This design comes from an exercise in tuning for small area, a short achievable clock period and few clock cycles on the open sky130 flow, not from production work. Where RTL was checked, it was by simulation tests only, not by an equivalence proof against the original. Some runs may be left out. An edit can pass the tests and still lose a function that they never use. No functional check of the RTL was part of runs 6, 7 and 9.

Figure 1. Power grid (run 1).
Scale bar: 50 um. Pins as bars on the die edge.
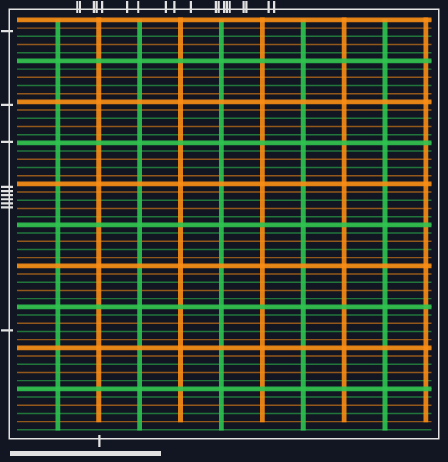
Figure 2. Clock routing (run 1).
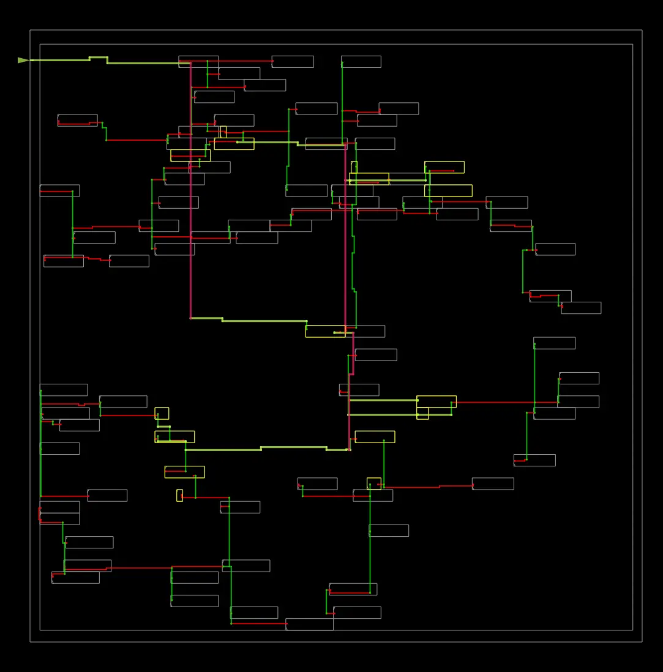
Figure 3. Cells colored by class (run 1).
Fill, decap, tap and diode cells in gray.
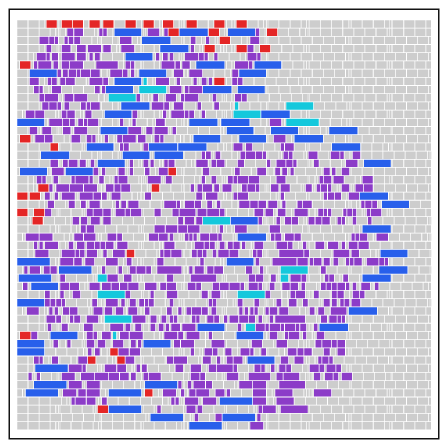
===== config.mk =====
export PLATFORM = sky130hd
export DESIGN_NAME = JAM
export DESIGN_NICKNAME = JAM
export VERILOG_FILES = /design/flow/design.v
export SDC_FILE = /design/flow/constraint.sdc
export NUM_CORES = 4
export LEC_CHECK = 0
export CAP_MARGIN = 20
export CORE_MARGIN = 2
export CORE_UTILIZATION = 40
export PLACE_DENSITY = 0.6
export SLEW_MARGIN = 20

===== constraint.sdc =====
create_clock -name core_clock -period 10.0 [get_ports {CLK}]
set_input_delay 2.0000 -clock core_clock [delete_from_list [all_inputs] [get_ports {CLK}]]
set_output_delay 2.0000 -clock core_clock [all_outputs]
set_load 0.01 [all_outputs]

===== design.v =====
module JAM (
    input CLK,
    input RST,
    output reg [2:0] W,
    output reg [2:0] J,
    input [6:0] Cost,
    output reg [3:0] MatchCount,
    output reg [9:0] MinCost,
    output reg Valid );
reg [2:0] state;
parameter FindPivot = 0, MinusCost = 1, Change = 2, Flip = 3, CountCost = 4;
reg [2:0] arrange [0:7];
reg [2:0] findCount;
reg [2:0] pivot;
reg findPivot;
reg [2:0] minusCount;
reg [2:0] changeIndex;
reg [3:0] flipCount;
wire [2:0] flipBound;
assign flipBound = ((7 - pivot) >> 1) + 1;
reg [9:0] currCost;
reg [3:0] costCount;
always@(*) begin
    if (state == CountCost) begin
        W = costCount;
        J = arrange[costCount];  
    end
    else if (state == MinusCost) begin
        W = minusCount;
        J = arrange[minusCount];  
    end
    else begin
        W = 0;
        J = 0;
    end
end
always@(posedge CLK, posedge RST)begin
    if (RST) begin
        state <= CountCost;
        arrange[0] <= 0;
        arrange[1] <= 1;
        arrange[2] <= 2;
        arrange[3] <= 3;
        arrange[4] <= 4;
        arrange[5] <= 5;
        arrange[6] <= 6;
        arrange[7] <= 7;
        currCost <= 0;
        costCount <= 0;
        pivot <= 0;
        MatchCount <= 0;
        MinCost <= 10'd1023;
        Valid <= 0;
    end
    else if (state == CountCost) begin
        if (costCount <= 7) begin
            currCost <= currCost + Cost;
            costCount <= costCount + 1;
        end
        else begin
            state <= FindPivot;
            findCount <= 7;
            findPivot <= 0;
            if (currCost < MinCost) begin
                MinCost <= currCost;
                MatchCount <= 1;
            end
            else if (currCost == MinCost) begin
                MatchCount <= MatchCount + 1;
            end
        end
    end
    else if (state == FindPivot) begin
        if (findCount > 0) begin
            if (arrange[findCount] > arrange[findCount - 1]) begin
                state <= MinusCost;
                minusCount <= findCount - 1;
                pivot <= findCount - 1;
                changeIndex <= findCount;
                findCount <= 7;
            end
            else begin
                findCount <= findCount - 1;
            end
        end
        else begin
            Valid <= 1;
        end
    end 
    else if (state == MinusCost) begin
        if (minusCount < 7) begin
            currCost <= currCost - Cost;
            minusCount <= minusCount + 1;
        end
        else begin
            currCost <= currCost - Cost;
            state <= Change;
        end
    end  
    else if (state == Change) begin
        if (findCount > pivot) begin
            findCount <= findCount - 1;
            if (arrange[findCount] > arrange[pivot] && arrange[findCount] < arrange[changeIndex]) begin
                changeIndex <= findCount;
            end
        end
        else begin
            state <= Flip;
            flipCount <= 1;
            arrange[pivot] <= arrange[changeIndex];
            arrange[changeIndex] <= arrange[pivot];
        end
    end
    else if (state == Flip) begin
        if (flipCount < flipBound) begin
            arrange[pivot + flipCount] <= arrange[7 - flipCount + 1];
            arrange[7 - flipCount + 1] <= arrange[pivot + flipCount];
            flipCount <= flipCount + 1;
        end
        else begin
            state <= CountCost;
            costCount <= pivot;
        end
    end
end
endmodule

===== run.sh =====
#!/bin/bash
# synth_recipe.tcl (not shown) runs the flow's synth.tcl, then flattens the netlist and writes it again
# the make line also repeats each setting of config.mk as NAME=value (left out here)
make -C /OpenROAD-flow-scripts/flow DESIGN_CONFIG=/design/flow/config.mk WORK_HOME=/design/flow/orfs CLKGATE_MAP_FILE= SYNTH_SCRIPT=/design/flow/synth_recipe.tcl finish

==> key figures, run 1 <==
Floorplan
  • I/O pins: 30
  • Die area: 20,200 sq um
  • Initial core utilization: 40.7%

Yosys
  • Largest area contributor in the netlist: dfrtp_1
  • Mapped Cells: 901
  • FFs w/ async S/R, synth: 81.9%
  • Syn nets: 971
  • Post-Syn Area: 7620 sq um
  • Post-synth top cells: 79 x nand2_1, 66 x nor2_1, 59 x ha_1
  • Post-synth top area share: 11.8%
  • Post-synth EDFFs: 13
  • Post-synthesis cell type count: 98
  • Sequential area share after synthesis: 24.9%
  • Ys flop type: dfrtp_1
  • Seq cells post-synth: 72
  • Syn_area_per_cell: 8.46 sq um
  • Synth area leaders: dfrtp_1 12%, ha_1 9.7%, dfstp_2 7.9%, edfxtp_1 5.1%, nand2_1 3.9%

Setup path
  • Worst-path maximum fanout: 11
  • Reg2reg start: pivot[2]
  • Critical Path End: J[1]
  • CP arrival: 3.02 ns
  • Reg2reg end: changeIndex[2]
  • Register-to-register setup slack: 5.67 ns
  • Critical path required time: 8.00 ns

Timing
  • RSZ-0062 raised after global routing: false
  • Final-report hold violation count: 0
  • Final setup vio count: 0
  • Hold slack: 0.478 ns
  • Slew Limit Headroom: 37.9%
  • Post-route minimum period: 5.02 ns
  • Final period utilization: 50.2%
  • Max Fclk: 0.199 GHz
  • Final Slew Violations: 0
  • Setup_tns: 0 ns

Route
  • Metal3 WL: 2320 um
  • Top sig layer: met4
  • Drt pass-1 iters: 6
  • Via count: 7,257
  • Wirelength, routed: 25,500 um
  • Drt drc: 0
  • Metal2 WL: 10,700 um
  • WL met1: 11,300 um
  • Post-route antenna net violation count: 0
  • WL/cell: 22.8 um
  • Detailed Route Iter0 Violations: 757

Global route
  • Pin count of the biggest net entering global routing: 49
  • Antenna violations before repair: 0
  • GRT Total Usage: 25.7%
  • First-pass GRT wire length: 39,800 um

Clocking
  • CTS tree: yes
  • Post-cts resize count: 0
  • H-tree depth: 3
  • CTS max path bufs: 2
  • Clock root cell: clkbuf_16
  • Clock-pin slew on the worst setup and hold paths: 0.06 ns
  • Post-CTS setup buffers: 0
  • Post-CTS Hold Buffers: 0

Layout
  • P&R area growth vs syn: 6.82%
  • NumNets Final: 945
  • Fraction of layout cells with a size suffix above 1: 11.8%

Worst hold path
  • HP Class: flip-flop to flip-flop

Flow run
  • # Max-Cap Violations: 0

Placed design
  • PortBufs: 29
  • Dpl hpwl: 17,900 um

Status
  • Status: timing/DRC/antenna clean
Testbench counts for the RTL of run 1, summed over its fixed seeds: cycles 6,007,164.
## Picture notes: Figure 1
Key: green = VSS; orange = VDD
10 straps on met4. 10 straps on met5. 51 met1 rails follow the rows. 30 signal pins sit on the boundary. The core has 50 rows.
die height: 142 um
core area: 18,700 sq um
Die W: 142 um

## Picture notes: Figure 2
clk_skew: 0.00702 ns
CTS Buf Count: 9
clk latency of the worst-skew pair: 0.35 ns
num sequential: 72
clk sinks: 72

## Picture notes: Figure 3
Key: blue = sequential cells [cells 72, share of their area 24%]; red = remaining buffers and delay cells [cells 37, share of their area 4.5%]; cyan = clock drivers and dummy loads [cells 16, share of their area 3.7%]; purple = combinational and other logic [cells 755, share of their area 68%]
Seq/total area: 23.3%
Finished Cell Area: 8140 sq um
number of core rows: 50
Core Util, Final: 43.5%

## run 1: sequential cells by signal (all words and copies together) (netlist names)
signal and cells:
arrange 24, MinCost 10, currCost 10, MatchCount 4, costCount 4, flipCount 4
changeIndex 3, findCount 3, minusCount 3, pivot 3, state 3, Valid 1
## run 1: logic make-up (layout without fill, tap and decap cells)
logic type / Yosys count / count (layout) / synth area share, %
buffers and inverters: 124 / 103 / 7.93
XOR/XNOR: 22 / 22 / 3.24
flip-flops: 72 / 72 / 24.9
AO/OA/AOI/OAI: 285 / 285 / 27.3
multiplexers: 45 / 45 / 6.78
AND/OR/NAND/NOR: 292 / 292 / 19.6
adder cells (fa/ha/maj): 61 / 61 / 10.2
## run 1: worst min path at each step
stage                        endpoint        start  slack, ns
final                           Valid        Valid       0.48
after global placement          Valid        Valid       0.46
after global routing            Valid        Valid       0.49
after floorplan           currCost[9]  currCost[9]       0.47
after CTS                       Valid        Valid       0.48
after detailed placement        Valid        Valid       0.46
## run 1: worst max-delay path: stages, from the launching register on
cell             delay [ns]
edfxtp_1               0.57
inv_1                  0.16
ha_1                   0.27
or4_1                  0.52
a21oi_1                0.22
a211oi_1               0.11
o22ai_1                0.24
clkdlybuf4s50_1        0.58
## run 1: through the flow
stage               cell area, sq um  cells  utilization, %  setup slack, ns
detailed placement              7850   1098            41.9             5.25
CTS                             8140   1114            43.5             5.03
global placement                7850   1098            41.9             5.30
finish                          8140   1114            43.5             4.98
global route                    8140   1114            43.5             4.80
floorplan                       7620    901               -             5.99
## run 1: routing by layer
metal | up-vias | GRT usage [%]
li1 | 3331 | -
met1 | 3430 | 36.4
met2 | 412 | 37.6
met3 | 84 | 4.98
met4 | 0 | 11.9
met5 | - | 0
## run 1: cell usage in the layout, fill, tap and decap left out, drive strengths merged, types with 7 or more instances in the layout
cell	n
a221oi	21
ha	59
nand2b	15
o211ai	8
dfrtp	36
nor2b	10
nor2	68
a22o	9
a21o	13
a211oi	9
nand4	7
and3	11
a31oi	16
inv	50
a22oi	18
o22ai	8
mux2	23
mux2i	19
a21oi	47
clkbuf	12
xnor2	12
nor3b	7
and2	9
a222oi	12
clkdlybuf4s50	29
edfxtp	13
o21ai	56
nand2	80
dfstp	23
buf	8
nand3	27
nor3	24
xor2	8
## run 1: cell type report
cell class              count  area, sq um
fillers                  1895        10600
repair buffers             37          350
flip-flops and latches     72         1900
multi-input cells         705         5120
clock inverters             4         55.1
clock buffers              12          236
inverters                  50          188
well taps                 234          293
==> run 1 -> run 2 <==
==> design.v (replaced) <==
module JAM (
    input CLK,
    input RST,
    output [2:0] W,
    output [2:0] J,
    input [6:0] Cost,
    output [3:0] MatchCount,
    output [9:0] MinCost,
    output reg Valid );
localparam SCAN1 = 2'd0, SCAN2 = 2'd1, SUM = 2'd2, DFS = 2'd3;
reg [1:0] state;
reg [2:0] d, cj;
reg [6:0] v [0:7];
reg [6:0] u [0:7];
reg [2:0] a [0:7];
reg [9:0] R [0:7];
reg [2:0] p [0:6];
reg [7:0] used;
reg adv;
reg [9:0] best;
reg [3:0] cnt;
assign W = d;
assign J = cj;
assign MinCost = best;
assign MatchCount = cnt;
function [3:0] lowest;           
    input [7:0] m;
    begin
        casez (m)
            8'b???????1: lowest = 4'b1000;
            8'b??????10: lowest = 4'b1001;
            8'b?????100: lowest = 4'b1010;
            8'b????1000: lowest = 4'b1011;
            8'b???10000: lowest = 4'b1100;
            8'b??100000: lowest = 4'b1101;
            8'b?1000000: lowest = 4'b1110;
            8'b10000000: lowest = 4'b1111;
            default:     lowest = 4'b0000;
        endcase
    end
endfunction
function [7:0] above;
    input [2:0] k;
    begin
        above = 8'hFE << k;
    end
endfunction
function [3:0] next_job;         
    input [7:0] fr;              
    input [2:0] s;
    input [2:0] cur;
    reg [7:0] lo, hi;
    reg [3:0] l1, l2;
    begin
        lo = ~(8'hFF << s);      
        if (cur >= s) begin
            hi = fr & above(cur);
            l1 = lowest(hi);
            l2 = lowest(fr & lo);
            next_job = l1[3] ? l1 : l2;
        end else begin
            next_job = lowest(fr & above(cur) & lo);
        end
    end
endfunction
function [3:0] first_job;
    input [7:0] fr;
    input [2:0] s;
    reg [3:0] l1, l2;
    begin
        l1 = lowest(fr & (8'hFF << s));
        l2 = lowest(fr);
        first_job = l1[3] ? l1 : l2;
    end
endfunction
wire [2:0] dm1 = d - 3'd1;
wire [2:0] dp1 = d + 3'd1;
wire [9:0] K = R[d] - {3'd0, u[d]} - {3'd0, v[cj]};
wire [9:0] S = K + {3'd0, Cost};
wire leaf = (d == 3'd7);
wire le = (S <= best);
wire lt = (S < best);
wire push = !adv && !leaf && le;
wire [7:0] bitcj = 8'd1 << cj;
wire [7:0] used_push = used | bitcj;
wire [3:0] f_push = first_job(~used_push, a[dp1]);
wire [3:0] n_here = next_job(~used, a[d], cj);
wire [7:0] used_pop = used & ~(8'd1 << p[dm1]);
wire [3:0] n_pop = next_job(~used_pop, a[dm1], p[dm1]);
wire [6:0] vc = v[cj];
wire [6:0] vmin = (d == 3'd0 || Cost < vc) ? Cost : vc;
wire [6:0] x = Cost - vc;
wire [6:0] ud = u[d];
wire [6:0] ud1 = u[dm1];
wire [9:0] addend = (d == 3'd0) ? {3'd0, vc} : (cj == 3'd0) ? {3'd0, ud1} : 10'd0;
integer i;
always @(posedge CLK or posedge RST) begin
    if (RST) begin
        state <= SCAN1;
        d <= 3'd0;
        cj <= 3'd0;
        best <= 10'h3FF;
        cnt <= 4'd0;
        Valid <= 1'b0;
        adv <= 1'b0;
        used <= 8'd0;
    end else begin
        case (state)
        SCAN1: begin
            v[cj] <= vmin;
            d <= dp1;
            if (d == 3'd7) begin
                cj <= cj + 3'd1;
                if (cj == 3'd7) state <= SCAN2;
            end
        end
        SCAN2: begin
            if (cj == 3'd0 || x < ud) begin
                u[d] <= x;
                a[d] <= cj;
            end
            R[0] <= ((d == 3'd0 && cj == 3'd0) ? 10'd0 : R[0]) + addend;
            cj <= cj + 3'd1;
            if (cj == 3'd7) begin
                d <= dp1;
                if (d == 3'd7) state <= SUM;
            end
        end
        SUM: begin
            R[0] <= R[0] + {3'd0, u[7]};
            state <= DFS;
            cj <= a[0];
            used <= 8'd0;
        end
        DFS: if (!Valid) begin
            if (!adv && leaf) begin
                if (lt) begin
                    best <= S;
                    cnt <= 4'd1;
                end else if (S == best) begin
                    cnt <= cnt + 4'd1;
                end
            end
            adv <= 1'b0;
            if (push) begin
                p[d] <= cj;
                for (i = 1; i < 8; i = i + 1)
                    if (dp1 == i) R[i] <= S;
                used <= used_push;
                d <= dp1;
                cj <= f_push[2:0];
            end else if (n_here[3]) begin
                cj <= n_here[2:0];
            end else if (d == 3'd0) begin
                Valid <= 1'b1;
            end else begin
                d <= dm1;
                used <= used_pop;
                if (n_pop[3]) begin
                    cj <= n_pop[2:0];
                end else begin
                    cj <= p[dm1];
                    adv <= 1'b1;
                end
            end
        end
        endcase
    end
end
endmodule
Figure 4. CTS result over the die (run 2).
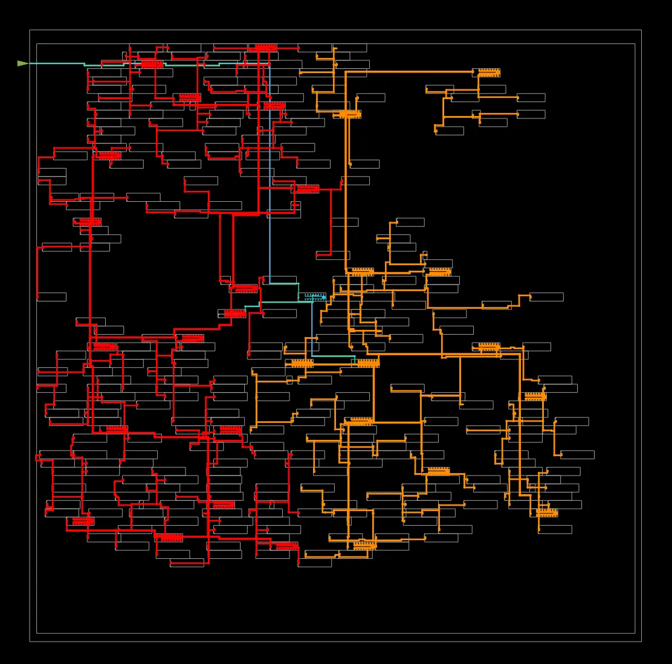
clock root cell: clkbuf_16
num sequential: 269
H-tree depth: 1

Figure 5. Placement density heat map (run 2).
The die is cut into 20 by 20 equal tiles; dark blue is low, red is high, 0 to 100% covered.
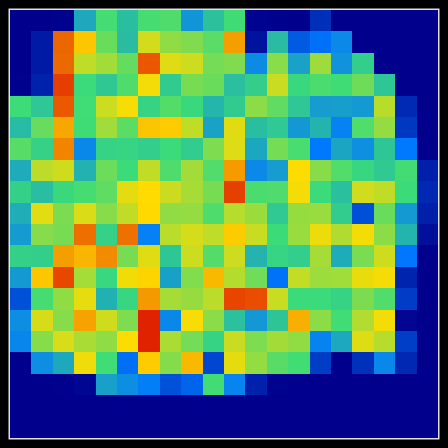
The emptiest ninth of the die: lower right. 8.5% of the tiles are over 75% full. The fullest tile reaches 96%. 22% of the tiles are nearly empty. The mean over all tiles is 41%.
Core Util, Final: 45.5%
initial core utilization: 40.8%
core area: 37,800 sq um

Figure 6. Cells colored by class (run 2).
Fill, decap, tap and diode cells in gray.
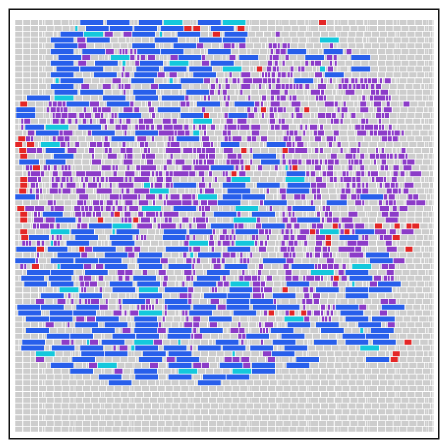
Key: red = remaining buffers and delay cells [cells 54, share of their area 2.9%]; blue = sequential cells [cells 269, share of their area 48%]; cyan = clock drivers and dummy loads [cells 55, share of their area 6.2%]; purple = combinational and other logic [cells 1,040, share of their area 43%]
Finished Cell Area: 17,200 sq um
number of core rows: 71
Seq/total area: 46.0%

==> run 2 against run 1 <==
Compared with the run above:
- sequential share of layout area grew 23 points
- non-clock buffer count grew 17
- highest routed layer unchanged
- global-route usage shrank 3.7 points
- sequential cell count grew 197
- core utilization grew 2.0 points
- setup slack lost 3.8 ns
- still clean
- clock-buffer cell count grew 23
- first-iteration DRC count grew 82%
==> key figures, run 2 <==
Worst hold path
  • HP Class: flip-flop to flip-flop
  • Min-delay src: best[5]
  • Worst hold path cell count: 2
  • Hold EP: best[5]

Clocking
  • CTS Buf Count: 30 (+21)
  • Post-CTS setup buffers: 0 (unchanged)
  • Clock-pin slew on the worst setup and hold paths: 0.06 ns (about the same)
  • CTS max path bufs: 3 (+1)
  • Clk sinks: 269 (+270%)
  • Clk latency of the worst-skew pair: 0.58 ns (+0.23 ns)
  • Post-cts resize count: 0 (unchanged)
  • Post-CTS Hold Buffers: 0 (unchanged)
  • CTS tree: yes

Yosys
  • Seq cells post-synth: 269 (+270%)
  • Ys flop type: edfxtp_1
  • Synth area leaders: edfxtp_1 46%, ha_1 6.2%, dfrtp_1 3.6%, nand2_1 3.5%, mux2_2 3.4%
  • Yosys warns: 6
  • Count leader, synth: edfxtp_1
  • FFs w/ async S/R, synth: 11.9% (-70 points)
  • Post-synth top cells: 237 x edfxtp_1, 145 x nand2_1, 90 x inv_1
  • Mapped Cells: 1,381 (+53%)
  • Largest area contributor in the netlist: edfxtp_1
  • Post-synth top area share: 46.1% (+34 points)
  • Sequential area share after synthesis: 51.4% (+27 points)
  • Syn_area_per_cell: 11.2 sq um (+32%)
  • Post-synthesis cell type count: 97 (-1.0%)
  • Syn nets: 1,483 (+53%)
  • Post-Syn Area: 15,400 sq um (+100%)
  • Post-synth EDFFs: 237 (+224)

Route
  • Detailed Route Iter0 Violations: 1,376 (+82%)
  • Via count: 11.7k (+61%)
  • Drt via density: 6.05
  • Drt pass-1 iters: 9 (+3)
  • Drt drc: 0 (unchanged)
  • WL/cell: 23.2 um (+1.6%)
  • Post-route antenna net violation count: 0 (unchanged)
  • Wirelength, routed: 44,800 um (+76%)

Status
  • Status: timing/DRC/antenna clean

Timing
  • Final setup vio count: 0 (unchanged)
  • Max Fclk: 0.113 GHz (-43%)
  • Clk_skew: 0.0169 ns (+0.00984 ns)
  • Slew @ Worst Pin: 1.08 ns
  • Final period utilization: 88.6% (+38 points)
  • RSZ-0062 raised after global routing: false
  • Hold slack: 0.523 ns (+0.0457 ns)
  • Setup_tns: 0 ns (unchanged)
  • Final Slew Violations: 0 (unchanged)
  • Final-report hold violation count: 0 (unchanged)
  • Post-route minimum period: 8.86 ns (+3.84 ns)
  • Slew Limit Headroom: 28.0% (-9.9 points)

Setup path
  • Critical path required time: 10.20 ns (+2.20 ns)
  • Register-to-register setup slack: 1.14 ns (-4.53 ns)
  • CP arrival: 9.06 ns (+6.04 ns)
  • Worst-path maximum fanout: 40 (+29)
  • CP max stage delay: 0.71 ns (+0.13 ns)
  • CP bufs+invs: 2 (unchanged)
  • CP Launch Type: flip-flop
  • Most used cell, CP: ha_1
  • Reg2reg start: d[0]
  • Reg2Reg Depth: 31
  • Reg2reg end: R[6][0]
  • Crit-path slowest cell: ha_1
  • Largest delay share family, worst path: adder cells
  • Crit path kind: flip-flop to flip-flop
  • Crit. End Element: flip-flop

Flow run
  • # Max-Cap Violations: 0 (unchanged)

Layout
  • Fraction of layout cells with a size suffix above 1: 12.3% (+0.52 points)
  • Top reg by flops: R
  • Area of the multi-input gates: 6790 sq um (+33%)
  • Max FFs per register: 80 (+230%)
  • P&R area growth vs syn: 11.7%
  • NumNets Final: 1,497 (+58%)
  • Antenna diodes: 0
  • Most common library cell in the layout ignoring fill and taps: edfxtp_1
  • Register area: 7930 sq um (+320%)
  • # fillers: 3,562 (+88%)
  • Largest regs: R (80), u (56), v (56)
  • Commonest cells after routing, fill and taps aside: 237 x edfxtp_1, 145 x nand2_1, 90 x inv_1

Global route
  • Pin count of the biggest net entering global routing: 50 (+2.0%)
  • GRT Total Usage: 22.0% (-3.7 points)
  • Antenna violations before repair: 0 (unchanged)
  • Congestion Overflow GR: 0
  • First-pass GRT wire length: 69,000 um (+73%)
  • Vias in the first global route: 11.5k

Placed design
  • Final Wtd Congestion: 0.922
  • Placed cell areas: 16,200 sq um (+110%)
  • Dpl hpwl: 32,100 um (+79%)
  • PortBufs: 29 (unchanged)

Floorplan
  • I/O pins: 30 (unchanged)
  • Die height: 200 um (+41%)
  • Die area: 40,100 sq um (+99%)
  • Die W: 200 um (+41%)
Testbench counts for the RTL of run 2, summed over its fixed seeds: cycles 6,802.
[run 2: cell count changes after synthesis, sizes merged, moves of 14 or more]
cell and change:
o21ai +36, nand2 +66, edfxtp +224, fa +14, mux2 +25, a222oi +25, nand4 +21, o22ai +16
nor2 +17, a21oi +27, ha +18, inv +45, dfrtp -14
[run 2: cell families after synthesis]
group	share of synthesized area (%)
adder cells (fa/ha/maj)	8.32
flip-flops	51.4
AO/OA/AOI/OAI	18.1
XOR/XNOR	1.81
buffers and inverters	4.71
AND/OR/NAND/NOR	11.1
multiplexers	4.55
[run 2: worst max path at each step]
stage | from | endpoint | depth (start not counted)
6_report | d[0] | R[6][0] | 31
2_1_floorplan | d[2] | R[6][0] | 33
5_1_grt | cj[2] | R[6][2] | 32
4_1_cts | d[0] | R[6][1] | 31
3_5_place_dp | Cost[0] | R[6][7] | 25
3_3_place_gp | Cost[0] | R[5][6] | 25
[run 2: stage by stage]
stage	setup WS (ns)	std cells
2_1_floorplan	1.86	1381
3_3_place_gp	1.43	1874
3_5_place_dp	1.25	1874
4_1_cts	1.19	1929
5_1_grt	0.449	1929
6_report	1.14	1929
[run 2: layout make-up]
type                       instances  area share (%)
sequential                       269            46.0
multi-input combinational        944            39.4
clock buffer                      35            4.47
tap                              511            3.71
timing repair buffer              54            2.77
inverter                          96            2.12
clock inverter                    20            1.47
[run 2: worst register-to-register path: cells and delay by family (launching register included)]
| family | cells | cell delay, ns |
|---|---|---|
| xor gates and xnor gates | 2 | 0.49 |
| DFF | 1 | 0.45 |
| buffers and inverters | 2 | 0.10 |
| and+or+nand+nor | 9 | 2.50 |
| adders and majority gates | 7 | 2.85 |
| AOI/OAI and AO/OA | 11 | 2.10 |
[run 2: routing by layer]
metal | routed length, um | share of wire, % | up-vias | global-route usage, %
li1 | - | - | 5290 | -
met1 | 19000 | 42 | 5767 | 29.9
met2 | 21200 | 47 | 507 | 36.4
met3 | 2990 | 6.7 | 99 | 2.60
met4 | 1650 | 3.7 | 0 | 7.88
met5 | 0 | 0 | - | 0
==> run 3: a larger rewrite; changed files in full <==
==> design.v <==
module JAM (
    input CLK,
    input RST,
    output [2:0] W,
    output [2:0] J,
    input [6:0] Cost,
    output [3:0] MatchCount,
    output [9:0] MinCost,
    output reg Valid );
localparam ROUND = 3'd0, SEL = 3'd1, FIN = 3'd2, UPASS = 3'd3, DFS = 3'd4;
reg [2:0] state;
reg [2:0] r;             
reg [2:0] i0;            
reg [2:0] cj;            
reg [3:0] j0;            
reg [8:0] base;           
reg first;
reg [7:0] mind;
reg [2:0] jmin;
reg [7:0] S;             
reg [7:0] dval;
reg [7:0] colFree;
reg [6:0] vp [0:7];
reg [7:0] dst [0:7];     
reg [3:0] way [0:7];
reg [2:0] rowOf [0:7];   
reg [3:0] ja;
reg augdone;
reg adv;
reg [9:0] mc;
reg [3:0] cnt;
assign MinCost = mc;
assign MatchCount = cnt;
function [3:0] lowest;           
    input [7:0] m;
    begin
        casez (m)
            8'b???????1: lowest = 4'b1000;
            8'b??????10: lowest = 4'b1001;
            8'b?????100: lowest = 4'b1010;
            8'b????1000: lowest = 4'b1011;
            8'b???10000: lowest = 4'b1100;
            8'b??100000: lowest = 4'b1101;
            8'b?1000000: lowest = 4'b1110;
            8'b10000000: lowest = 4'b1111;
            default:     lowest = 4'b0000;
        endcase
    end
endfunction
function [7:0] above;            
    input [2:0] k;
    begin
        above = 8'hFE << k;
    end
endfunction
wire [2:0] row_jmin = rowOf[jmin];
wire [2:0] row_cj = rowOf[cj];
assign W = (state == SEL) ? row_jmin : (state == UPASS) ? row_cj : i0;
assign J = (state == SEL) ? jmin : cj;
wire [6:0] vp_cj = colFree[cj] ? 7'd0 : vp[cj];
wire [6:0] vp_jmin = colFree[jmin] ? 7'd0 : vp[jmin];
wire [9:0] bv = {base[8], base} + {3'd0, vp_cj};
wire [9:0] cur_full = bv + {3'd0, Cost};
wire over = cur_full[9:8] != 2'b00;
wire [7:0] cur8 = over ? 8'd255 : cur_full[7:0];
wire [7:0] dst_cj = dst[cj];
wire better = !dval[cj] || (!over && cur_full[7:0] < dst_cj);
wire cur_lt_min = !over && cur_full[7:0] < mind;
wire dst_lt_min = dst_cj < mind;
wire take = first || (better ? cur_lt_min : dst_lt_min);
wire [7:0] nd = better ? cur8 : dst_cj;
wire [3:0] nxt_round = lowest(~S & above(cj));
wire [7:0] S_sel = S | (8'd1 << jmin);
wire [3:0] first_round = lowest(~S_sel);
wire [3:0] lS = lowest(S);
wire [2:0] ju = lS[2:0];
wire [7:0] dst_ju = dst[ju];
wire [3:0] j1 = way[ja[2:0]];
wire [7:0] S_fin = S & (S - 8'd1);
wire aug_last = j1[3];
wire [7:0] tsum = {1'b0, Cost} + {1'b0, vp_cj};
wire tight = !adv && (tsum == dst[i0]);
wire leaf = (i0 == 3'd7);
wire push = tight && !leaf;
wire [2:0] dm1 = i0 - 3'd1;
wire [7:0] used_push = S | (8'd1 << cj);
wire [3:0] f_push = lowest(~used_push);
wire [3:0] n_here = lowest(~S & above(cj));
wire [2:0] pd = rowOf[dm1];
wire [7:0] used_pop = S & ~(8'd1 << pd);
wire [3:0] n_pop = lowest(~used_pop & above(pd));
always @(posedge CLK or posedge RST) begin
    if (RST) begin
        state <= ROUND;
        r <= 3'd0;
        i0 <= 3'd0;
        cj <= 3'd0;
        j0 <= 4'd8;
        base <= 9'd0;
        first <= 1'b1;
        S <= 8'd0;
        dval <= 8'd0;
        colFree <= 8'hFF;
        mc <= 10'd0;
        cnt <= 4'd0;
        Valid <= 1'b0;
        adv <= 1'b0;
        augdone <= 1'b0;
    end else begin
        case (state)
        ROUND: begin
            if (better) begin
                dst[cj] <= cur8;
                way[cj] <= j0;
                dval[cj] <= 1'b1;
            end
            if (take) begin
                mind <= nd;
                jmin <= cj;
            end
            first <= 1'b0;
            if (nxt_round[3])
                cj <= nxt_round[2:0];
            else
                state <= SEL;
        end
        SEL: begin
            if (colFree[jmin]) begin
                mc <= mc + {2'd0, mind};
                colFree[jmin] <= 1'b0;
                vp[jmin] <= 7'd0;
                ja <= {1'b0, jmin};
                augdone <= 1'b0;
                state <= FIN;
            end else begin
                S <= S_sel;
                j0 <= {1'b0, jmin};
                i0 <= row_jmin;
                base <= {1'b0, mind} - {2'd0, Cost} - {2'd0, vp_jmin};
                cj <= first_round[2:0];
                first <= 1'b1;
                state <= ROUND;
            end
        end
        FIN: begin
            if (lS[3]) begin
                vp[ju] <= vp[ju] + (mind[6:0] - dst_ju[6:0]);
                S <= S_fin;
            end
            if (!augdone) begin
                if (aug_last) begin
                    rowOf[ja[2:0]] <= r;
                    augdone <= 1'b1;
                end else begin
                    rowOf[ja[2:0]] <= rowOf[j1[2:0]];
                    ja <= j1;
                end
            end
            if (S_fin == 8'd0 && (augdone || aug_last)) begin
                if (r == 3'd7) begin
                    state <= UPASS;
                    cj <= 3'd0;
                end else begin
                    state <= ROUND;
                    r <= r + 3'd1;
                    i0 <= r + 3'd1;
                    j0 <= 4'd8;
                    base <= 9'd0;
                    dval <= 8'd0;
                    cj <= 3'd0;
                    first <= 1'b1;
                end
            end
        end
        UPASS: begin
            dst[row_cj] <= tsum;
            cj <= cj + 3'd1;
            if (cj == 3'd7) begin
                state <= DFS;
                i0 <= 3'd0;
                S <= 8'd0;
                adv <= 1'b0;
            end
        end
        DFS: if (!Valid) begin
            if (tight && leaf)
                cnt <= cnt + 4'd1;
            adv <= 1'b0;
            if (push) begin
                rowOf[i0] <= cj;
                S <= used_push;
                i0 <= i0 + 3'd1;
                cj <= f_push[2:0];
            end else if (n_here[3]) begin
                cj <= n_here[2:0];
            end else if (i0 == 3'd0) begin
                Valid <= 1'b1;
            end else begin
                i0 <= dm1;
                S <= used_pop;
                if (n_pop[3]) begin
                    cj <= n_pop[2:0];
                end else begin
                    cj <= pd;
                    adv <= 1'b1;
                end
            end
        end
        default: state <= ROUND;
        endcase
    end
end
endmodule
==> config.mk <==
export PLATFORM = sky130hd
export DESIGN_NAME = JAM
export DESIGN_NICKNAME = JAM
export VERILOG_FILES = /design/flow/design.v
export SDC_FILE = /design/flow/constraint.sdc
export NUM_CORES = 4
export LEC_CHECK = 0
export CAP_MARGIN = 20
export CORE_MARGIN = 2
export CORE_UTILIZATION = 40
export PLACE_DENSITY = 0.6
export SETUP_SLACK_MARGIN = 5
export SLEW_MARGIN = 20
Figure 7. Register map, names as in the netlist (run 3).
Scale bar: 50 um. Other sequential cells in the stronger gray, the rest of the logic in the fainter gray.
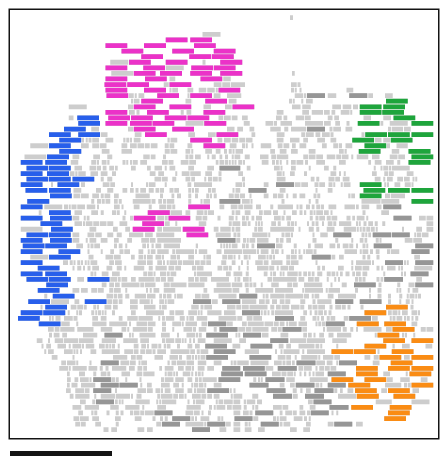
Key: orange = way [placed flops 32, where lower right]; green = rowOf [placed flops 24]; blue = vp [placed flops 56, where middle left]; magenta = dst [placed flops 64]
Another 81 sequential cells are not colored.
register area: 7410 sq um
Core Util, Final: 50.3%
Seq/total area: 35.3%

Figure 8. Placement density heat map (run 3).
The die is cut into 21 by 21 equal tiles; dark blue is low, red is high, 0 to 100% covered.
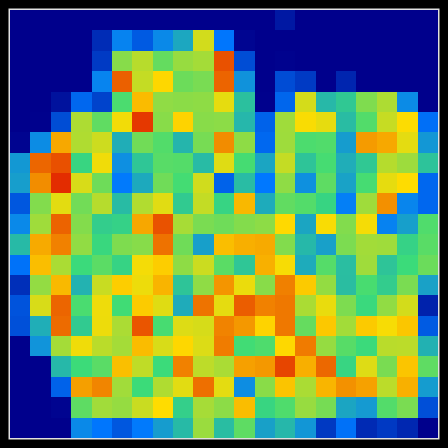
The mean over all tiles is 47%. 17% of the tiles are over 75% full. 17% of the tiles are nearly empty. The fullest tile reaches 95%.
core area: 41,800 sq um
initial core utilization: 40.3%

Figure 9. Power grid (run 3).
Scale bar: 50 um. Pins as bars on the die edge.
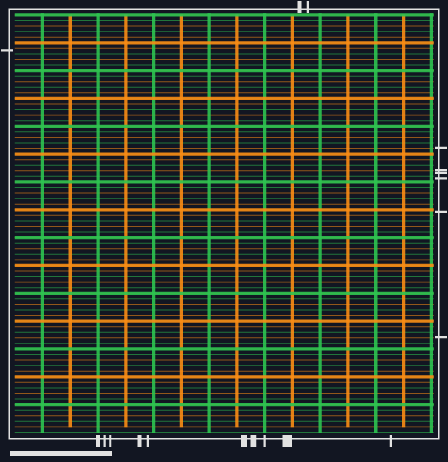
Key: green = VSS; orange = VDD
The core has 75 rows. 15 straps on met4. 30 signal pins sit on the boundary. 76 met1 rails follow the rows.
die height: 209 um
Die W: 209 um

==> run 3 against run 2 <==
Compared with the run above:
- core utilization up 4.7 points
- highest routed layer unchanged
- first-iteration DRC count up 94%
- maximum frequency up 55%
- clock skew up 0.0090 ns
==> key figures, run 3 <==
Status
  • Status: timing/DRC/antenna clean

Placed design
  • Setup Slack @ Placement: 2.71 ns (+1.46 ns)
  • Final Wtd Congestion: 0.970 (+5.3%)
  • Placed cell areas: 17,900 sq um (+11%)
  • Dpl hpwl: 45,600 um (+42%)
  • PortBufs: 29 (unchanged)
  • Inst Count DP: 2,163 (+15%)

Setup path
  • Most used cell, CP: a21oi_2
  • Largest delay share family, worst path: compound AO/OA/AOI/OAI gates
  • CP arrival: 5.98 ns (-3.08 ns)
  • Crit-path slowest cell: fa_1
  • CP max stage delay: 0.49 ns (-0.22 ns)
  • Worst-path maximum fanout: 8 (-80%)
  • Register-to-register setup slack: 4.29 ns (+3.15 ns)
  • Crit path kind: flip-flop to flip-flop
  • Crit path launch: cj[0]
  • Crit. End Element: flip-flop
  • Critical path required time: 10.27 ns (+0.07 ns)
  • Reg2reg start: cj[0]
  • CP bufs+invs: 4 (+2)

Timing
  • Slew Limit Headroom: 29.4% (+1.4 points)
  • Final worst slack: 4.29 ns (+3.15 ns)
  • Final setup vio count: 0 (unchanged)
  • Final Slew Violations: 0 (unchanged)
  • Setup_tns: 0 ns (unchanged)
  • Final period utilization: 57.1% (-32 points)
  • Slew @ Worst Pin: 1.06 ns (-0.0190 ns)
  • Max Fclk: 0.175 GHz (+55%)
  • Clk_skew: 0.0258 ns (+0.00895 ns)
  • Final-report hold violation count: 0 (unchanged)
  • RSZ-0062 raised after global routing: true
  • Hold slack: 0.461 ns (-0.0621 ns)

Layout
  • Top reg by flops: dst
  • NumNets Final: 1,897 (+27%)
  • Commonest cells after routing, fill and taps aside: 190 x edfxtp_1, 141 x nand2_1, 113 x nor2_1
  • Most common library cell in the layout ignoring fill and taps: edfxtp_1
  • Max FFs per register: 64 (-20%)
  • Finished Cell Area: 21,000 sq um (+22%)
  • Antenna diodes: 0 (unchanged)
  • P&R area growth vs syn: 24.7%
  • Fraction of layout cells with a size suffix above 1: 24.4% (+12 points)
  • Layout Cells excl Fill: 2,337 (+21%)

Clocking
  • CTS tree: yes
  • CTS max path bufs: 3 (unchanged)
  • Post-CTS Hold Buffers: 0 (unchanged)
  • CTS Buf Count: 30 (unchanged)
  • Clock-pin slew on the worst setup and hold paths: 0.06 ns (about the same)
  • Clk sinks: 257 (-4.5%)
  • H-tree depth: 1 (unchanged)
  • Clock root cell: clkbuf_16

Yosys
  • Synth area leaders: edfxtp_1 34%, dfrtp_1 8.5%, ha_1 6.8%, o21ai_0 3.3%, nand2_1 3.3%
  • Ys flop type: edfxtp_1
  • Post-synthesis cell type count: 77 (-21%)
  • Mapped Cells: 1,656 (+20%)
  • Post-synth top area share: 33.9% (-12 points)
  • Syn_area_per_cell: 10.2 sq um (-9.0%)
  • Syn nets: 1,779 (+20%)
  • Yosys warns: 5 (-1)
  • Seq cells post-synth: 257 (-4.5%)
  • Post-synth EDFFs: 190 (-20%)
  • Largest area contributor in the netlist: edfxtp_1
  • Post-Syn Area: 16,800 sq um (+9.1%)
  • FFs w/ async S/R, synth: 26.1% (+14 points)
  • Sequential area share after synthesis: 43.9% (-7.5 points)
  • Post-synth top cells: 190 x edfxtp_1, 148 x nand2_1, 138 x nor2_1

Global route
  • Vias in the first global route: 14.8k (+28%)
  • Congestion Overflow GR: 0 (unchanged)
  • GRT Total Usage: 29.6% (+7.7 points)
  • First-pass GRT wire length: 96,700 um (+40%)
  • Antenna violations before repair: 0 (unchanged)

Worst hold path
  • Min-delay src: colFree[0]
  • HP Class: flip-flop to flip-flop

Route
  • Post-route antenna net violation count: 0 (unchanged)
  • Wirelength, routed: 66,400 um (+48%)
  • Drt via density: 6.58 (+8.8%)
  • Drt pass-1 iters: 10 (+1)
  • Via count: 15.4k (+32%)
  • WL/cell: 28.4 um (+22%)
  • Drt drc: 0 (unchanged)
  • Detailed Route Iter0 Violations: 2,675 (+94%)

Floorplan
  • I/O pins: 30 (unchanged)
  • Die area: 43,700 sq um (+8.9%)

Flow run
  • # Max-Cap Violations: 0 (unchanged)
Testbench counts for the RTL of run 3, summed over its fixed seeds: cycles 3,413.
[run 3: worst paths after layout]
check	end	cells after the start
min	colFree[0]	2
max in group asynchronous	S[1]	4
max reg2reg	dst[0][4]	25
min in group asynchronous	S[7]	4
max	dst[0][4]	25
min reg2reg	colFree[0]	2
[run 3: per-layer routing]
| metal | track usage (%) | vias to the layer above | wire length [um] |
|---|---|---|---|
| met5 | 0 | - | 0 |
| met4 | 16.3 | 0 | 4720 |
| met3 | 6.01 | 302 | 6890 |
| met2 | 47.0 | 1074 | 29800 |
| met1 | 38.2 | 7396 | 25000 |
| li1 | - | 6607 | - |
[run 3: cell families after synthesis]
logic type	after synthesis	synth area share [%]
adder cells (fa/ha/maj)	115	9.56
XOR/XNOR	42	2.23
flip-flops	257	43.9
AO/OA/AOI/OAI	537	22.3
buffers and inverters	176	4.07
multiplexers	83	5.75
AND/OR/NAND/NOR	446	12.1
[run 3: repair_timing]
| item | in CTS | in global routing |
|---|---|---|
| pin swaps | 53 | 59 |
| cloned | 5 | 1 |
| resized for setup | 184 | 80 |
| endpoints found under the setup margin | 277 | 244 |
| buffers inserted | 75 | 37 |
[run 3: cell type report]
type,count,area (sq um)
sequential,257,7410
clock buffer,33,793
tap,539,674
multi-input combinational,1223,9750
timing repair buffer,184,1810
fill,3696,20800
inverter,78,320
clock inverter,23,243
[run 3: worst min-delay path: stages (launching register included)]
cell,delay (ns)
dfstp_2,0.38
inv_1,0.05
a31oi_1,0.03
==> run 3 -> run 4 <==
--- a/config.mk
+++ b/config.mk
@@ -9,5 +9,4 @@
 export CORE_MARGIN = 2
 export CORE_UTILIZATION = 40
 export PLACE_DENSITY = 0.6
-export SETUP_SLACK_MARGIN = 5
 export SLEW_MARGIN = 20
Figure 10. Register map, names as in the netlist (run 4).
Scale bar: 50 um. Other sequential cells in the stronger gray, the rest of the logic in the fainter gray.
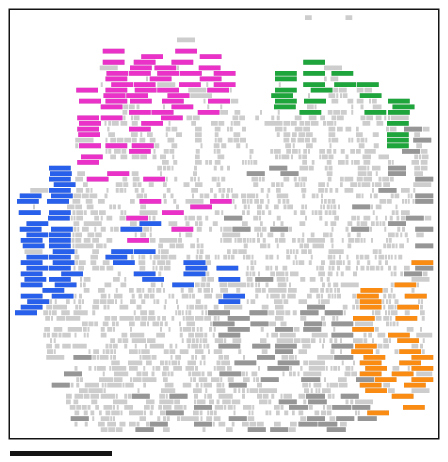
Key: magenta = dst [placed flops 64]; orange = way [placed flops 32, where lower right]; green = rowOf [placed flops 24, where upper right]; blue = vp [placed flops 56]
Another 81 sequential cells are not colored.
Core Util, Final: 44.7%
register area: 7390 sq um
Seq/total area: 39.6%

Figure 11. Power grid (run 4).
Scale bar: 50 um. Pins as bars on the die edge.
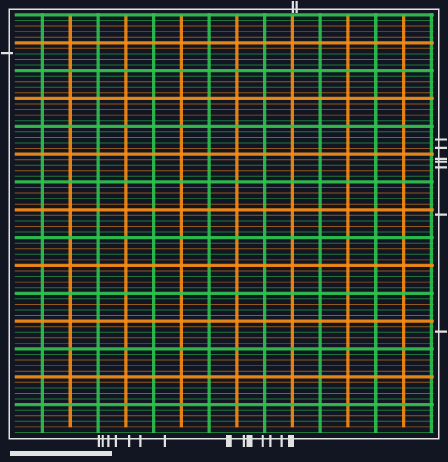

Figure 12. Clock routing (run 4).
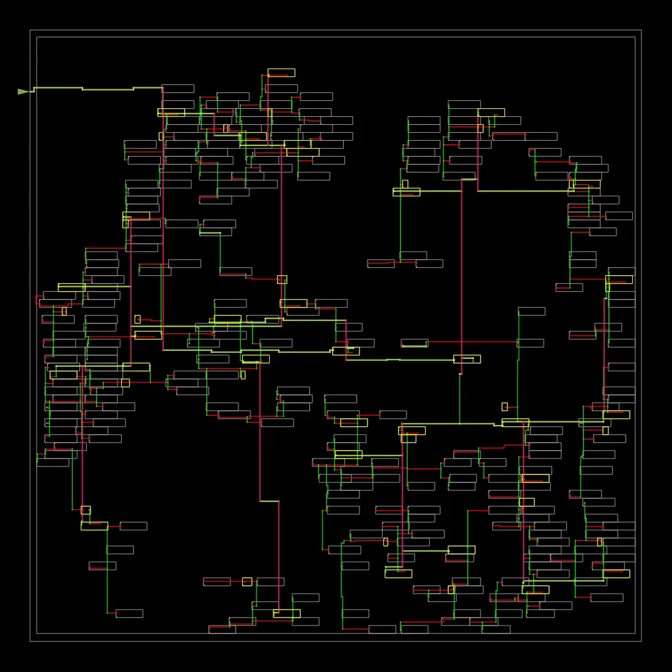
num sequential: 257
clk sinks: 257

==> run 4 against run 3 <==
Compared with the run above:
- final area decreased by 11%
- synthesized cell count is the same
- still clean on timing, DRC and antenna
- clock skew is 0.0071 ns lower
- global-route usage fell by 0.92 points
- area after synthesis is the same
- non-clock buffer count shrank 118
- highest routed layer unchanged
==> key figures, run 4 <==
Status
  • Status: timing/DRC/antenna clean

Layout
  • Top reg by flops: dst
  • NumNets Final: 1,778 (-6.3%)
  • Fraction of layout cells with a size suffix above 1: 9.54% (-15 points)
  • Most common library cell in the layout ignoring fill and taps: edfxtp_1
  • Commonest cells after routing, fill and taps aside: 190 x edfxtp_1, 148 x nand2_1, 136 x nor2_1
  • # fillers: 3,927 (+6.3%)
  • Largest regs: dst (64), vp (56), way (32)
  • Max FFs per register: 64 (unchanged)
  • Layout Cells excl Fill: 2,217 (-5.1%)
  • P&R area growth vs syn: 10.9%

Placed design
  • PortBufs: 29 (unchanged)
  • Inst Count DP: 2,163 (unchanged)
  • Dpl hpwl: 46,000 um (+0.80%)
  • Setup Slack @ Placement: 2.17 ns (-0.540 ns)
  • Final Wtd Congestion: 0.966 (-0.49%)

Worst hold path
  • HP Class: flip-flop to flip-flop
  • Hold EP: colFree[0]
  • Min-delay src: colFree[0]
  • Worst hold path cell count: 2 (unchanged)

Floorplan
  • I/O pins: 30 (unchanged)
  • Die height: 209 um (unchanged)
  • Initial core utilization: 40.3% (unchanged)
  • Die area: 43,700 sq um (unchanged)
  • Die W: 209 um (unchanged)
  • Core area: 41,800 sq um (unchanged)

Clocking
  • CTS tree: yes
  • Post-cts resize count: 0 (-100%)
  • CTS max path bufs: 3 (unchanged)
  • Post-CTS Hold Buffers: 0 (unchanged)
  • Clk latency of the worst-skew pair: 0.58 ns
  • Clock-pin slew on the worst setup and hold paths: 0.06 ns (about the same)
  • Clock root cell: clkbuf_16
  • CTS Buf Count: 29 (-3.3%)
  • H-tree depth: 1 (unchanged)
  • Post-CTS setup buffers: 0 (-100%)

Route
  • Drt drc: 0 (unchanged)
  • Post-route antenna net violation count: 0 (unchanged)
  • Drt pass-1 iters: 9 (-1)
  • Detailed Route Iter0 Violations: 2,385 (-11%)
  • Via count: 14.7k (-4.3%)
  • WL/cell: 28.6 um (+0.72%)
  • Drt via density: 6.64 (+0.88%)
  • Wirelength, routed: 63,400 um (-4.4%)

Global route
  • First-pass GRT wire length: 94,000 um (-2.8%)
  • Pin count of the biggest net entering global routing: 70
  • GRT Total Usage: 28.7% (-0.92 points)
  • Congestion Overflow GR: 0 (unchanged)
  • Vias in the first global route: 14.2k (-4.1%)
  • Antenna violations before repair: 2 (+2)

Yosys
  • Ys flop type: edfxtp_1
  • FFs w/ async S/R, synth: 26.1% (unchanged)
  • Post-synth top cells: 190 x edfxtp_1, 148 x nand2_1, 138 x nor2_1
  • Syn_area_per_cell: 10.2 sq um (unchanged)
  • Seq cells post-synth: 257 (unchanged)
  • Yosys warns: 5 (unchanged)
  • Post-synth EDFFs: 190 (unchanged)
  • Mapped Cells: 1,656 (unchanged)
  • Synth area leaders: edfxtp_1 34%, dfrtp_1 8.5%, ha_1 6.8%, o21ai_0 3.3%, nand2_1 3.3%
  • Post-synthesis cell type count: 77 (unchanged)
  • Count leader, synth: edfxtp_1
  • Post-synth top area share: 33.9% (unchanged)
  • Sequential area share after synthesis: 43.9% (unchanged)
  • Post-Syn Area: 16,800 sq um (unchanged)
  • Syn nets: 1,779 (unchanged)
  • Largest area contributor in the netlist: edfxtp_1

Timing
  • Final worst slack: 2.02 ns (-2.27 ns)
  • Final setup vio count: 0 (unchanged)
  • Clk_skew: 0.0187 ns (-0.00707 ns)
  • RSZ-0062 raised after global routing: false
  • Final Slew Violations: 0 (unchanged)
  • Final period utilization: 79.8% (+23 points)
  • Max Fclk: 0.125 GHz (-28%)
  • Slew @ Worst Pin: 1.23 ns (+0.169 ns)
  • Post-route minimum period: 7.98 ns
  • Final-report hold violation count: 0 (unchanged)
  • Setup_tns: 0 ns (unchanged)
  • Slew Limit Headroom: 17.4% (-12 points)

Setup path
  • CP bufs+invs: 2 (-2)
  • Crit-path slowest cell: a211oi_2
  • Crit. End Element: flip-flop
  • CP max stage delay: 0.83 ns (+0.34 ns)
  • Reg2reg start: cj[1]
  • CP arrival: 8.18 ns (+2.20 ns)
  • Most used cell, CP: a21oi_1
  • Largest delay share family, worst path: compound AO/OA/AOI/OAI gates
  • Register-to-register setup slack: 2.02 ns (-2.27 ns)
  • Critical path required time: 10.20 ns (-0.07 ns)
  • Crit path kind: flip-flop to flip-flop
  • Worst-path maximum fanout: 16 (+8)
  • CP Launch Type: flip-flop
  • Worst-path cell chain: inv_1 > ha_1 > inv_1 > nor2_1 > a22oi_1 > nand4_1 > o21ai_0 > nor2_1 > fa_1 > fa_1 > a21o_1 > a21oi_1 > o21bai_1 > a21oi_1 > xnor2_1 > ha_1 > o2111ai_1 > o21ai_0 > o21ai_0 > a21oi_1 > a21oi_1 > a211oi_2
  • Reg2reg end: mind[1]
  • Reg2Reg Depth: 22 (-12%)

Flow run
  • # Max-Cap Violations: 0 (unchanged)
## run 4: worst min-delay path, cell delays in order (launching register included)
cell     delay, ns
dfstp_2       0.38
inv_1         0.05
a31oi_1       0.04
## run 4: per-stage QoR
step	hold slack (ns)	instance area, sq um
2_1_floorplan	0.425	16800
3_3_place_gp	0.445	17700
3_5_place_dp	0.457	17700
4_1_cts	0.466	18600
5_1_grt	0.481	18700
6_report	0.463	18700
## run 4: routing by layer
| layer | GRT usage [%] | share of wire [%] | wire (um) | vias up |
|---|---|---|---|---|
| met5 | 0.334 | 0 | 0 | - |
| met4 | 14.6 | 6.1 | 3890 | 0 |
| met3 | 6.27 | 10 | 6530 | 250 |
| met2 | 44.4 | 44 | 27900 | 967 |
| met1 | 38.1 | 40 | 25100 | 7153 |
| li1 | - | - | - | 6347 |
## run 4: cells by family after synthesis
kind of cell	Yosys count	share of synthesized area, %
buffers and inverters	176	4.07
AO/OA/AOI/OAI	537	22.3
multiplexers	83	5.75
AND/OR/NAND/NOR	446	12.1
adder cells (fa/ha/maj)	115	9.56
flip-flops	257	43.9
XOR/XNOR	42	2.23
## run 4: worst max-delay path by stage
| stage | slack (ns) | start | end | cells past startpoint |
|---|---|---|---|---|
| 4_1_cts | 2.12 | cj[0] | way[2][0] | 23 |
| 3_5_place_dp | 2.17 | cj[0] | way[2][0] | 23 |
| 6_report | 2.02 | cj[1] | mind[1] | 22 |
| 2_1_floorplan | 2.94 | cj[2] | jmin[0] | 26 |
| 3_3_place_gp | 2.36 | cj[0] | way[2][2] | 23 |
| 5_1_grt | 1.62 | cj[0] | mind[2] | 22 |
## run 4: layout make-up
type | instances | area, sq um | share of cell area [%]
inverter | 78 | 293 | 1.57
multi-input combinational | 1223 | 8810 | 47.2
clock buffer | 38 | 801 | 4.29
antenna | 1 | 2.50 | 0.0134
timing repair buffer | 66 | 568 | 3.04
tap | 539 | 674 | 3.61
clock inverter | 15 | 110 | 0.590
sequential | 257 | 7390 | 39.6
==> run 4 -> run 5 <==
--- a/config.mk
+++ b/config.mk
@@ -9,4 +9,5 @@
 export CORE_MARGIN = 2
 export CORE_UTILIZATION = 40
 export PLACE_DENSITY = 0.6
+export SETUP_SLACK_MARGIN = 4
 export SLEW_MARGIN = 20
Figure 13. Power grid (run 5).
Scale bar: 50 um. Pins as bars on the die edge.
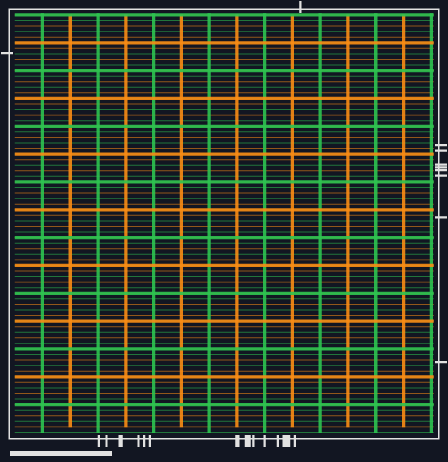
Key: orange = VDD; green = VSS
76 met1 rails follow the rows. 15 straps on met4. 15 straps on met5.

Figure 14. Cells colored by class (run 5).
Fill, decap, tap and diode cells in gray.
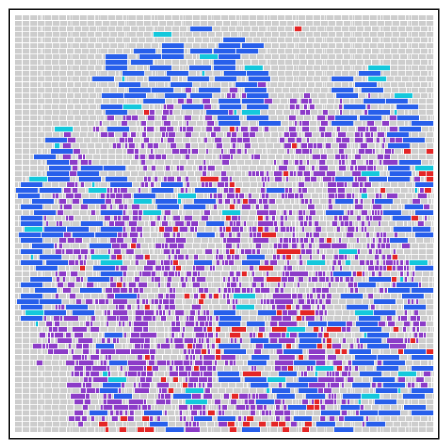
Key: red = remaining buffers and delay cells [cells 109, share of their area 5.5%]; cyan = clock drivers and dummy loads [cells 55, share of their area 5.3%]; purple = combinational and other logic [cells 1,301, share of their area 50%]; blue = sequential cells [cells 257, share of their area 39%]
Finished Cell Area: 19,500 sq um
Core Util, Final: 46.8%
number of core rows: 75
Seq/total area: 37.9%

Figure 15. Placement density heat map (run 5).
The die is cut into 21 by 21 equal tiles; dark blue is low, red is high, 0 to 100% covered.
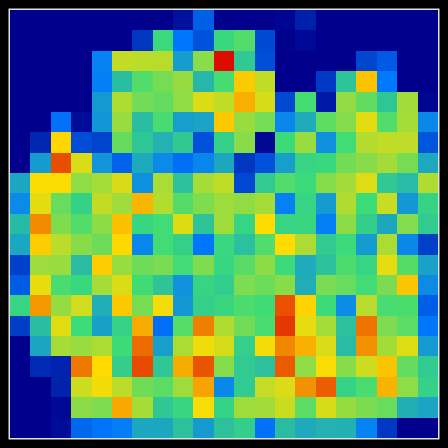

==> run 5 against run 4 <==
Compared with the run above:
- first-iteration DRC count is 11% higher
- largest cell class unchanged
- clock skew up 0.0025 ns
- critical path type unchanged
- register-to-register slack improved by 2.0 ns
- non-clock buffer count increased by 43
- routed wire length rose by 2.5%
- setup slack better by 2.0 ns
- synthesized cell count unchanged
- core utilization rose by 2.1 points
- still clean
- sequential share of layout area is 1.8 points lower
- final area is 4.7% higher
- worst hold slack improved by 0.0039 ns
==> key figures, run 5 <==
Global route
  • Grt met3 use: 5.62% (-0.65 points)
  • Met2 track demand over resource: 46.6% (+2.3 points)
  • GRT Total Usage: 29.0% (+0.24 points)
  • Vias in the first global route: 14.3k (+0.68%)
  • Pin count of the biggest net entering global routing: 69 (-1.4%)
  • Met1 Usage GRT: 38.2% (+0.092 points)
  • Congestion Overflow GR: 0 (unchanged)
  • First-pass GRT wire length: 94,400 um (+0.40%)

Yosys
  • Ys flop type: edfxtp_1
  • Syn_area_per_cell: 10.2 sq um (unchanged)
  • Count leader, synth: edfxtp_1
  • Post-synth top cells: 190 x edfxtp_1, 148 x nand2_1, 138 x nor2_1
  • Post-synthesis cell type count: 77 (unchanged)
  • Syn nets: 1,779 (unchanged)
  • Synth area leaders: edfxtp_1 34%, dfrtp_1 8.5%, ha_1 6.8%, o21ai_0 3.3%, nand2_1 3.3%
  • Largest area contributor in the netlist: edfxtp_1
  • Post-Syn Area: 16,800 sq um (unchanged)
  • Seq cells post-synth: 257 (unchanged)
  • Post-synth EDFFs: 190 (unchanged)
  • Mapped Cells: 1,656 (unchanged)
  • Sequential area share after synthesis: 43.9% (unchanged)
  • FFs w/ async S/R, synth: 26.1% (unchanged)

Setup path
  • Worst-path maximum fanout: 18 (+2)
  • CP arrival: 6.26 ns (-1.92 ns)
  • Crit. End Element: flip-flop
  • Crit path kind: flip-flop to flip-flop
  • Critical path required time: 10.30 ns (+0.10 ns)

Route
  • Drt pass-1 iters: 8 (-1)
  • Via count: 15.0k (+2.0%)
  • Wirelength, routed: 65,100 um (+2.5%)
  • WL/cell: 28.8 um (+0.55%)
  • Post-route antenna net violation count: 0 (unchanged)
  • Drt via density: 6.64 (about the same)

Clocking
  • Clk latency of the worst-skew pair: 0.59 ns (about the same)
  • Post-CTS Hold Buffers: 0 (unchanged)
  • Clock root cell: clkbuf_16
  • H-tree depth: 1 (unchanged)
  • CTS Buf Count: 30 (+3.4%)
  • Clock-pin slew on the worst setup and hold paths: 0.06 ns (about the same)
  • CTS max path bufs: 3 (unchanged)

Timing
  • Hold slack: 0.467 ns (+0.00393 ns)
  • Final-report hold violation count: 0 (unchanged)
  • Final Slew Violations: 0 (unchanged)
  • Post-route minimum period: 5.96 ns (-2.02 ns)
  • Final period utilization: 59.6% (-20 points)
  • Final worst slack: 4.04 ns (+2.02 ns)
  • Final setup vio count: 0 (unchanged)
  • Slew Limit Headroom: 26.6% (+9.2 points)
  • Clk_skew: 0.0213 ns (+0.00255 ns)
  • Setup_tns: 0 ns (unchanged)
  • Max Fclk: 0.168 GHz (+34%)
  • RSZ-0062 raised after global routing: false

Layout
  • Max FFs per register: 64 (unchanged)
  • Antenna diodes: 0 (-1)
  • Fraction of layout cells with a size suffix above 1: 14.9% (+5.3 points)
  • Largest regs: dst (64), vp (56), way (32)
  • Layout Cells excl Fill: 2,261 (+2.0%)
  • Commonest cells after routing, fill and taps aside: 190 x edfxtp_1, 145 x nand2_1, 122 x nor2_1
  • Top reg by flops: dst
  • NumNets Final: 1,822 (+2.5%)
  • Most common library cell in the layout ignoring fill and taps: edfxtp_1

Floorplan
  • Die height: 209 um (unchanged)
  • Die area: 43,700 sq um (unchanged)
  • I/O pins: 30 (unchanged)
  • Die W: 209 um (unchanged)
  • Core area: 41,800 sq um (unchanged)

Placed design
  • Dpl hpwl: 45,800 um (-0.28%)
  • PortBufs: 29 (unchanged)
  • Placed cell areas: 17,700 sq um (about the same)
  • Setup Slack @ Placement: 2.37 ns (+0.204 ns)
  • Inst Count DP: 2,157 (-0.28%)

Worst hold path
  • HP Class: flip-flop to flip-flop

Flow run
  • # Max-Cap Violations: 0 (unchanged)

Status
  • Status: timing/DRC/antenna clean
run 5: cell counts after synthesis:
Identical to the previous run, type by type.
run 5: repair_timing:
item | in CTS | in global routing
buffers inserted | 18 | 28
cloned | 1 | 2
endpoints found under the setup margin | 250 | 148
pin swaps | 8 | 28
resized for setup | 46 | 38
run 5: critical path, cell delays in order (launching register included):
cell	delay, ns
dfrtp_2	0.42
buf_12	0.13
clkinvlp_4	0.11
buf_4	0.17
ha_1	0.22
buf_12	0.17
a222oi_1	0.33
o221ai_1	0.22
mux2i_2	0.27
nor2_2	0.09
fa_1	0.51
ha_4	0.31
a21oi_2	0.06
o21bai_1	0.18
a21oi_1	0.11
xnor2_1	0.34
ha_1	0.32
a21o_1	0.19
a21oi_2	0.14
nand2_1	0.08
o21ai_2	0.15
nor2_1	0.05
or4_4	0.51
a211oi_4	0.37
clkbuf_16	0.21
run 5: layer usage:
layer | vias up | routed length [um]
met5 | - | 12
met3 | 208 | 6920
met4 | 2 | 3240
li1 | 6436 | -
met2 | 1016 | 29800
met1 | 7350 | 25100
run 5: logic make-up (layout without fill, tap and decap cells):
family / Yosys count / in the layout / share of synthesized area (%)
compound gates: 537 / 537 / 22.3
simple gates: 446 / 446 / 12.1
flops: 257 / 257 / 43.9
buf+inv: 176 / 242 / 4.07
fa+ha+maj: 115 / 115 / 9.56
mux: 83 / 83 / 5.75
xor+xnor: 42 / 42 / 2.23
run 5: layout make-up:
cell class	count	area, sq um
multi-input combinational	1223	9110
clock buffer	37	798
fill	3810	22200
clock inverter	18	194
timing repair buffer	109	1050
sequential	257	7400
inverter	78	310
tap	539	674
run 5: final timing paths:
kind | from | endpoint | slack (ns) | cells past startpoint
max | cj[2] | mind[3] | 4.04 | 24
min | first | first | 0.47 | 2
max reg2reg | cj[2] | mind[3] | 4.04 | 24
min reg2reg | first | first | 0.47 | 2
max in group asynchronous | RST | cj[1] | 7.01 | 4
min in group asynchronous | RST | S[1] | 2.29 | 4
==> run 5 -> run 6 <==
--- a/design.v
+++ b/design.v
@@ -12,19 +12,19 @@
 reg [2:0] r;             
 reg [2:0] i0;            
 reg [2:0] cj;            
-reg [3:0] j0;            
+reg [2:0] j0;            
 reg [8:0] base;           
 reg first;
 reg [7:0] mind;
 reg [2:0] jmin;
 reg [7:0] S;             
-reg [7:0] dval;
+reg rootr;               
 reg [7:0] colFree;
 reg [6:0] vp [0:7];
 reg [7:0] dst [0:7];     
-reg [3:0] way [0:7];
+reg [2:0] way [0:7];     
 reg [2:0] rowOf [0:7];   
-reg [3:0] ja;
+reg [2:0] ja;
 reg augdone;
 reg adv;
 reg [9:0] mc;
@@ -64,7 +64,7 @@
 wire over = cur_full[9:8] != 2'b00;
 wire [7:0] cur8 = over ? 8'd255 : cur_full[7:0];
 wire [7:0] dst_cj = dst[cj];
-wire better = !dval[cj] || (!over && cur_full[7:0] < dst_cj);
+wire better = rootr || (!over && cur_full[7:0] < dst_cj);
 wire cur_lt_min = !over && cur_full[7:0] < mind;
 wire dst_lt_min = dst_cj < mind;
 wire take = first || (better ? cur_lt_min : dst_lt_min);
@@ -75,9 +75,9 @@
 wire [3:0] lS = lowest(S);
 wire [2:0] ju = lS[2:0];
 wire [7:0] dst_ju = dst[ju];
-wire [3:0] j1 = way[ja[2:0]];
+wire [2:0] j1 = way[ja];
 wire [7:0] S_fin = S & (S - 8'd1);
-wire aug_last = j1[3];
+wire aug_last = (j1 == ja);
 wire [7:0] tsum = {1'b0, Cost} + {1'b0, vp_cj};
 wire tight = !adv && (tsum == dst[i0]);
 wire leaf = (i0 == 3'd7);
@@ -95,11 +95,11 @@
         r <= 3'd0;
         i0 <= 3'd0;
         cj <= 3'd0;
-        j0 <= 4'd8;
+        j0 <= 3'd0;
         base <= 9'd0;
         first <= 1'b1;
         S <= 8'd0;
-        dval <= 8'd0;
+        rootr <= 1'b1;
         colFree <= 8'hFF;
         mc <= 10'd0;
         cnt <= 4'd0;
@@ -111,8 +111,7 @@
         ROUND: begin
             if (better) begin
                 dst[cj] <= cur8;
-                way[cj] <= j0;
-                dval[cj] <= 1'b1;
+                way[cj] <= rootr ? cj : j0;
             end
             if (take) begin
                 mind <= nd;
@@ -129,12 +128,13 @@
                 mc <= mc + {2'd0, mind};
                 colFree[jmin] <= 1'b0;
                 vp[jmin] <= 7'd0;
-                ja <= {1'b0, jmin};
+                ja <= jmin;
                 augdone <= 1'b0;
                 state <= FIN;
             end else begin
                 S <= S_sel;
-                j0 <= {1'b0, jmin};
+                j0 <= jmin;
+                rootr <= 1'b0;
                 i0 <= row_jmin;
                 base <= {1'b0, mind} - {2'd0, Cost} - {2'd0, vp_jmin};
                 cj <= first_round[2:0];
@@ -149,10 +149,10 @@
             end
             if (!augdone) begin
                 if (aug_last) begin
-                    rowOf[ja[2:0]] <= r;
+                    rowOf[ja] <= r;
                     augdone <= 1'b1;
                 end else begin
-                    rowOf[ja[2:0]] <= rowOf[j1[2:0]];
+                    rowOf[ja] <= rowOf[j1];
                     ja <= j1;
                 end
             end
@@ -164,9 +164,8 @@
                     state <= ROUND;
                     r <= r + 3'd1;
                     i0 <= r + 3'd1;
-                    j0 <= 4'd8;
                     base <= 9'd0;
-                    dval <= 8'd0;
+                    rootr <= 1'b1;
                     cj <= 3'd0;
                     first <= 1'b1;
                 end
Figure 16. Cells colored by class (run 6).
Fill, decap, tap and diode cells in gray.
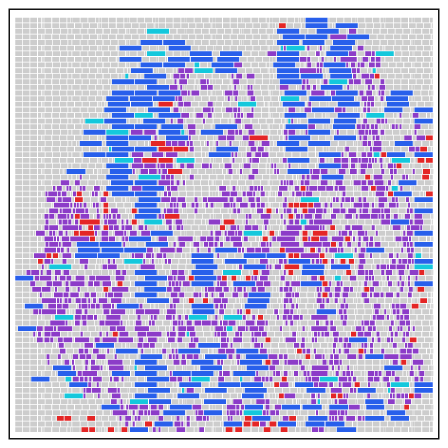
Key: purple = combinational and other logic [cells 1,316, share of their area 51%]; red = remaining buffers and delay cells [cells 123, share of their area 6.3%]; cyan = clock drivers and dummy loads [cells 53, share of their area 5.1%]; blue = sequential cells [cells 241, share of their area 37%]
number of core rows: 74
Finished Cell Area: 19,400 sq um
Core Util, Final: 47.6%
Seq/total area: 35.8%

Figure 17. Power grid (run 6).
Scale bar: 50 um. Pins as bars on the die edge.
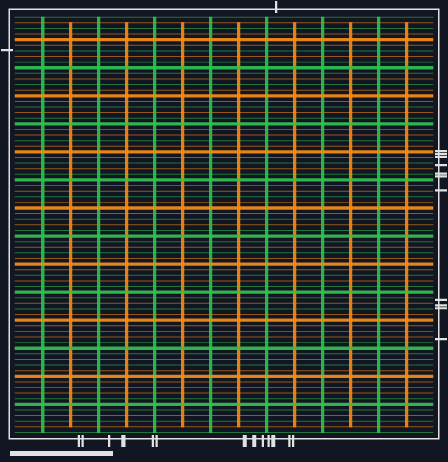
Key: green = VSS; orange = VDD
75 met1 rails follow the rows. 30 signal pins sit on the boundary. 14 straps on met4. The core has 74 rows. 14 straps on met5.
die height: 208 um
Die W: 208 um
core area: 40,800 sq um

Figure 18. Register map, names as in the netlist (run 6).
Scale bar: 50 um. Other sequential cells in the stronger gray, the rest of the logic in the fainter gray.
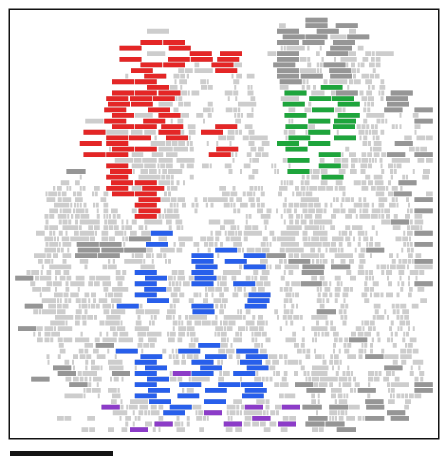
register area: 6960 sq um

==> run 6 against run 5 <==
Compared with the run above:
- final cell count grew 0.18%
- register-to-register slack worse by 0.06 ns
==> key figures, run 6 <==
Status
  • Status: timing/DRC/antenna clean

Route
  • Drt drc: 0
  • Drt via density: 6.69 (+0.74%)
  • Metal3 WL: 7550 um (+9.1%)
  • WL/cell: 29.1 um (+1.3%)
  • Top sig layer: met4
  • Drt pass-1 iters: 9 (+1)
  • WL met1: 25,600 um (+2.1%)
  • Metal2 WL: 29,300 um (-1.5%)
  • Post-route antenna net violation count: 0 (unchanged)
  • Wirelength, routed: 66,000 um (+1.4%)
  • Detailed Route Iter0 Violations: 2,677
  • Via count: 15.2k (+0.92%)

Layout
  • NumNets Final: 1,829 (+0.38%)
  • P&R area growth vs syn: 17.2%
  • Area of the multi-input gates: 9340 sq um (+2.5%)
  • Commonest cells after routing, fill and taps aside: 182 x edfxtp_1, 151 x nand2_1, 136 x nor2_1
  • # fillers: 3,726 (-2.2%)
  • Antenna diodes: 0 (unchanged)
  • Layout Cells excl Fill: 2,265 (+0.18%)
  • Most common library cell in the layout ignoring fill and taps: edfxtp_1
  • Fraction of layout cells with a size suffix above 1: 17.2% (+2.3 points)
  • Top reg by flops: dst
  • Largest regs: dst (64), vp (56)
  • Max FFs per register: 64 (unchanged)

Timing
  • Slew Limit Headroom: 27.3% (+0.68 points)
  • Final period utilization: 60.2% (+0.63 points)
  • Final setup vio count: 0 (unchanged)
  • Max Fclk: 0.166 GHz (-1.1%)
  • Clk_skew: 0.0317 ns (+0.0104 ns)
  • Setup_tns: 0 ns (unchanged)
  • Final-report hold violation count: 0 (unchanged)
  • Final Slew Violations: 0 (unchanged)
  • Post-route minimum period: 6.02 ns (+0.0634 ns)
  • RSZ-0062 raised after global routing: true
  • Slew @ Worst Pin: 1.09 ns

Clocking
  • Clock-pin slew on the worst setup and hold paths: 0.07 ns (about the same)
  • Clock root cell: clkbuf_16
  • Post-CTS Hold Buffers: 0 (unchanged)
  • H-tree depth: 1 (unchanged)
  • CTS Buf Count: 29 (-3.3%)
  • CTS max path bufs: 3 (unchanged)
  • CTS tree: yes
  • Clk sinks: 241
  • Clk latency of the worst-skew pair: 0.60 ns (about the same)

Yosys
  • Post-synth top area share: 33.0%
  • Count leader, synth: edfxtp_1
  • Syn nets: 1,787 (+0.45%)
  • Syn_area_per_cell: 9.93 sq um (-2.3%)
  • Largest area contributor in the netlist: edfxtp_1
  • FFs w/ async S/R, synth: 24.5% (-1.6 points)
  • Post-synth top cells: 182 x edfxtp_1, 155 x nand2_1, 140 x nor2_1
  • Synth area leaders: edfxtp_1 33%, dfrtp_1 7.4%, ha_1 6.5%, nand2_1 3.5%, a21oi_1 3.3%
  • Mapped Cells: 1,669 (+0.79%)
  • Seq cells post-synth: 241 (-6.2%)
  • Post-Syn Area: 16,600 sq um (-1.6%)
  • Post-synthesis cell type count: 91 (+18%)
  • Yosys warns: 5
  • Sequential area share after synthesis: 42.0% (-2.0 points)
  • Post-synth EDFFs: 182 (-4.2%)
  • Ys flop type: edfxtp_1

Worst hold path
  • HP Class: flip-flop to flip-flop
  • Worst hold path cell count: 2 (unchanged)
  • Min-delay src: colFree[3]
  • Hold EP: colFree[3]

Global route
  • Congestion Overflow GR: 0 (unchanged)
  • Vias in the first global route: 14.2k (-0.46%)
  • GRT Total Usage: 29.7% (+0.71 points)
  • First-pass GRT wire length: 96,200 um (+1.9%)
  • Pin count of the biggest net entering global routing: 60 (-13%)
  • Antenna violations before repair: 0

Placed design
  • PortBufs: 29 (unchanged)
  • Dpl hpwl: 46,500 um (+1.4%)
  • Inst Count DP: 2,148 (-0.42%)
  • Final Wtd Congestion: 1.08
  • Placed cell areas: 17,500 sq um (-1.5%)

Floorplan
  • Initial core utilization: 40.6%
  • Die area: 43,100 sq um (-1.5%)
  • I/O pins: 30 (unchanged)

Setup path
  • Critical path required time: 10.30 ns (about the same)
  • CP Launch Type: flip-flop
  • Reg2Reg Depth: 25 (+4.2%)
  • Crit. End Element: flip-flop
  • Crit path kind: flip-flop to flip-flop
  • Register-to-register setup slack: 3.98 ns (-0.06 ns)
  • Reg2reg end: jmin[2]
  • Worst-path maximum fanout: 12 (-6)
  • Reg2reg start: cj[2]
  • CP arrival: 6.32 ns (+0.06 ns)

Flow run
  • # Max-Cap Violations: 0 (unchanged)
-- run 6: worst max path at each step --
stage               slack [ns]    start       to  depth (start not counted)
floorplan                 4.00  Cost[1]  jmin[0]                         19
global placement          2.61  Cost[1]  jmin[0]                         20
detailed placement        2.38    cj[0]  jmin[0]                         25
CTS                       4.00    cj[0]  mind[3]                         26
global route              3.80    cj[2]  jmin[2]                         26
finish                    3.98    cj[2]  jmin[2]                         25
-- run 6: final cells by class --
type	count	share of cell area, %
clock buffers	33	3.81
inverters	79	1.57
well taps	532	3.43
clock inverters	20	1.15
flip-flops and latches	241	35.8
multi-input cells	1237	48.1
repair buffers	123	6.11
-- run 6: kinds of logic (layout without fill, tap and decap cells) --
logic type | Yosys count | after routing | share of synthesized area (%)
AND/OR/NAND/NOR | 480 | 481 | 13.8
buffers and inverters | 192 | 255 | 4.55
flip-flops | 241 | 241 | 42.0
adder cells (fa/ha/maj) | 110 | 110 | 9.33
multiplexers | 69 | 69 | 4.98
XOR/XNOR | 46 | 46 | 2.48
AO/OA/AOI/OAI | 531 | 531 | 22.9
-- run 6: layer usage --
metal,global-route usage [%],vias to the layer above
li1,-,6446
met1,40.0,7298
met2,46.2,1160
met3,5.90,246
met4,13.5,0
met5,0,-
-- run 6: stage by stage --
stage | hold WS, ns | utilization [%] | worst slack, ns
6_report | 0.465 | 47.6 | 3.98
5_1_grt | 0.482 | 47.6 | 3.80
2_1_floorplan | 0.425 | - | 4.00
4_1_cts | 0.463 | 46.7 | 4.00
3_3_place_gp | 0.454 | 42.8 | 2.61
3_5_place_dp | 0.454 | 42.8 | 2.38
-- run 6: worst max-delay path, cell delays in order, from the launching register on --
cell and delay (ns):
dfrtp_4 0.50, clkinvlp_4 0.18, ha_4 0.21, nor4_4 0.28, buf_6 0.16, nand2_8 0.09, buf_4 0.16, a211oi_2 0.34
fa_1 0.54, fa_2 0.41, a21o_1 0.21, a21oi_2 0.21, o21bai_2 0.10, a21oi_2 0.20, xnor2_2 0.16, ha_1 0.27
nand4_1 0.10, nor2_2 0.07, o21ai_1 0.08, nand3b_1 0.14, a31oi_4 0.17, nor2_1 0.06, or4_4 0.50, a311oi_4 0.28
buf_4 0.18, buf_12 0.12
-- run 6: repair_timing --
item	in CTS	in global routing
gates cloned	2	1
gates resized for setup	61	24
endpoints found under the setup margin	226	143
hold endpoints to repair	0	0
setup buffers	34	27
pin swaps	16	21
==> run 6 -> run 7 <==
--- a/config.mk
+++ b/config.mk
@@ -7,7 +7,7 @@
 export LEC_CHECK = 0
 export CAP_MARGIN = 20
 export CORE_MARGIN = 2
-export CORE_UTILIZATION = 40
-export PLACE_DENSITY = 0.6
+export CORE_UTILIZATION = 65
+export PLACE_DENSITY = 0.75
 export SETUP_SLACK_MARGIN = 4
 export SLEW_MARGIN = 20
Figure 19. Clock routing (run 7).
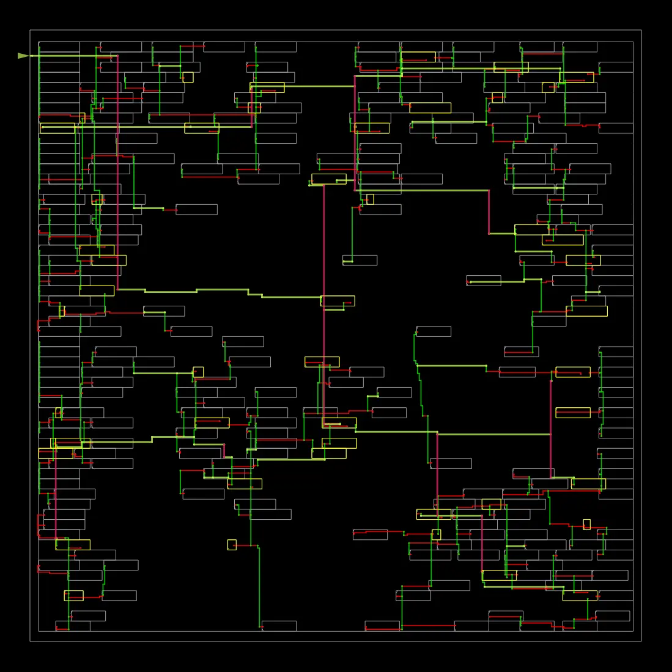
num sequential: 241
clk_skew: 0.0214 ns

Figure 20. Power grid (run 7).
Scale bar: 50 um. Pins as bars on the die edge.
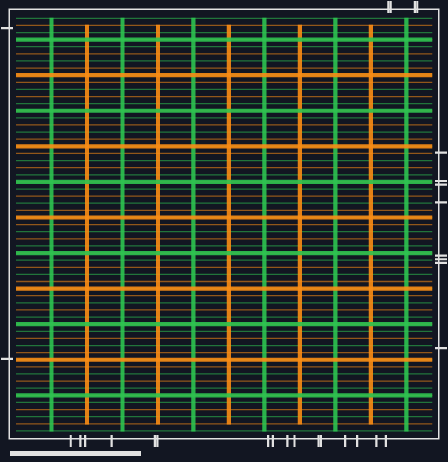
Key: green = VSS; orange = VDD
59 met1 rails follow the rows. 11 straps on met5.
Die W: 164 um
die height: 164 um
core area: 25,100 sq um

Figure 21. Cells colored by class (run 7).
Fill, decap, tap and diode cells in gray.
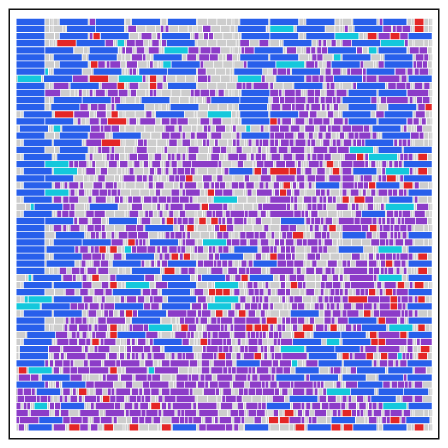
Core Util, Final: 75.4%
Finished Cell Area: 18,900 sq um
Seq/total area: 36.8%
number of core rows: 58

==> run 7 against run 6 <==
Compared with the run above:
- clock-buffer cell count grew 2
- critical path type is now flip-flop to output pin
- area after synthesis is the same
- highest routed layer unchanged
- first-iteration DRC count up 26%
- clock skew decreased by 0.010 ns
- final area is 2.6% lower
- maximum frequency is 1.5% higher
==> key figures, run 7 <==
Status
  • Status: timing/DRC/antenna clean

Timing
  • Slew @ Worst Pin: 1.09 ns (+0.00531 ns)
  • Post-route minimum period: 5.93 ns (-0.0891 ns)
  • Final setup vio count: 0 (unchanged)
  • Setup_tns: 0 ns (unchanged)
  • Final period utilization: 59.3% (-0.89 points)
  • RSZ-0062 raised after global routing: true
  • Final worst slack: 4.07 ns (+0.0891 ns)
  • Slew Limit Headroom: 26.9% (-0.40 points)
  • Final-report hold violation count: 0 (unchanged)
  • Max Fclk: 0.169 GHz (+1.5%)
  • Final Slew Violations: 0 (unchanged)

Layout
  • Top reg by flops: dst
  • P&R area growth vs syn: 14.2%
  • NumNets Final: 1,818 (-0.60%)
  • Antenna diodes: 0 (unchanged)
  • Most common library cell in the layout ignoring fill and taps: edfxtp_1
  • Fraction of layout cells with a size suffix above 1: 16.5% (-0.68 points)
  • Max FFs per register: 64 (unchanged)
  • Largest regs: dst (64), vp (56)
  • Commonest cells after routing, fill and taps aside: 182 x edfxtp_1, 151 x nand2_1, 136 x nor2_1

Yosys
  • Post-Syn Area: 16,600 sq um (unchanged)
  • Sequential area share after synthesis: 42.0% (unchanged)
  • Largest family of logic cells by synthesized area: compound AO/OA/AOI/OAI gates
  • Post-synth EDFFs: 182 (unchanged)
  • Simple-Gate Fraction of Synth Area: 13.8% (unchanged)
  • Mapped Cells: 1,669 (unchanged)
  • Post-synth top cells: 182 x edfxtp_1, 155 x nand2_1, 140 x nor2_1
  • Synth area leaders: edfxtp_1 33%, dfrtp_1 7.4%, ha_1 6.5%, nand2_1 3.5%, a21oi_1 3.3%
  • Syn nets: 1,787 (unchanged)
  • Largest area contributor in the netlist: edfxtp_1
  • Proportion of synthesized area in mux cells: 4.98% (unchanged)
  • XOR/XNOR Fraction of Synth Area: 2.48% (unchanged)
  • Adder and majority gate portion of the synthesized area: 9.33% (unchanged)
  • Ys flop type: edfxtp_1
  • Post-synthesis cell type count: 91 (unchanged)
  • FFs w/ async S/R, synth: 24.5% (unchanged)
  • Seq cells post-synth: 241 (unchanged)
  • Count leader, synth: edfxtp_1
  • Syn_area_per_cell: 9.93 sq um (unchanged)
  • Synth Area in Compound Gates: 22.9% (unchanged)
  • Post-synth top area share: 33.0% (unchanged)
  • Yosys warns: 5 (unchanged)

Clocking
  • Clk sinks: 241 (unchanged)
  • H-tree depth: 1 (unchanged)
  • Clock root cell: clkbuf_16
  • Post-CTS Hold Buffers: 0 (unchanged)
  • Clock-pin slew on the worst setup and hold paths: 0.06 ns (about the same)
  • Clk latency of the worst-skew pair: 0.55 ns (-0.05 ns)
  • CTS max path bufs: 3 (unchanged)
  • CTS tree: yes
  • CTS Buf Count: 26 (-10%)

Global route
  • GRT Total Usage: 45.9% (+16 points)
  • Congestion Overflow GR: 0 (unchanged)
  • Antenna violations before repair: 0 (unchanged)
  • Vias in the first global route: 14.7k (+3.7%)
  • First-pass GRT wire length: 91,300 um (-5.1%)
  • Pin count of the biggest net entering global routing: 60 (unchanged)

Setup path
  • Crit-path slowest cell: or4_1
  • Reg2reg start: cj[0]
  • Critical path required time: 8.00 ns (-2.30 ns)
  • Crit path launch: jmin[1]
  • Crit. End Element: output pin
  • CP arrival: 3.93 ns (-2.39 ns)
  • CP max stage delay: 0.65 ns (+0.11 ns)
  • Worst-path cell chain: inv_1 > ha_1 > ha_1 > buf_4 > or4_1 > a21oi_1 > nor2_1 > a31oi_1 > clkdlybuf4s50_1
  • Worst-path maximum fanout: 15 (+3)
  • Most used cell, CP: ha_1
  • CP Launch Type: flip-flop
  • Register-to-register setup slack: 4.08 ns (+0.10 ns)
  • Reg2Reg Depth: 24 (-4.0%)
  • Reg2reg end: way[0][0]
  • Crit path kind: flip-flop to output pin

Placed design
  • Final Wtd Congestion: 1.03 (-4.6%)
  • Dpl hpwl: 42,400 um (-8.8%)
  • Setup Slack @ Placement: 2.62 ns (+0.247 ns)
  • PortBufs: 29 (unchanged)
  • Placed cell areas: 17,200 sq um (-1.3%)

Route
  • Detailed Route Iter0 Violations: 3,378 (+26%)
  • WL/cell: 30.2 um (+3.6%)
  • Drt pass-1 iters: 13 (+4)
  • Post-route antenna net violation count: 0 (unchanged)
  • Drt via density: 7.65 (+14%)
  • Wirelength, routed: 61,900 um (-6.2%)
  • Via count: 15.7k (+3.6%)
  • Drt drc: 0 (unchanged)

Worst hold path
  • Hold EP: colFree[1]
  • HP Class: flip-flop to flip-flop
  • Worst hold path cell count: 2 (unchanged)
  • Min-delay src: colFree[1]

Floorplan
  • Initial core utilization: 66.0% (+25 points)
  • I/O pins: 30 (unchanged)
  • Die area: 26,800 sq um (-38%)

Flow run
  • # Max-Cap Violations: 0 (unchanged)
==> run 7: cell types whose count changed in the layout (fill, tap and decap cells not counted), sizes merged <==
cell | before | now
clkinv | 11 | 6
inv | 82 | 79
clkinvlp | 2 | 4
dlygate4sd2 | 3 | 2
buf | 93 | 86
clkbuf | 34 | 35
bufinv | 4 | 3
clkdlybuf4s50 | 25 | 26
==> run 7: timing repair <==
action	CTS	global route
pin swaps	14	20
cloned	1	0
resized for setup	53	20
setup endpoints to repair	217	146
setup buffers	27	23
==> run 7: cell type report <==
type	instances	area, sq um
multi-input combinational	1237	9270
sequential	241	6960
fill	1737	6180
timing repair buffer	115	1040
clock buffer	35	772
tap	330	413
inverter	79	305
clock inverter	13	156
==> run 7: logic make-up (layout without fill, tap and decap cells) <==
family,Yosys count,count (layout)
simple gates,480,481
compound gates,531,531
mux,69,69
fa+ha+maj,110,110
flops,241,241
buf+inv,192,242
xor+xnor,46,46
==> run 7: routing by layer <==
layer	wire length [um]	track usage (%)	vias up
met1	22300	62.3	7352
met5	0	0	-
met3	8980	12.8	416
met2	25800	66.0	1496
met4	4860	26.3	0
li1	-	-	6427
==> run 7: worst max path at each step <==
| stage | cells after the start | slack, ns | end |
|---|---|---|---|
| global placement | 27 | 2.82 | dst[6][0] |
| finish | 9 | 4.07 | W[2] |
| global route | 26 | 3.92 | jmin[0] |
| floorplan | 19 | 4.00 | jmin[0] |
| detailed placement | 27 | 2.62 | dst[6][3] |
| CTS | 26 | 4.02 | jmin[1] |
==> run 7: worst max-delay path: cells and delay by family, from the launching register on <==
kind,cells,cell delay [ns]
AO/OA/AOI/OAI,2,0.57
flip-flops,1,0.61
AND/OR/NAND/NOR,2,0.74
buffers and inverters,3,1.02
adder cells (fa/ha/maj),2,0.45
==> run 7: through the flow <==
stage | utilization [%] | std cells | hold slack, ns
5_1_grt | 75.4 | 2050 | 0.484
2_1_floorplan | - | 1669 | 0.425
4_1_cts | 74.3 | 2027 | 0.458
3_3_place_gp | 68.7 | 1951 | 0.438
3_5_place_dp | 68.7 | 1951 | 0.447
6_report | 75.4 | 2050 | 0.475
==> run 8: a larger rewrite; changed files in full <==
==> design.v <==
module JAM (
    input CLK,
    input RST,
    output [2:0] W,
    output [2:0] J,
    input [6:0] Cost,
    output [3:0] MatchCount,
    output [9:0] MinCost,
    output reg Valid );
localparam ROUND = 3'd0, SEL = 3'd1, FIN = 3'd2, BUILD = 3'd3, COUNT = 3'd4;
reg [2:0] state;
reg [2:0] r;             
reg [2:0] i0;            
reg [2:0] cj;            
reg [2:0] j0;            
reg [8:0] base;           
reg first;
reg [7:0] mind;
reg [2:0] jmin;
reg [7:0] S;             
reg rootr;               
reg [7:0] colFree;
reg [6:0] vp [0:7];
reg [7:0] dst [0:7];     
reg [2:0] way [0:7];     
reg [2:0] rowOf [0:7];   
reg [2:0] ja;
reg augdone;
reg [9:0] mc;
reg [3:0] cnt;
assign MinCost = mc;
assign MatchCount = cnt;
function [3:0] lowest;           
    input [7:0] m;
    begin
        casez (m)
            8'b???????1: lowest = 4'b1000;
            8'b??????10: lowest = 4'b1001;
            8'b?????100: lowest = 4'b1010;
            8'b????1000: lowest = 4'b1011;
            8'b???10000: lowest = 4'b1100;
            8'b??100000: lowest = 4'b1101;
            8'b?1000000: lowest = 4'b1110;
            8'b10000000: lowest = 4'b1111;
            default:     lowest = 4'b0000;
        endcase
    end
endfunction
function [7:0] above;            
    input [2:0] k;
    begin
        above = 8'hFE << k;
    end
endfunction
wire [2:0] row_jmin = rowOf[jmin];
wire [2:0] row_cj = rowOf[cj];
assign W = (state == SEL) ? row_jmin : i0;
assign J = (state == SEL) ? jmin : cj;
wire [6:0] vp_cj = colFree[cj] ? 7'd0 : vp[cj];
wire [6:0] vp_jmin = colFree[jmin] ? 7'd0 : vp[jmin];
wire [9:0] bv = {base[8], base} + {3'd0, vp_cj};
wire [9:0] cur_full = bv + {3'd0, Cost};
wire over = cur_full[9:8] != 2'b00;
wire [7:0] cur8 = over ? 8'd255 : cur_full[7:0];
wire [7:0] dst_cj = dst[cj];
wire better = rootr || (!over && cur_full[7:0] < dst_cj);
wire cur_lt_min = !over && cur_full[7:0] < mind;
wire dst_lt_min = dst_cj < mind;
wire take = first || (better ? cur_lt_min : dst_lt_min);
wire [7:0] nd = better ? cur8 : dst_cj;
wire [3:0] nxt_round = lowest(~S & above(cj));
wire [7:0] S_sel = S | (8'd1 << jmin);
wire [3:0] first_round = lowest(~S_sel);
wire [3:0] lS = lowest(S);
wire [2:0] ju = lS[2:0];
wire [7:0] dst_ju = dst[ju];
wire [2:0] j1 = way[ja];
wire [7:0] S_fin = S & (S - 8'd1);
wire aug_last = (j1 == ja);
wire cur_eq_min = (cur_full[7:0] == mind);
wire [7:0] bitcj = 8'd1 << cj;
wire newmin = (cj == 3'd0) || cur_lt_min;
wire [7:0] tmask = newmin ? bitcj : cur_eq_min ? (S | bitcj) : S;
wire [7:0] adj = dst[i0];
wire [2:0] dm1 = i0 - 3'd1;
wire [7:0] cand = adj & ~S & (first ? 8'hFF : above(rowOf[i0]));
wire [3:0] lj = lowest(cand);
wire [7:0] u2 = S | (8'd1 << lj[2:0]);
reg ok;
integer k;
always @(*) begin
    ok = 1'b1;
    for (k = 1; k < 8; k = k + 1)
        if (k > i0 && (dst[k] & ~u2) == 8'd0)
            ok = 1'b0;
end
wire d6 = first && (i0 == 3'd6);
wire [7:0] fx = ~S;
wire [7:0] flo = fx & (~fx + 8'd1);
wire [7:0] fhi = fx ^ flo;
wire [7:0] m6 = dst[6] & fx;
wire [7:0] m7 = dst[7] & fx;
wire c1 = (|(m6 & flo)) && (|(m7 & fhi));
wire c2 = (|(m6 & fhi)) && (|(m7 & flo));
wire [2:0] pd = rowOf[dm1];
always @(posedge CLK or posedge RST) begin
    if (RST) begin
        state <= ROUND;
        r <= 3'd0;
        i0 <= 3'd0;
        cj <= 3'd0;
        j0 <= 3'd0;
        base <= 9'd0;
        first <= 1'b1;
        S <= 8'd0;
        rootr <= 1'b1;
        colFree <= 8'hFF;
        mc <= 10'd0;
        cnt <= 4'd0;
        Valid <= 1'b0;
        augdone <= 1'b0;
    end else begin
        case (state)
        ROUND: begin
            if (better) begin
                dst[cj] <= cur8;
                way[cj] <= rootr ? cj : j0;
            end
            if (take) begin
                mind <= nd;
                jmin <= cj;
            end
            first <= 1'b0;
            if (nxt_round[3])
                cj <= nxt_round[2:0];
            else
                state <= SEL;
        end
        SEL: begin
            if (colFree[jmin]) begin
                mc <= mc + {2'd0, mind};
                colFree[jmin] <= 1'b0;
                vp[jmin] <= 7'd0;
                ja <= jmin;
                augdone <= 1'b0;
                state <= FIN;
            end else begin
                S <= S_sel;
                j0 <= jmin;
                rootr <= 1'b0;
                i0 <= row_jmin;
                base <= {1'b0, mind} - {2'd0, Cost} - {2'd0, vp_jmin};
                cj <= first_round[2:0];
                first <= 1'b1;
                state <= ROUND;
            end
        end
        FIN: begin
            if (lS[3]) begin
                vp[ju] <= vp[ju] + (mind[6:0] - dst_ju[6:0]);
                S <= S_fin;
            end
            if (!augdone) begin
                if (aug_last) begin
                    rowOf[ja] <= r;
                    augdone <= 1'b1;
                end else begin
                    rowOf[ja] <= rowOf[j1];
                    ja <= j1;
                end
            end
            if (S_fin == 8'd0 && (augdone || aug_last)) begin
                if (r == 3'd7) begin
                    state <= BUILD;
                    i0 <= 3'd0;
                    cj <= 3'd0;
                    base <= 9'd0;
                end else begin
                    state <= ROUND;
                    r <= r + 3'd1;
                    i0 <= r + 3'd1;
                    base <= 9'd0;
                    rootr <= 1'b1;
                    cj <= 3'd0;
                    first <= 1'b1;
                end
            end
        end
        BUILD: begin
            S <= tmask;
            if (newmin)
                mind <= cur8;
            cj <= cj + 3'd1;
            if (cj == 3'd7) begin
                dst[i0] <= tmask;
                i0 <= i0 + 3'd1;
                if (i0 == 3'd7) begin
                    state <= COUNT;
                    S <= 8'd0;
                    first <= 1'b1;
                end
            end
        end
        COUNT: if (!Valid) begin
            if (d6) begin
                cnt <= cnt + {3'd0, c1} + {3'd0, c2};
                i0 <= dm1;
                S <= S & ~(8'd1 << pd);
                first <= 1'b0;
            end else if (lj[3]) begin
                rowOf[i0] <= lj[2:0];
                if (ok) begin
                    S <= u2;
                    i0 <= i0 + 3'd1;
                    first <= 1'b1;
                end else begin
                    first <= 1'b0;
                end
            end else if (i0 == 3'd0) begin
                Valid <= 1'b1;
            end else begin
                i0 <= dm1;
                S <= S & ~(8'd1 << pd);
                first <= 1'b0;
            end
        end
        default: state <= ROUND;
        endcase
    end
end
endmodule
==> config.mk <==
export PLATFORM = sky130hd
export DESIGN_NAME = JAM
export DESIGN_NICKNAME = JAM
export VERILOG_FILES = /design/flow/design.v
export SDC_FILE = /design/flow/constraint.sdc
export NUM_CORES = 4
export LEC_CHECK = 0
export CAP_MARGIN = 20
export CORE_MARGIN = 2
export CORE_UTILIZATION = 40
export PLACE_DENSITY = 0.6
export SETUP_SLACK_MARGIN = 4
export SLEW_MARGIN = 20
Figure 22. Placement density heat map (run 8).
The die is cut into 21 by 21 equal tiles; dark blue is low, red is high, 0 to 100% covered.
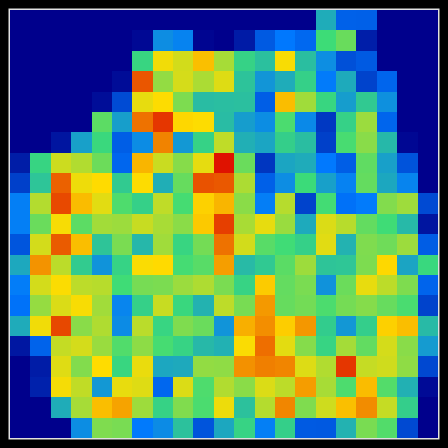
Core Util, Final: 47.3%
initial core utilization: 40.6%
core area: 41,900 sq um

Figure 23. Clock routing (run 8).
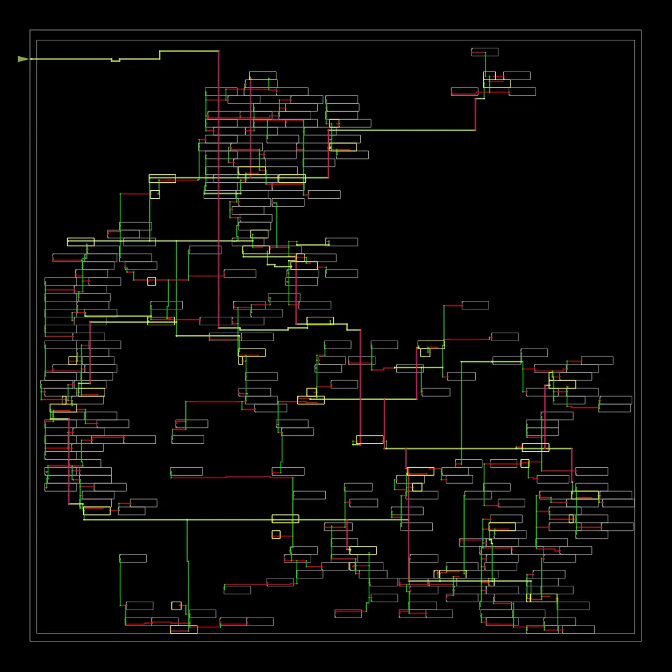
clk latency of the worst-skew pair: 0.59 ns
num sequential: 240
CTS Buf Count: 28
clk sinks: 240

Figure 24. Power grid (run 8).
Scale bar: 50 um. Pins as bars on the die edge.
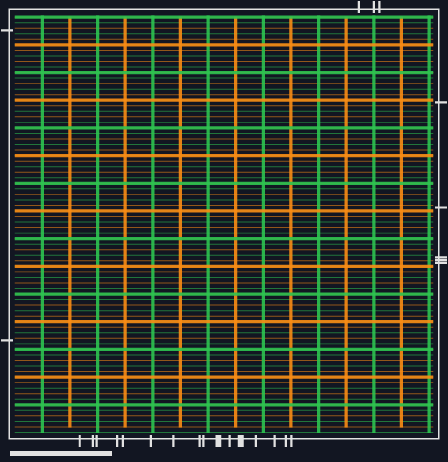
die height: 210 um
Die W: 210 um

==> run 8 against run 7 <==
Compared with the run above:
- still clean
- clock skew increased by 0.0078 ns
- synthesized cell count increased by 4.1%
- largest cell class unchanged
==> key figures, run 8 <==
Timing
  • Final-report hold violation count: 0 (unchanged)
  • Final Slew Violations: 0 (unchanged)
  • Final setup vio count: 0 (unchanged)
  • Slew @ Worst Pin: 1.13 ns (+0.0370 ns)
  • Hold slack: 0.475 ns (+0.0000510 ns)
  • Clk_skew: 0.0292 ns (+0.00780 ns)
  • Setup_tns: 0 ns (unchanged)
  • Post-route minimum period: 5.92 ns (-0.0165 ns)
  • Slew Limit Headroom: 24.6% (-2.3 points)
  • Max Fclk: 0.169 GHz (+0.28%)
  • RSZ-0062 raised after global routing: true

Route
  • Drt via density: 6.85 (-11%)
  • WL/cell: 29.9 um (-1.0%)
  • Drt drc: 0 (unchanged)
  • Detailed Route Iter0 Violations: 2,705 (-20%)
  • Post-route antenna net violation count: 0 (unchanged)
  • Wirelength, routed: 69,800 um (+13%)
  • Via count: 16.0k (+2.0%)

Setup path
  • Critical path required time: 10.29 ns (+2.29 ns)
  • Worst-path maximum fanout: 12 (-3)
  • CP Launch Type: flip-flop
  • Crit. End Element: flip-flop
  • CP arrival: 6.20 ns (+2.27 ns)
  • Crit path kind: flip-flop to flip-flop

Yosys
  • Largest area contributor in the netlist: edfxtp_1
  • Seq cells post-synth: 240 (-0.41%)
  • Syn nets: 1,849 (+3.5%)
  • Post-Syn Area: 17,000 sq um (+2.7%)
  • Yosys warns: 5 (unchanged)
  • Post-synth EDFFs: 182 (unchanged)
  • Synth area leaders: edfxtp_1 32%, dfrtp_1 7.1%, ha_1 5.8%, nand2_1 4.0%, a222oi_1 3.9%
  • Post-synth top area share: 32.1% (-0.87 points)
  • Post-synth top cells: 182 x edfxtp_1, 182 x nand2_1, 123 x nor2_1
  • Syn_area_per_cell: 9.79 sq um (-1.4%)
  • Post-synthesis cell type count: 91 (unchanged)
  • FFs w/ async S/R, synth: 24.2% (-0.31 points)
  • Mapped Cells: 1,738 (+4.1%)
  • Sequential area share after synthesis: 40.7% (-1.3 points)

Global route
  • Pin count of the biggest net entering global routing: 59 (-1.7%)
  • Congestion Overflow GR: 0 (unchanged)
  • GRT Total Usage: 30.6% (-15 points)
  • Vias in the first global route: 15.0k (+1.7%)
  • Antenna violations before repair: 0 (unchanged)
  • First-pass GRT wire length: 101,000 um (+10%)

Status
  • Status: timing/DRC/antenna clean

Clocking
  • Clock-pin slew on the worst setup and hold paths: 0.06 ns (about the same)
  • CTS max path bufs: 3 (unchanged)
  • Clock root cell: clkbuf_16

Layout
  • P&R area growth vs syn: 16.7%
  • Commonest cells after routing, fill and taps aside: 182 x edfxtp_1, 181 x nand2_1, 113 x nor2_1, 113 x a21oi_1, 96 x o21ai_0
  • # fillers: 3,870 (+120%)
  • Most common library cell in the layout ignoring fill and taps: edfxtp_1
  • Fraction of layout cells with a size suffix above 1: 17.1% (+0.62 points)
  • Largest regs: dst (64), vp (56)
  • Antenna diodes: 0 (unchanged)
  • Top reg by flops: dst

Placed design
  • Final Wtd Congestion: 0.996 (-3.6%)
  • Dpl hpwl: 49,400 um (+17%)
  • PortBufs: 29 (unchanged)

Floorplan
  • Die area: 44,200 sq um (+65%)
  • Number of core rows: 75 (+29%)
  • I/O pins: 30 (unchanged)

Flow run
  • # Max-Cap Violations: 0 (unchanged)
Testbench counts for the RTL of run 8, summed over its fixed seeds: cycles 2,845.
==> run 8: cell types whose count changed after synthesis, moves of 9 or more <==
cell and delta:
a222oi_1 +14, a22o_1 +11, a22oi_1 -25, a41oi_1 +11
clkbuf_1 +12, mux2_2 +15, nand2_1 +27, nand3_1 +17
nor2_1 -17, o211ai_1 +18, o21ai_0 +9, o31ai_1 -10
xnor2_1 -11
==> run 8: cell families after synthesis <==
kind of cell / Yosys count / synth area share [%]
AO/OA/AOI/OAI: 584 / 24.8
multiplexers: 76 / 5.37
AND/OR/NAND/NOR: 510 / 14.4
flip-flops: 240 / 40.7
buffers and inverters: 191 / 4.37
XOR/XNOR: 33 / 1.70
adder cells (fa/ha/maj): 104 / 8.63
==> run 8: final timing paths <==
kind,from,endpoint,slack [ns],depth (start not counted)
max,cj[0],dst[4][2],4.08,26
min,mc[9],mc[9],0.48,1
max reg2reg,cj[0],dst[4][2],4.08,26
min reg2reg,mc[9],mc[9],0.48,1
max in group asynchronous,RST,cj[0],6.98,3
min in group asynchronous,RST,mc[9],1.92,2
==> run 8: repair_timing <==
action / in CTS / in global routing
cloned: 1 / 2
setup endpoints to repair: 213 / 194
pin swaps: 13 / 27
resized for setup: 46 / 42
setup buffers: 19 / 26
==> run 8: per-layer routing <==
layer | global-route usage, % | part of all wire (%) | up-vias
met5 | 0 | 0 | -
met4 | 15.4 | 5.8 | 0
met3 | 6.85 | 12 | 264
met2 | 46.8 | 44 | 1209
met1 | 41.0 | 38 | 7703
li1 | - | - | 6830
==> run 8: per-stage QoR <==
stage,instance area [sq um],cells,setup slack [ns],utilization [%]
floorplan,17200,1738,4.00,-
global route,19900,2337,3.87,47.3
global placement,18100,2240,3.19,43.1
CTS,19400,2309,4.00,46.2
detailed placement,18100,2240,3.05,43.1
finish,19900,2337,4.08,47.3
==> run 8: layout make-up <==
class                           count  area (sq um)  area share (%)
Timing Repair Buffer              129          1250            6.29
Clock buffer                       34           723            3.64
Tap cell                          539           674            3.40
Multi-Input combinational cell   1307          9870            49.7
Inverter                           73           278            1.40
Sequential cell                   240          6940            34.9
Clock inverter                     15           128           0.643
==> run 8: critical path, stage by stage (launching register included) <==
cell and delay, ns:
dfrtp_2 0.44, inv_1 0.19, ha_2 0.41, and2_0 0.25
buf_4 0.30, nor2_4 0.10, nand2_1 0.08, a41oi_1 0.22
fa_1 0.44, ha_2 0.20, fa_2 0.35, a21o_1 0.20
a21oi_2 0.15, nor2b_1 0.06, o21ai_1 0.18, nor2b_4 0.23
xnor2_4 0.16, ha_4 0.24, nand4_1 0.07, nor2_1 0.05
a211oi_2 0.27, a21oi_2 0.14, nand2_1 0.11, o211ai_1 0.11
buf_6 0.22, a221oi_4 0.23, buf_12 0.17
==> run 9: too many edits to list; what changed since run 8 <==
design.v: 231 -> 269 lines; modules unchanged: 0
  JAM: edited, 231 -> 269 lines
--- a/config.mk
+++ b/config.mk
@@ -6,8 +6,9 @@
 export NUM_CORES = 4
 export LEC_CHECK = 0
+export ABC_AREA = 1
 export CAP_MARGIN = 20
 export CORE_MARGIN = 2
-export CORE_UTILIZATION = 40
-export PLACE_DENSITY = 0.6
-export SETUP_SLACK_MARGIN = 4
+export CORE_UTILIZATION = 50
+export PLACE_DENSITY = 0.65
+export SETUP_SLACK_MARGIN = 5
 export SLEW_MARGIN = 20
Figure 25. Power grid (run 9).
Scale bar: 50 um. Pins as bars on the die edge.
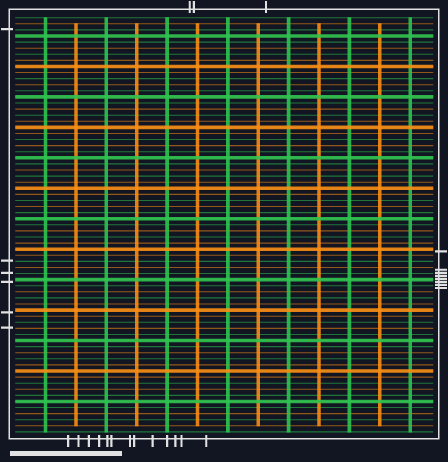
Key: green = VSS; orange = VDD
30 signal pins sit on the boundary. The core has 68 rows. 13 straps on met4. 69 met1 rails follow the rows. 13 straps on met5.
Die W: 191 um
die height: 191 um
core area: 34,500 sq um

Figure 26. Placement density heat map (run 9).
The die is cut into 19 by 19 equal tiles; dark blue is low, red is high, 0 to 100% covered.
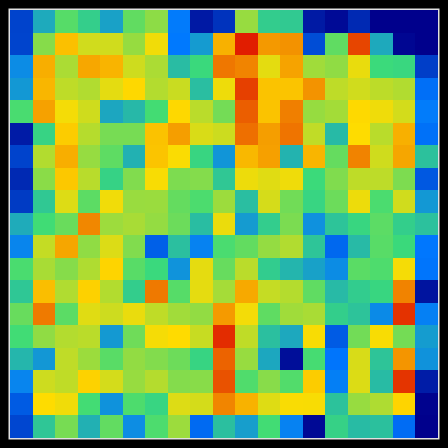
The fullest tile reaches 97%. 17% of the tiles are over 75% full. 2.2% of the tiles are nearly empty. The mean over all tiles is 55%.
initial core utilization: 50.7%
Core Util, Final: 60.2%

Figure 27. Cells colored by class (run 9).
Fill, decap, tap and diode cells in gray.
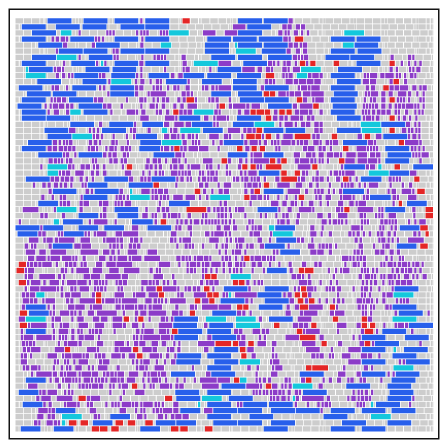
Seq/total area: 35.2%
Finished Cell Area: 20,800 sq um
number of core rows: 68

==> run 9 against run 8 <==
Compared with the run above:
- final area grew 4.7%
- clock-buffer cell count grew 8
- core utilization grew 13 points
- sequential share of layout area grew 0.30 points
- critical path depth grew 4
- setup slack gained 0.77 ns
- die area shrank 17%
- clock skew shrank 0.0077 ns
- still clean
==> key figures, run 9 <==
Setup path
  • Reg2Reg Depth: 30 (+15%)
  • Critical path required time: 10.23 ns (-0.06 ns)
  • Worst-path maximum fanout: 8 (-4)
  • CP Launch Type: flip-flop
  • Crit. End Element: flip-flop
  • CP arrival: 5.38 ns (-0.82 ns)
  • Crit-path slowest cell: dfrtp_2
  • CP max stage delay: 0.45 ns (about the same)
  • Reg2reg start: state[0]
  • Most used cell, CP: inv_2

Clocking
  • CTS Buf Count: 30 (+7.1%)
  • Post-CTS Hold Buffers: 0
  • Clk sinks: 254 (+5.8%)
  • Clock root cell: clkbuf_16
  • Clk latency of the worst-skew pair: 0.59 ns (about the same)

Layout
  • P&R area growth vs syn: 18.8%
  • Antenna diodes: 0 (unchanged)
  • Commonest cells after routing, fill and taps aside: 421 x nand2_1, 272 x inv_1, 189 x edfxtp_1
  • Top reg by flops: dst
  • Largest regs: dst (64), vp (56)
  • Fraction of layout cells with a size suffix above 1: 17.0% (-0.13 points)

Route
  • Drt via density: 5.97 (-13%)
  • Wirelength, routed: 60,200 um (-14%)
  • Via count: 16.3k (+1.6%)
  • WL/cell: 22.1 um (-26%)
  • Post-route antenna net violation count: 0 (unchanged)
  • Drt drc: 0 (unchanged)
  • Detailed Route Iter0 Violations: 1,817 (-33%)

Flow run
  • # Max-Cap Violations: 0 (unchanged)

Yosys
  • Yosys warns: 5 (unchanged)
  • Syn nets: 2,246 (+21%)
  • Sequential area share after synthesis: 41.8% (+1.1 points)
  • Largest area contributor in the netlist: edfxtp_1
  • Seq cells post-synth: 254 (+5.8%)
  • FFs w/ async S/R, synth: 25.6% (+1.4 points)
  • Mapped Cells: 2,120 (+22%)
  • Post-synth top area share: 32.4% (+0.29 points)
  • Syn_area_per_cell: 8.26 sq um (-16%)
  • Post-synthesis cell type count: 70 (-23%)
  • Post-synth EDFFs: 189 (+3.8%)
  • Post-Syn Area: 17,500 sq um (+2.9%)

Global route
  • Antenna violations before repair: 0 (unchanged)
  • GRT Total Usage: 32.7% (+2.1 points)
  • First-pass GRT wire length: 90,300 um (-10%)
  • Pin count of the biggest net entering global routing: 40 (-32%)
  • Congestion Overflow GR: 0 (unchanged)
  • Vias in the first global route: 15.3k (+2.3%)

Timing
  • Max Fclk: 0.194 GHz (+15%)
  • Final Slew Violations: 0 (unchanged)
  • Final setup vio count: 0 (unchanged)
  • Setup_tns: 0 ns (unchanged)
  • Slew Limit Headroom: 29.7% (+5.1 points)
  • Final worst slack: 4.85 ns (+0.768 ns)
  • Clk_skew: 0.0215 ns (-0.00771 ns)
  • Post-route minimum period: 5.15 ns (-0.768 ns)
  • Final-report hold violation count: 0 (unchanged)
  • Hold slack: 0.465 ns (-0.0102 ns)

Floorplan
  • Die area: 36,500 sq um (-17%)
  • I/O pins: 30 (unchanged)

Placed design
  • Dpl hpwl: 44,500 um (-10%)
  • Setup Slack @ Placement: 3.71 ns (+0.660 ns)
  • PortBufs: 29 (unchanged)

Worst hold path
  • Hold EP: cnt[3]
  • Min-delay src: cnt[3]
  • Worst hold path cell count: 1 (unchanged)

Status
  • Status: timing/DRC/antenna clean
-- run 9: repair_timing --
| action | CTS | global route |
|---|---|---|
| setup endpoints to repair | 254 | 254 |
| gates resized for setup | 150 | 63 |
| cloned | 4 | 2 |
| pin swaps | 32 | 19 |
| buffers inserted | 64 | 31 |
-- run 9: layer usage --
layer | track usage [%] | up-vias | share of wire (%)
met5 | 0 | - | 0
met4 | 13.8 | 0 | 4.8
met3 | 4.63 | 185 | 7.9
met2 | 52.2 | 800 | 45
met1 | 44.6 | 7744 | 42
li1 | - | 7531 | -
-- run 9: cell families after synthesis --
family | after synthesis | share of synthesized area (%)
adders and majority gates | 117 | 9.18
AOI/OAI and AO/OA | 401 | 13.8
xor gates and xnor gates | 48 | 2.40
muxes | 2 | 0.129
buffers and inverters | 361 | 8.60
DFF | 254 | 41.8
and+or+nand+nor | 937 | 24.2
-- run 9: worst max-delay path, delay by kind of cell, from the launching register on --
| kind | cells | cell delay, ns |
|---|---|---|
| compound gates | 10 | 1.20 |
| xor+xnor | 1 | 0.17 |
| fa+ha+maj | 3 | 0.87 |
| buf+inv | 6 | 0.69 |
| flops | 1 | 0.45 |
| simple gates | 10 | 1.38 |
-- run 9: metrics by stage --
step	instance area, sq um	utilization [%]	cells
3_5_place_dp	18200	52.6	2568
3_3_place_gp	18200	52.6	2568
5_1_grt	20800	60.2	2725
6_report	20800	60.2	2725
4_1_cts	20300	58.7	2692
2_1_floorplan	17500	-	2120
-- run 9: final cells by class --
cell class	count	area (sq um)
tap	455	569
sequential	254	7330
timing repair buffer	141	1230
clock inverter	14	158
inverter	309	1200
multi-input combinational	1510	9430
clock buffer	42	877
fill	3086	13700
-- run 9: worst max-delay path by stage --
stage                     end  slack (ns)  cells after the start
floorplan           dst[1][0]        4.60                     26
global placement        cj[0]        3.81                     31
detailed placement  dst[3][4]        3.71                     25
CTS                     cj[0]        4.97                     35
global route            cj[0]        4.55                     35
finish              dst[3][2]        4.85                     30
==> run 9 -> run 10 <==
--- a/design.v
+++ b/design.v
@@ -132,7 +132,6 @@
         r <= 3'd0;
         i0 <= 3'd0;
         cj <= 3'd0;
-        j0 <= 3'd0;
         base <= 9'd0;
         first <= 1'b1;
         S <= 8'd0;
@@ -146,15 +145,6 @@
     end else begin
         case (state)
         ROUND: begin
-            if (better) begin
-                dst[cj] <= cur8;
-                way[cj] <= rootr ? cj : j0;
-            end
-            if (take) begin
-                mind <= nd;
-                jmin <= cj;
-                vpj <= vpc;
-            end
             first <= 1'b0;
             if (nxt_round[3]) begin
                 cj <= nxt_round[2:0];
@@ -171,15 +161,12 @@
             if (colFree[cj]) begin
                 mc <= mc + {2'd0, mind};
                 colFree[cj] <= 1'b0;
-                vp[cj] <= 7'd0;
-                ja <= cj;
                 cj <= lS[2:0];
                 vpc <= vpn;
                 augdone <= 1'b0;
                 state <= FIN;
             end else begin
                 S <= S_sel;
-                j0 <= cj;
                 rootr <= 1'b0;
                 i0 <= rA;
                 base <= {1'b0, mind} - {2'd0, Cost} - {2'd0, vpA};
@@ -191,20 +178,12 @@
         end
         FIN: begin
             if (S != 8'd0) begin
-                vp[cj] <= vp_upd;
                 S <= S_fin;
                 cj <= lSf[2:0];
                 vpc <= vpn;
             end
-            if (!augdone) begin
-                if (aug_last) begin
-                    rowOf[ja] <= r;
-                    augdone <= 1'b1;
-                end else begin
-                    rowOf[ja] <= rA;
-                    ja <= j1;
-                end
-            end
+            if (!augdone && aug_last)
+                augdone <= 1'b1;
             if (S_fin == 8'd0 && (augdone || aug_last)) begin
                 vpc <= (S != 8'd0 && cj == 3'd0) ? vp_upd : vp0;
                 if (r == 3'd7) begin
@@ -225,12 +204,9 @@
         end
         BUILD: begin
             S <= tmask;
-            if (newmin)
-                mind <= cur8;
             cj <= cj + 3'd1;
             vpc <= vpn;
             if (cj == 3'd7) begin
-                dst[i0] <= tmask;
                 i0 <= i0 + 3'd1;
                 if (i0 == 3'd7) begin
                     state <= COUNT;
@@ -246,7 +222,6 @@
                 S <= S & ~(8'd1 << pd);
                 first <= 1'b0;
             end else if (lj[3]) begin
-                rowOf[i0] <= lj[2:0];
                 if (ok) begin
                     S <= u2;
                     i0 <= i0 + 3'd1;
@@ -266,4 +241,45 @@
         endcase
     end
 end
+always @(posedge CLK) begin
+    case (state)
+    ROUND: begin
+        if (better) begin
+            dst[cj] <= cur8;
+            way[cj] <= rootr ? cj : j0;
+        end
+        if (take) begin
+            mind <= nd;
+            jmin <= cj;
+            vpj <= vpc;
+        end
+    end
+    SEL: begin
+        j0 <= cj;
+        ja <= cj;
+        if (colFree[cj])
+            vp[cj] <= 7'd0;
+    end
+    FIN: begin
+        if (S != 8'd0)
+            vp[cj] <= vp_upd;
+        if (!augdone) begin
+            rowOf[ja] <= aug_last ? r : rA;
+            if (!aug_last)
+                ja <= j1;
+        end
+    end
+    BUILD: begin
+        if (newmin)
+            mind <= cur8;
+        if (cj == 3'd7)
+            dst[i0] <= tmask;
+    end
+    COUNT: begin
+        if (!Valid && !d6 && lj[3])
+            rowOf[i0] <= lj[2:0];
+    end
+    default: ;
+    endcase
+end
 endmodule
--- a/config.mk
+++ b/config.mk
@@ -10,5 +10,5 @@
 export CORE_MARGIN = 2
 export CORE_UTILIZATION = 50
 export PLACE_DENSITY = 0.65
-export SETUP_SLACK_MARGIN = 5
+export SETUP_SLACK_MARGIN = 4
 export SLEW_MARGIN = 20
Figure 28. Power grid (run 10).
Scale bar: 50 um. Pins as bars on the die edge.
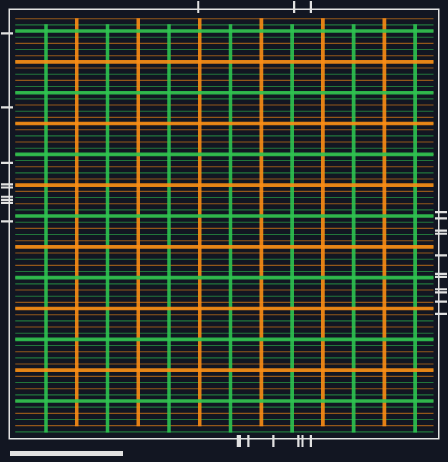
Key: green = VSS; orange = VDD
30 signal pins sit on the boundary. 13 straps on met5. The core has 67 rows.
die height: 189 um
Die W: 189 um

Figure 29. Cells colored by class (run 10).
Fill, decap, tap and diode cells in gray.
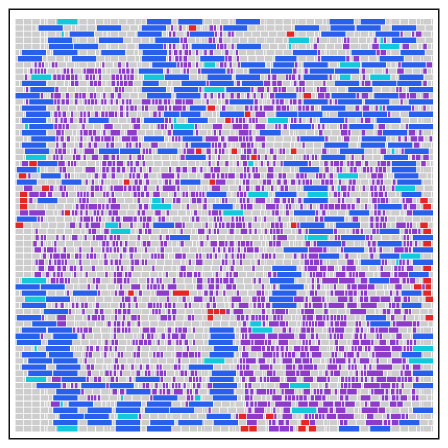
Key: cyan = clock drivers and dummy loads [cells 52, share of their area 5.1%]; blue = sequential cells [cells 257, share of their area 40%]; red = remaining buffers and delay cells [cells 46, share of their area 2.3%]; purple = combinational and other logic [cells 1,777, share of their area 52%]
Finished Cell Area: 18,900 sq um
Core Util, Final: 56.2%
core area: 33,600 sq um
number of core rows: 67
Seq/total area: 39.2%

Figure 30. Register map, names as in the netlist (run 10).
Scale bar: 50 um. Other sequential cells in the stronger gray, the rest of the logic in the fainter gray.
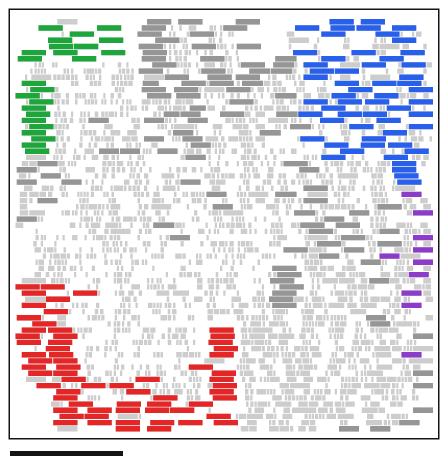
register area: 7390 sq um

==> run 10 against run 9 <==
Compared with the run above:
- still clean
- core utilization decreased by 4.0 points
- via count decreased by 5.6%
- routed wire length decreased by 8.7%
- synthesized cell count decreased by 1.3%
- global-route usage decreased by 1.8 points
- setup slack got worse by 0.73 ns
- die area decreased by 2.4%
- area after synthesis decreased by 2.5%
- maximum frequency decreased by 12%
- final cell count decreased by 5.3%
- critical path type is now flip-flop to output pin
- critical endpoint is now W[1]
- largest cell class unchanged
==> key figures, run 10 <==
Setup path
  • Worst-path maximum fanout: 16 (+8)
  • CP arrival: 3.88 ns (-1.50 ns)
  • Critical path required time: 8.00 ns (-2.23 ns)
  • CP max stage delay: 0.58 ns (+0.13 ns)
  • Crit-path slowest cell: dfrtp_2
  • Most used cell, CP: inv_2

Timing
  • Final worst slack: 4.12 ns (-0.726 ns)
  • Post-route minimum period: 5.88 ns (+0.726 ns)
  • Setup_tns: 0 ns (unchanged)
  • Final Slew Violations: 0 (unchanged)
  • Clk_skew: 0.0156 ns (-0.00587 ns)
  • Slew Limit Headroom: 19.1% (-11 points)

Global route
  • GRT Total Usage: 30.9% (-1.8 points)
  • Grt peak-use layer: met2

Yosys
  • Post-synth top area share: 33.8% (+1.4 points)
  • Simple-Gate Fraction of Synth Area: 24.0% (-0.21 points)
  • FFs w/ async S/R, synth: 24.1% (-1.5 points)
  • Sequential area share after synthesis: 43.3% (+1.5 points)
  • Adder and majority gate portion of the synthesized area: 9.12% (-0.060 points)
  • Yosys warns: 1 (-4)
  • XOR/XNOR Fraction of Synth Area: 2.21% (-0.20 points)
  • Syn_area_per_cell: 8.16 sq um (-1.2%)
  • Post-synthesis cell type count: 61 (-13%)

Layout
  • Antenna diodes: 0 (unchanged)
  • # fillers: 3,148 (+2.0%)

Status
  • Status: timing/DRC/antenna clean

Clocking
  • Clk latency of the worst-skew pair: 0.58 ns (about the same)
  • Clk sinks: 257 (+1.2%)
  • Post-CTS setup buffers: 4 (-94%)

Placed design
  • Setup Slack @ Placement: 3.08 ns (-0.635 ns)

Route
  • Drt via density: 5.95 (-0.32%)
  • WL/cell: 21.3 um (-3.6%)
  • WL met1: 23,300 um (-7.5%)
  • Wirelength, routed: 55,000 um (-8.7%)
  • Drt drc: 0 (unchanged)

Floorplan
  • Die area: 35,600 sq um (-2.4%)
Testbench counts for the RTL of run 10, summed over its fixed seeds: cycles 2,845.
run 10: cell count changes in the layout (fill, tap and decap cells not counted), moves of 22 or more:
cell / before / now
nand4_1: 74 / 27
nand2_1: 421 / 494
nand3_1: 97 / 174
nor2_1: 174 / 209
o22ai_1: 35 / 13
buf_4: 100 / 16
inv_1: 272 / 227
run 10: cells by family after synthesis:
group	count (synthesis)
AND/OR/NAND/NOR	971
XOR/XNOR	43
AO/OA/AOI/OAI	396
buffers and inverters	306
multiplexers	6
adder cells (fa/ha/maj)	113
flip-flops	257
run 10: final cells by class:
| cell class | instances | area (sq um) | share of cell area [%] |
|---|---|---|---|
| well taps | 448 | 561 | 2.97 |
| multi-input cells | 1530 | 8620 | 45.7 |
| repair buffers | 46 | 430 | 2.28 |
| clock inverters | 10 | 145 | 0.769 |
| flip-flops and latches | 257 | 7390 | 39.2 |
| clock buffers | 42 | 783 | 4.15 |
| inverters | 247 | 943 | 5.00 |
run 10: worst register-to-register path, cell delays in order, from the launching register on:
cell and delay [ns]:
dfrtp_2 0.58, inv_1 0.37, a21oi_2 0.52, inv_2 0.23
o21ai_2 0.33, inv_1 0.14, ha_1 0.37, a21oi_1 0.09
o21ai_1 0.21, a21oi_1 0.10, o21bai_1 0.20, xnor2_1 0.14
ha_1 0.27, a21oi_1 0.16, o221ai_1 0.13, nand2_1 0.10
nor2_1 0.05, nand2_1 0.05, o21ai_0 0.09, and2_1 0.17
inv_1 0.12, nand2_2 0.20, nand2_4 0.19, nand3_1 0.20
nor2_4 0.34
run 10: final timing paths:
kind | start | cells past startpoint | end | slack (ns)
setup / recovery | cj[2] | 9 | W[1] | 4.12
hold / removal | cnt[3] | 1 | cnt[3] | 0.47
setup reg to reg | cj[2] | 24 | dst[6][5] | 4.33
hold reg to reg | cnt[3] | 1 | cnt[3] | 0.47
max in group asynchronous | RST | 3 | cj[2] | 7.39
min in group asynchronous | RST | 3 | mc[9] | 1.99

==> notes/layouts.md <==
Pictures saved along the way, in no particular order.

Placement density heat map.
shot_01.png
The die is cut into 16 by 16 equal tiles; dark blue is low, red is high, 0 to 100% covered.
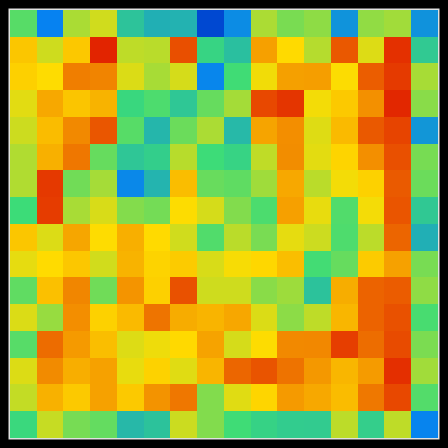
shot_02.png
The die is cut into 19 by 19 equal tiles; dark blue is low, red is high, 0 to 100% covered.
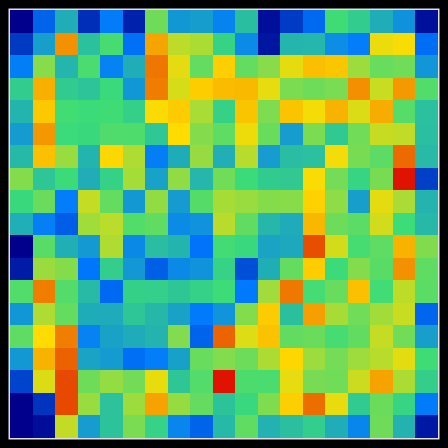
shot_03.png
The die is cut into 21 by 21 equal tiles; dark blue is low, red is high, 0 to 100% covered.
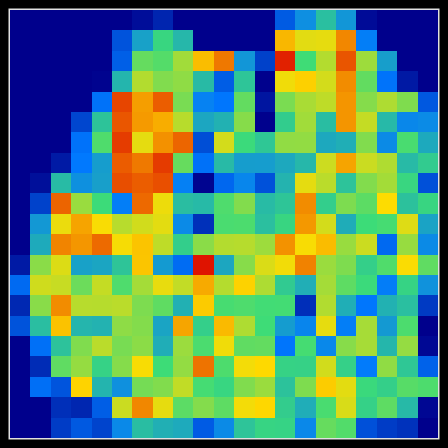
shot_04.png
The die is cut into 21 by 21 equal tiles; dark blue is low, red is high, 0 to 100% covered.
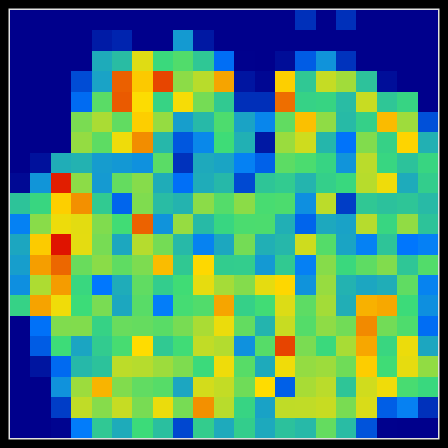
shot_05.png
The die is cut into 14 by 14 equal tiles; dark blue is low, red is high, 0 to 100% covered.
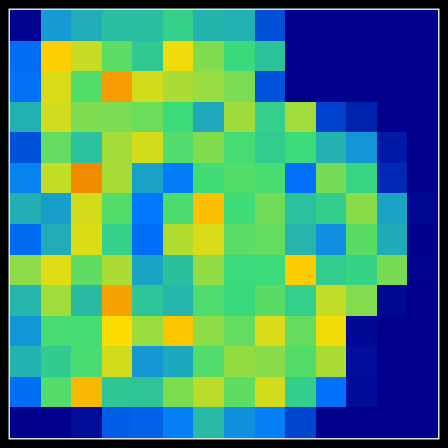
The one with the highest utilization is shot_01.png.
- run 6 = shot_03.png
- run 1 = shot_05.png
- run 10 = shot_02.png
- run 4 = shot_04.png
- run 7 = shot_01.png

Key to shot_01.png:
The mean over all tiles is 69%. 43% of the tiles are over 75% full. The fullest tile reaches 96%.


==> screenshots <==
CTS result over the die.
panel A
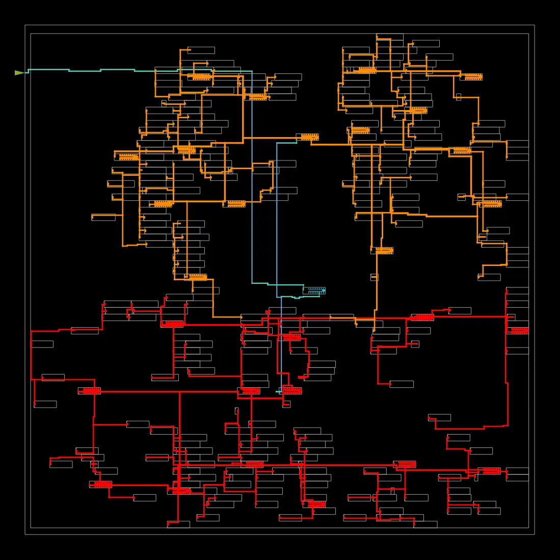
panel B
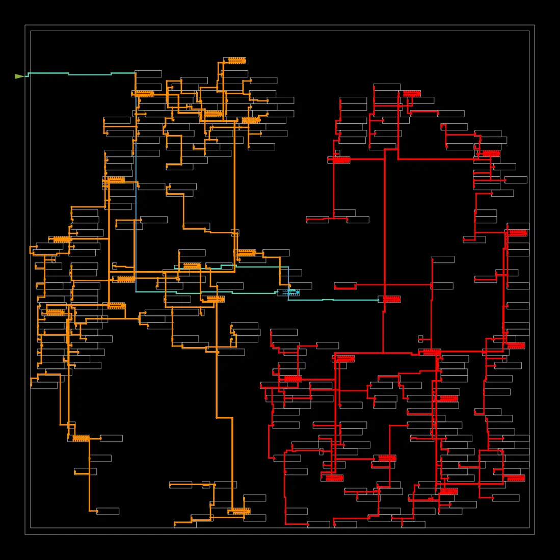
panel C
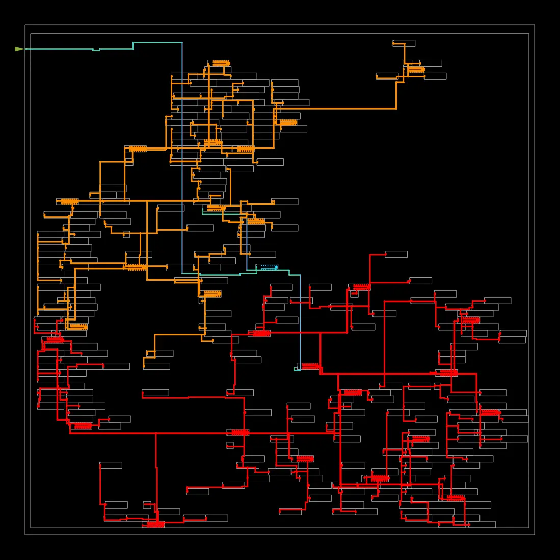
panel D
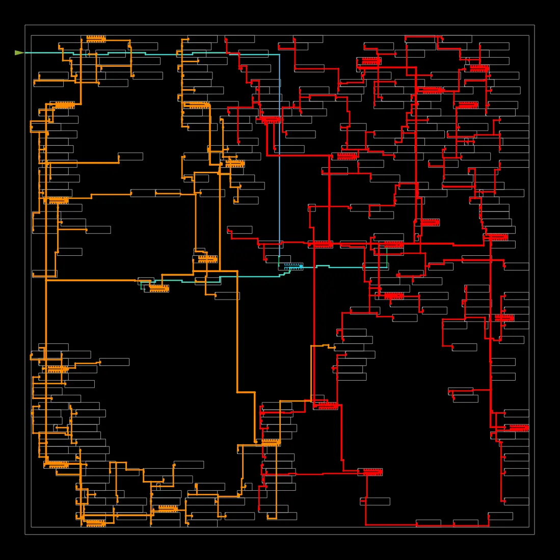
panel E
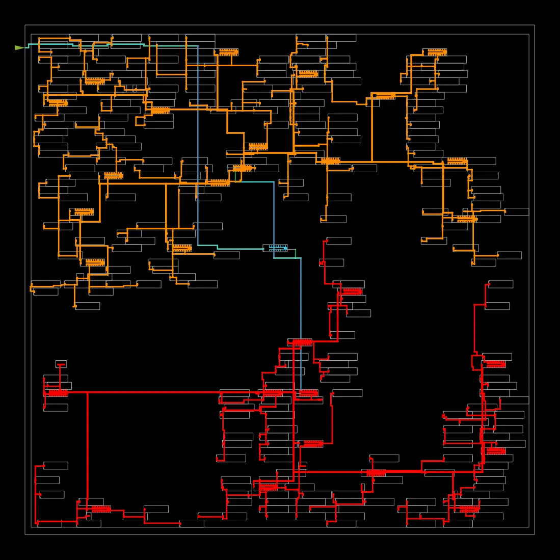
- run 9 = panel E
- run 8 = panel C
- run 10 = panel D
- run 6 = panel A
- run 4 = panel B

==> re-timing with driven ports <==
The results above use ideal ports. As a check the final layouts listed here were re-extracted and re-timed, cells and wires unchanged.
Step 1: set_driving_cell puts a clkbuf_16 on CLK and a buf_2 on each other input, an assumption about the parent block.
Step 2, shift: input delay + t, output delay - t, t = (earliest + latest rising clock arrival at the registers) / 2. This alone moves slack from input paths to output paths.
Slacks: no drivers / after step 1 / after step 2; pairs: no drivers / after step 1.
| run | shift t [ns] | setup WS [ns] | clock arrival spread, ns |
|---|---|---|---|
| run 1 | 0.386 | 4.979 / 4.934 / 5.202 | 0.008 / 0.008 |
| run 2 | 0.621 | 1.136 / 1.136 / 1.136 | 0.017 / 0.017 |
| run 3 | 0.638 | 4.289 / 4.289 / 3.695 | 0.026 / 0.026 |
| run 4 | 0.633 | 2.019 / 2.019 / 2.019 | 0.018 / 0.019 |
| run 5 | 0.633 | 4.040 / 4.040 / 3.553 | 0.021 / 0.021 |
| run 6 | 0.639 | 3.977 / 3.977 / 3.459 | 0.032 / 0.031 |
| run 7 | 0.591 | 4.066 / 4.015 / 3.551 | 0.022 / 0.021 |
| run 8 | 0.631 | 4.082 / 4.082 / 3.535 | 0.029 / 0.029 |
| run 9 | 0.637 | 4.851 / 4.851 / 4.528 | 0.022 / 0.023 |
| run 10 | 0.623 | 4.125 / 4.074 / 3.952 | 0.015 / 0.015 |
After both steps setup and hold are still met in every run listed. The setup slack of run 3, which loses most, moves by 0.000 ns with the drivers and by -0.594 ns with both steps.
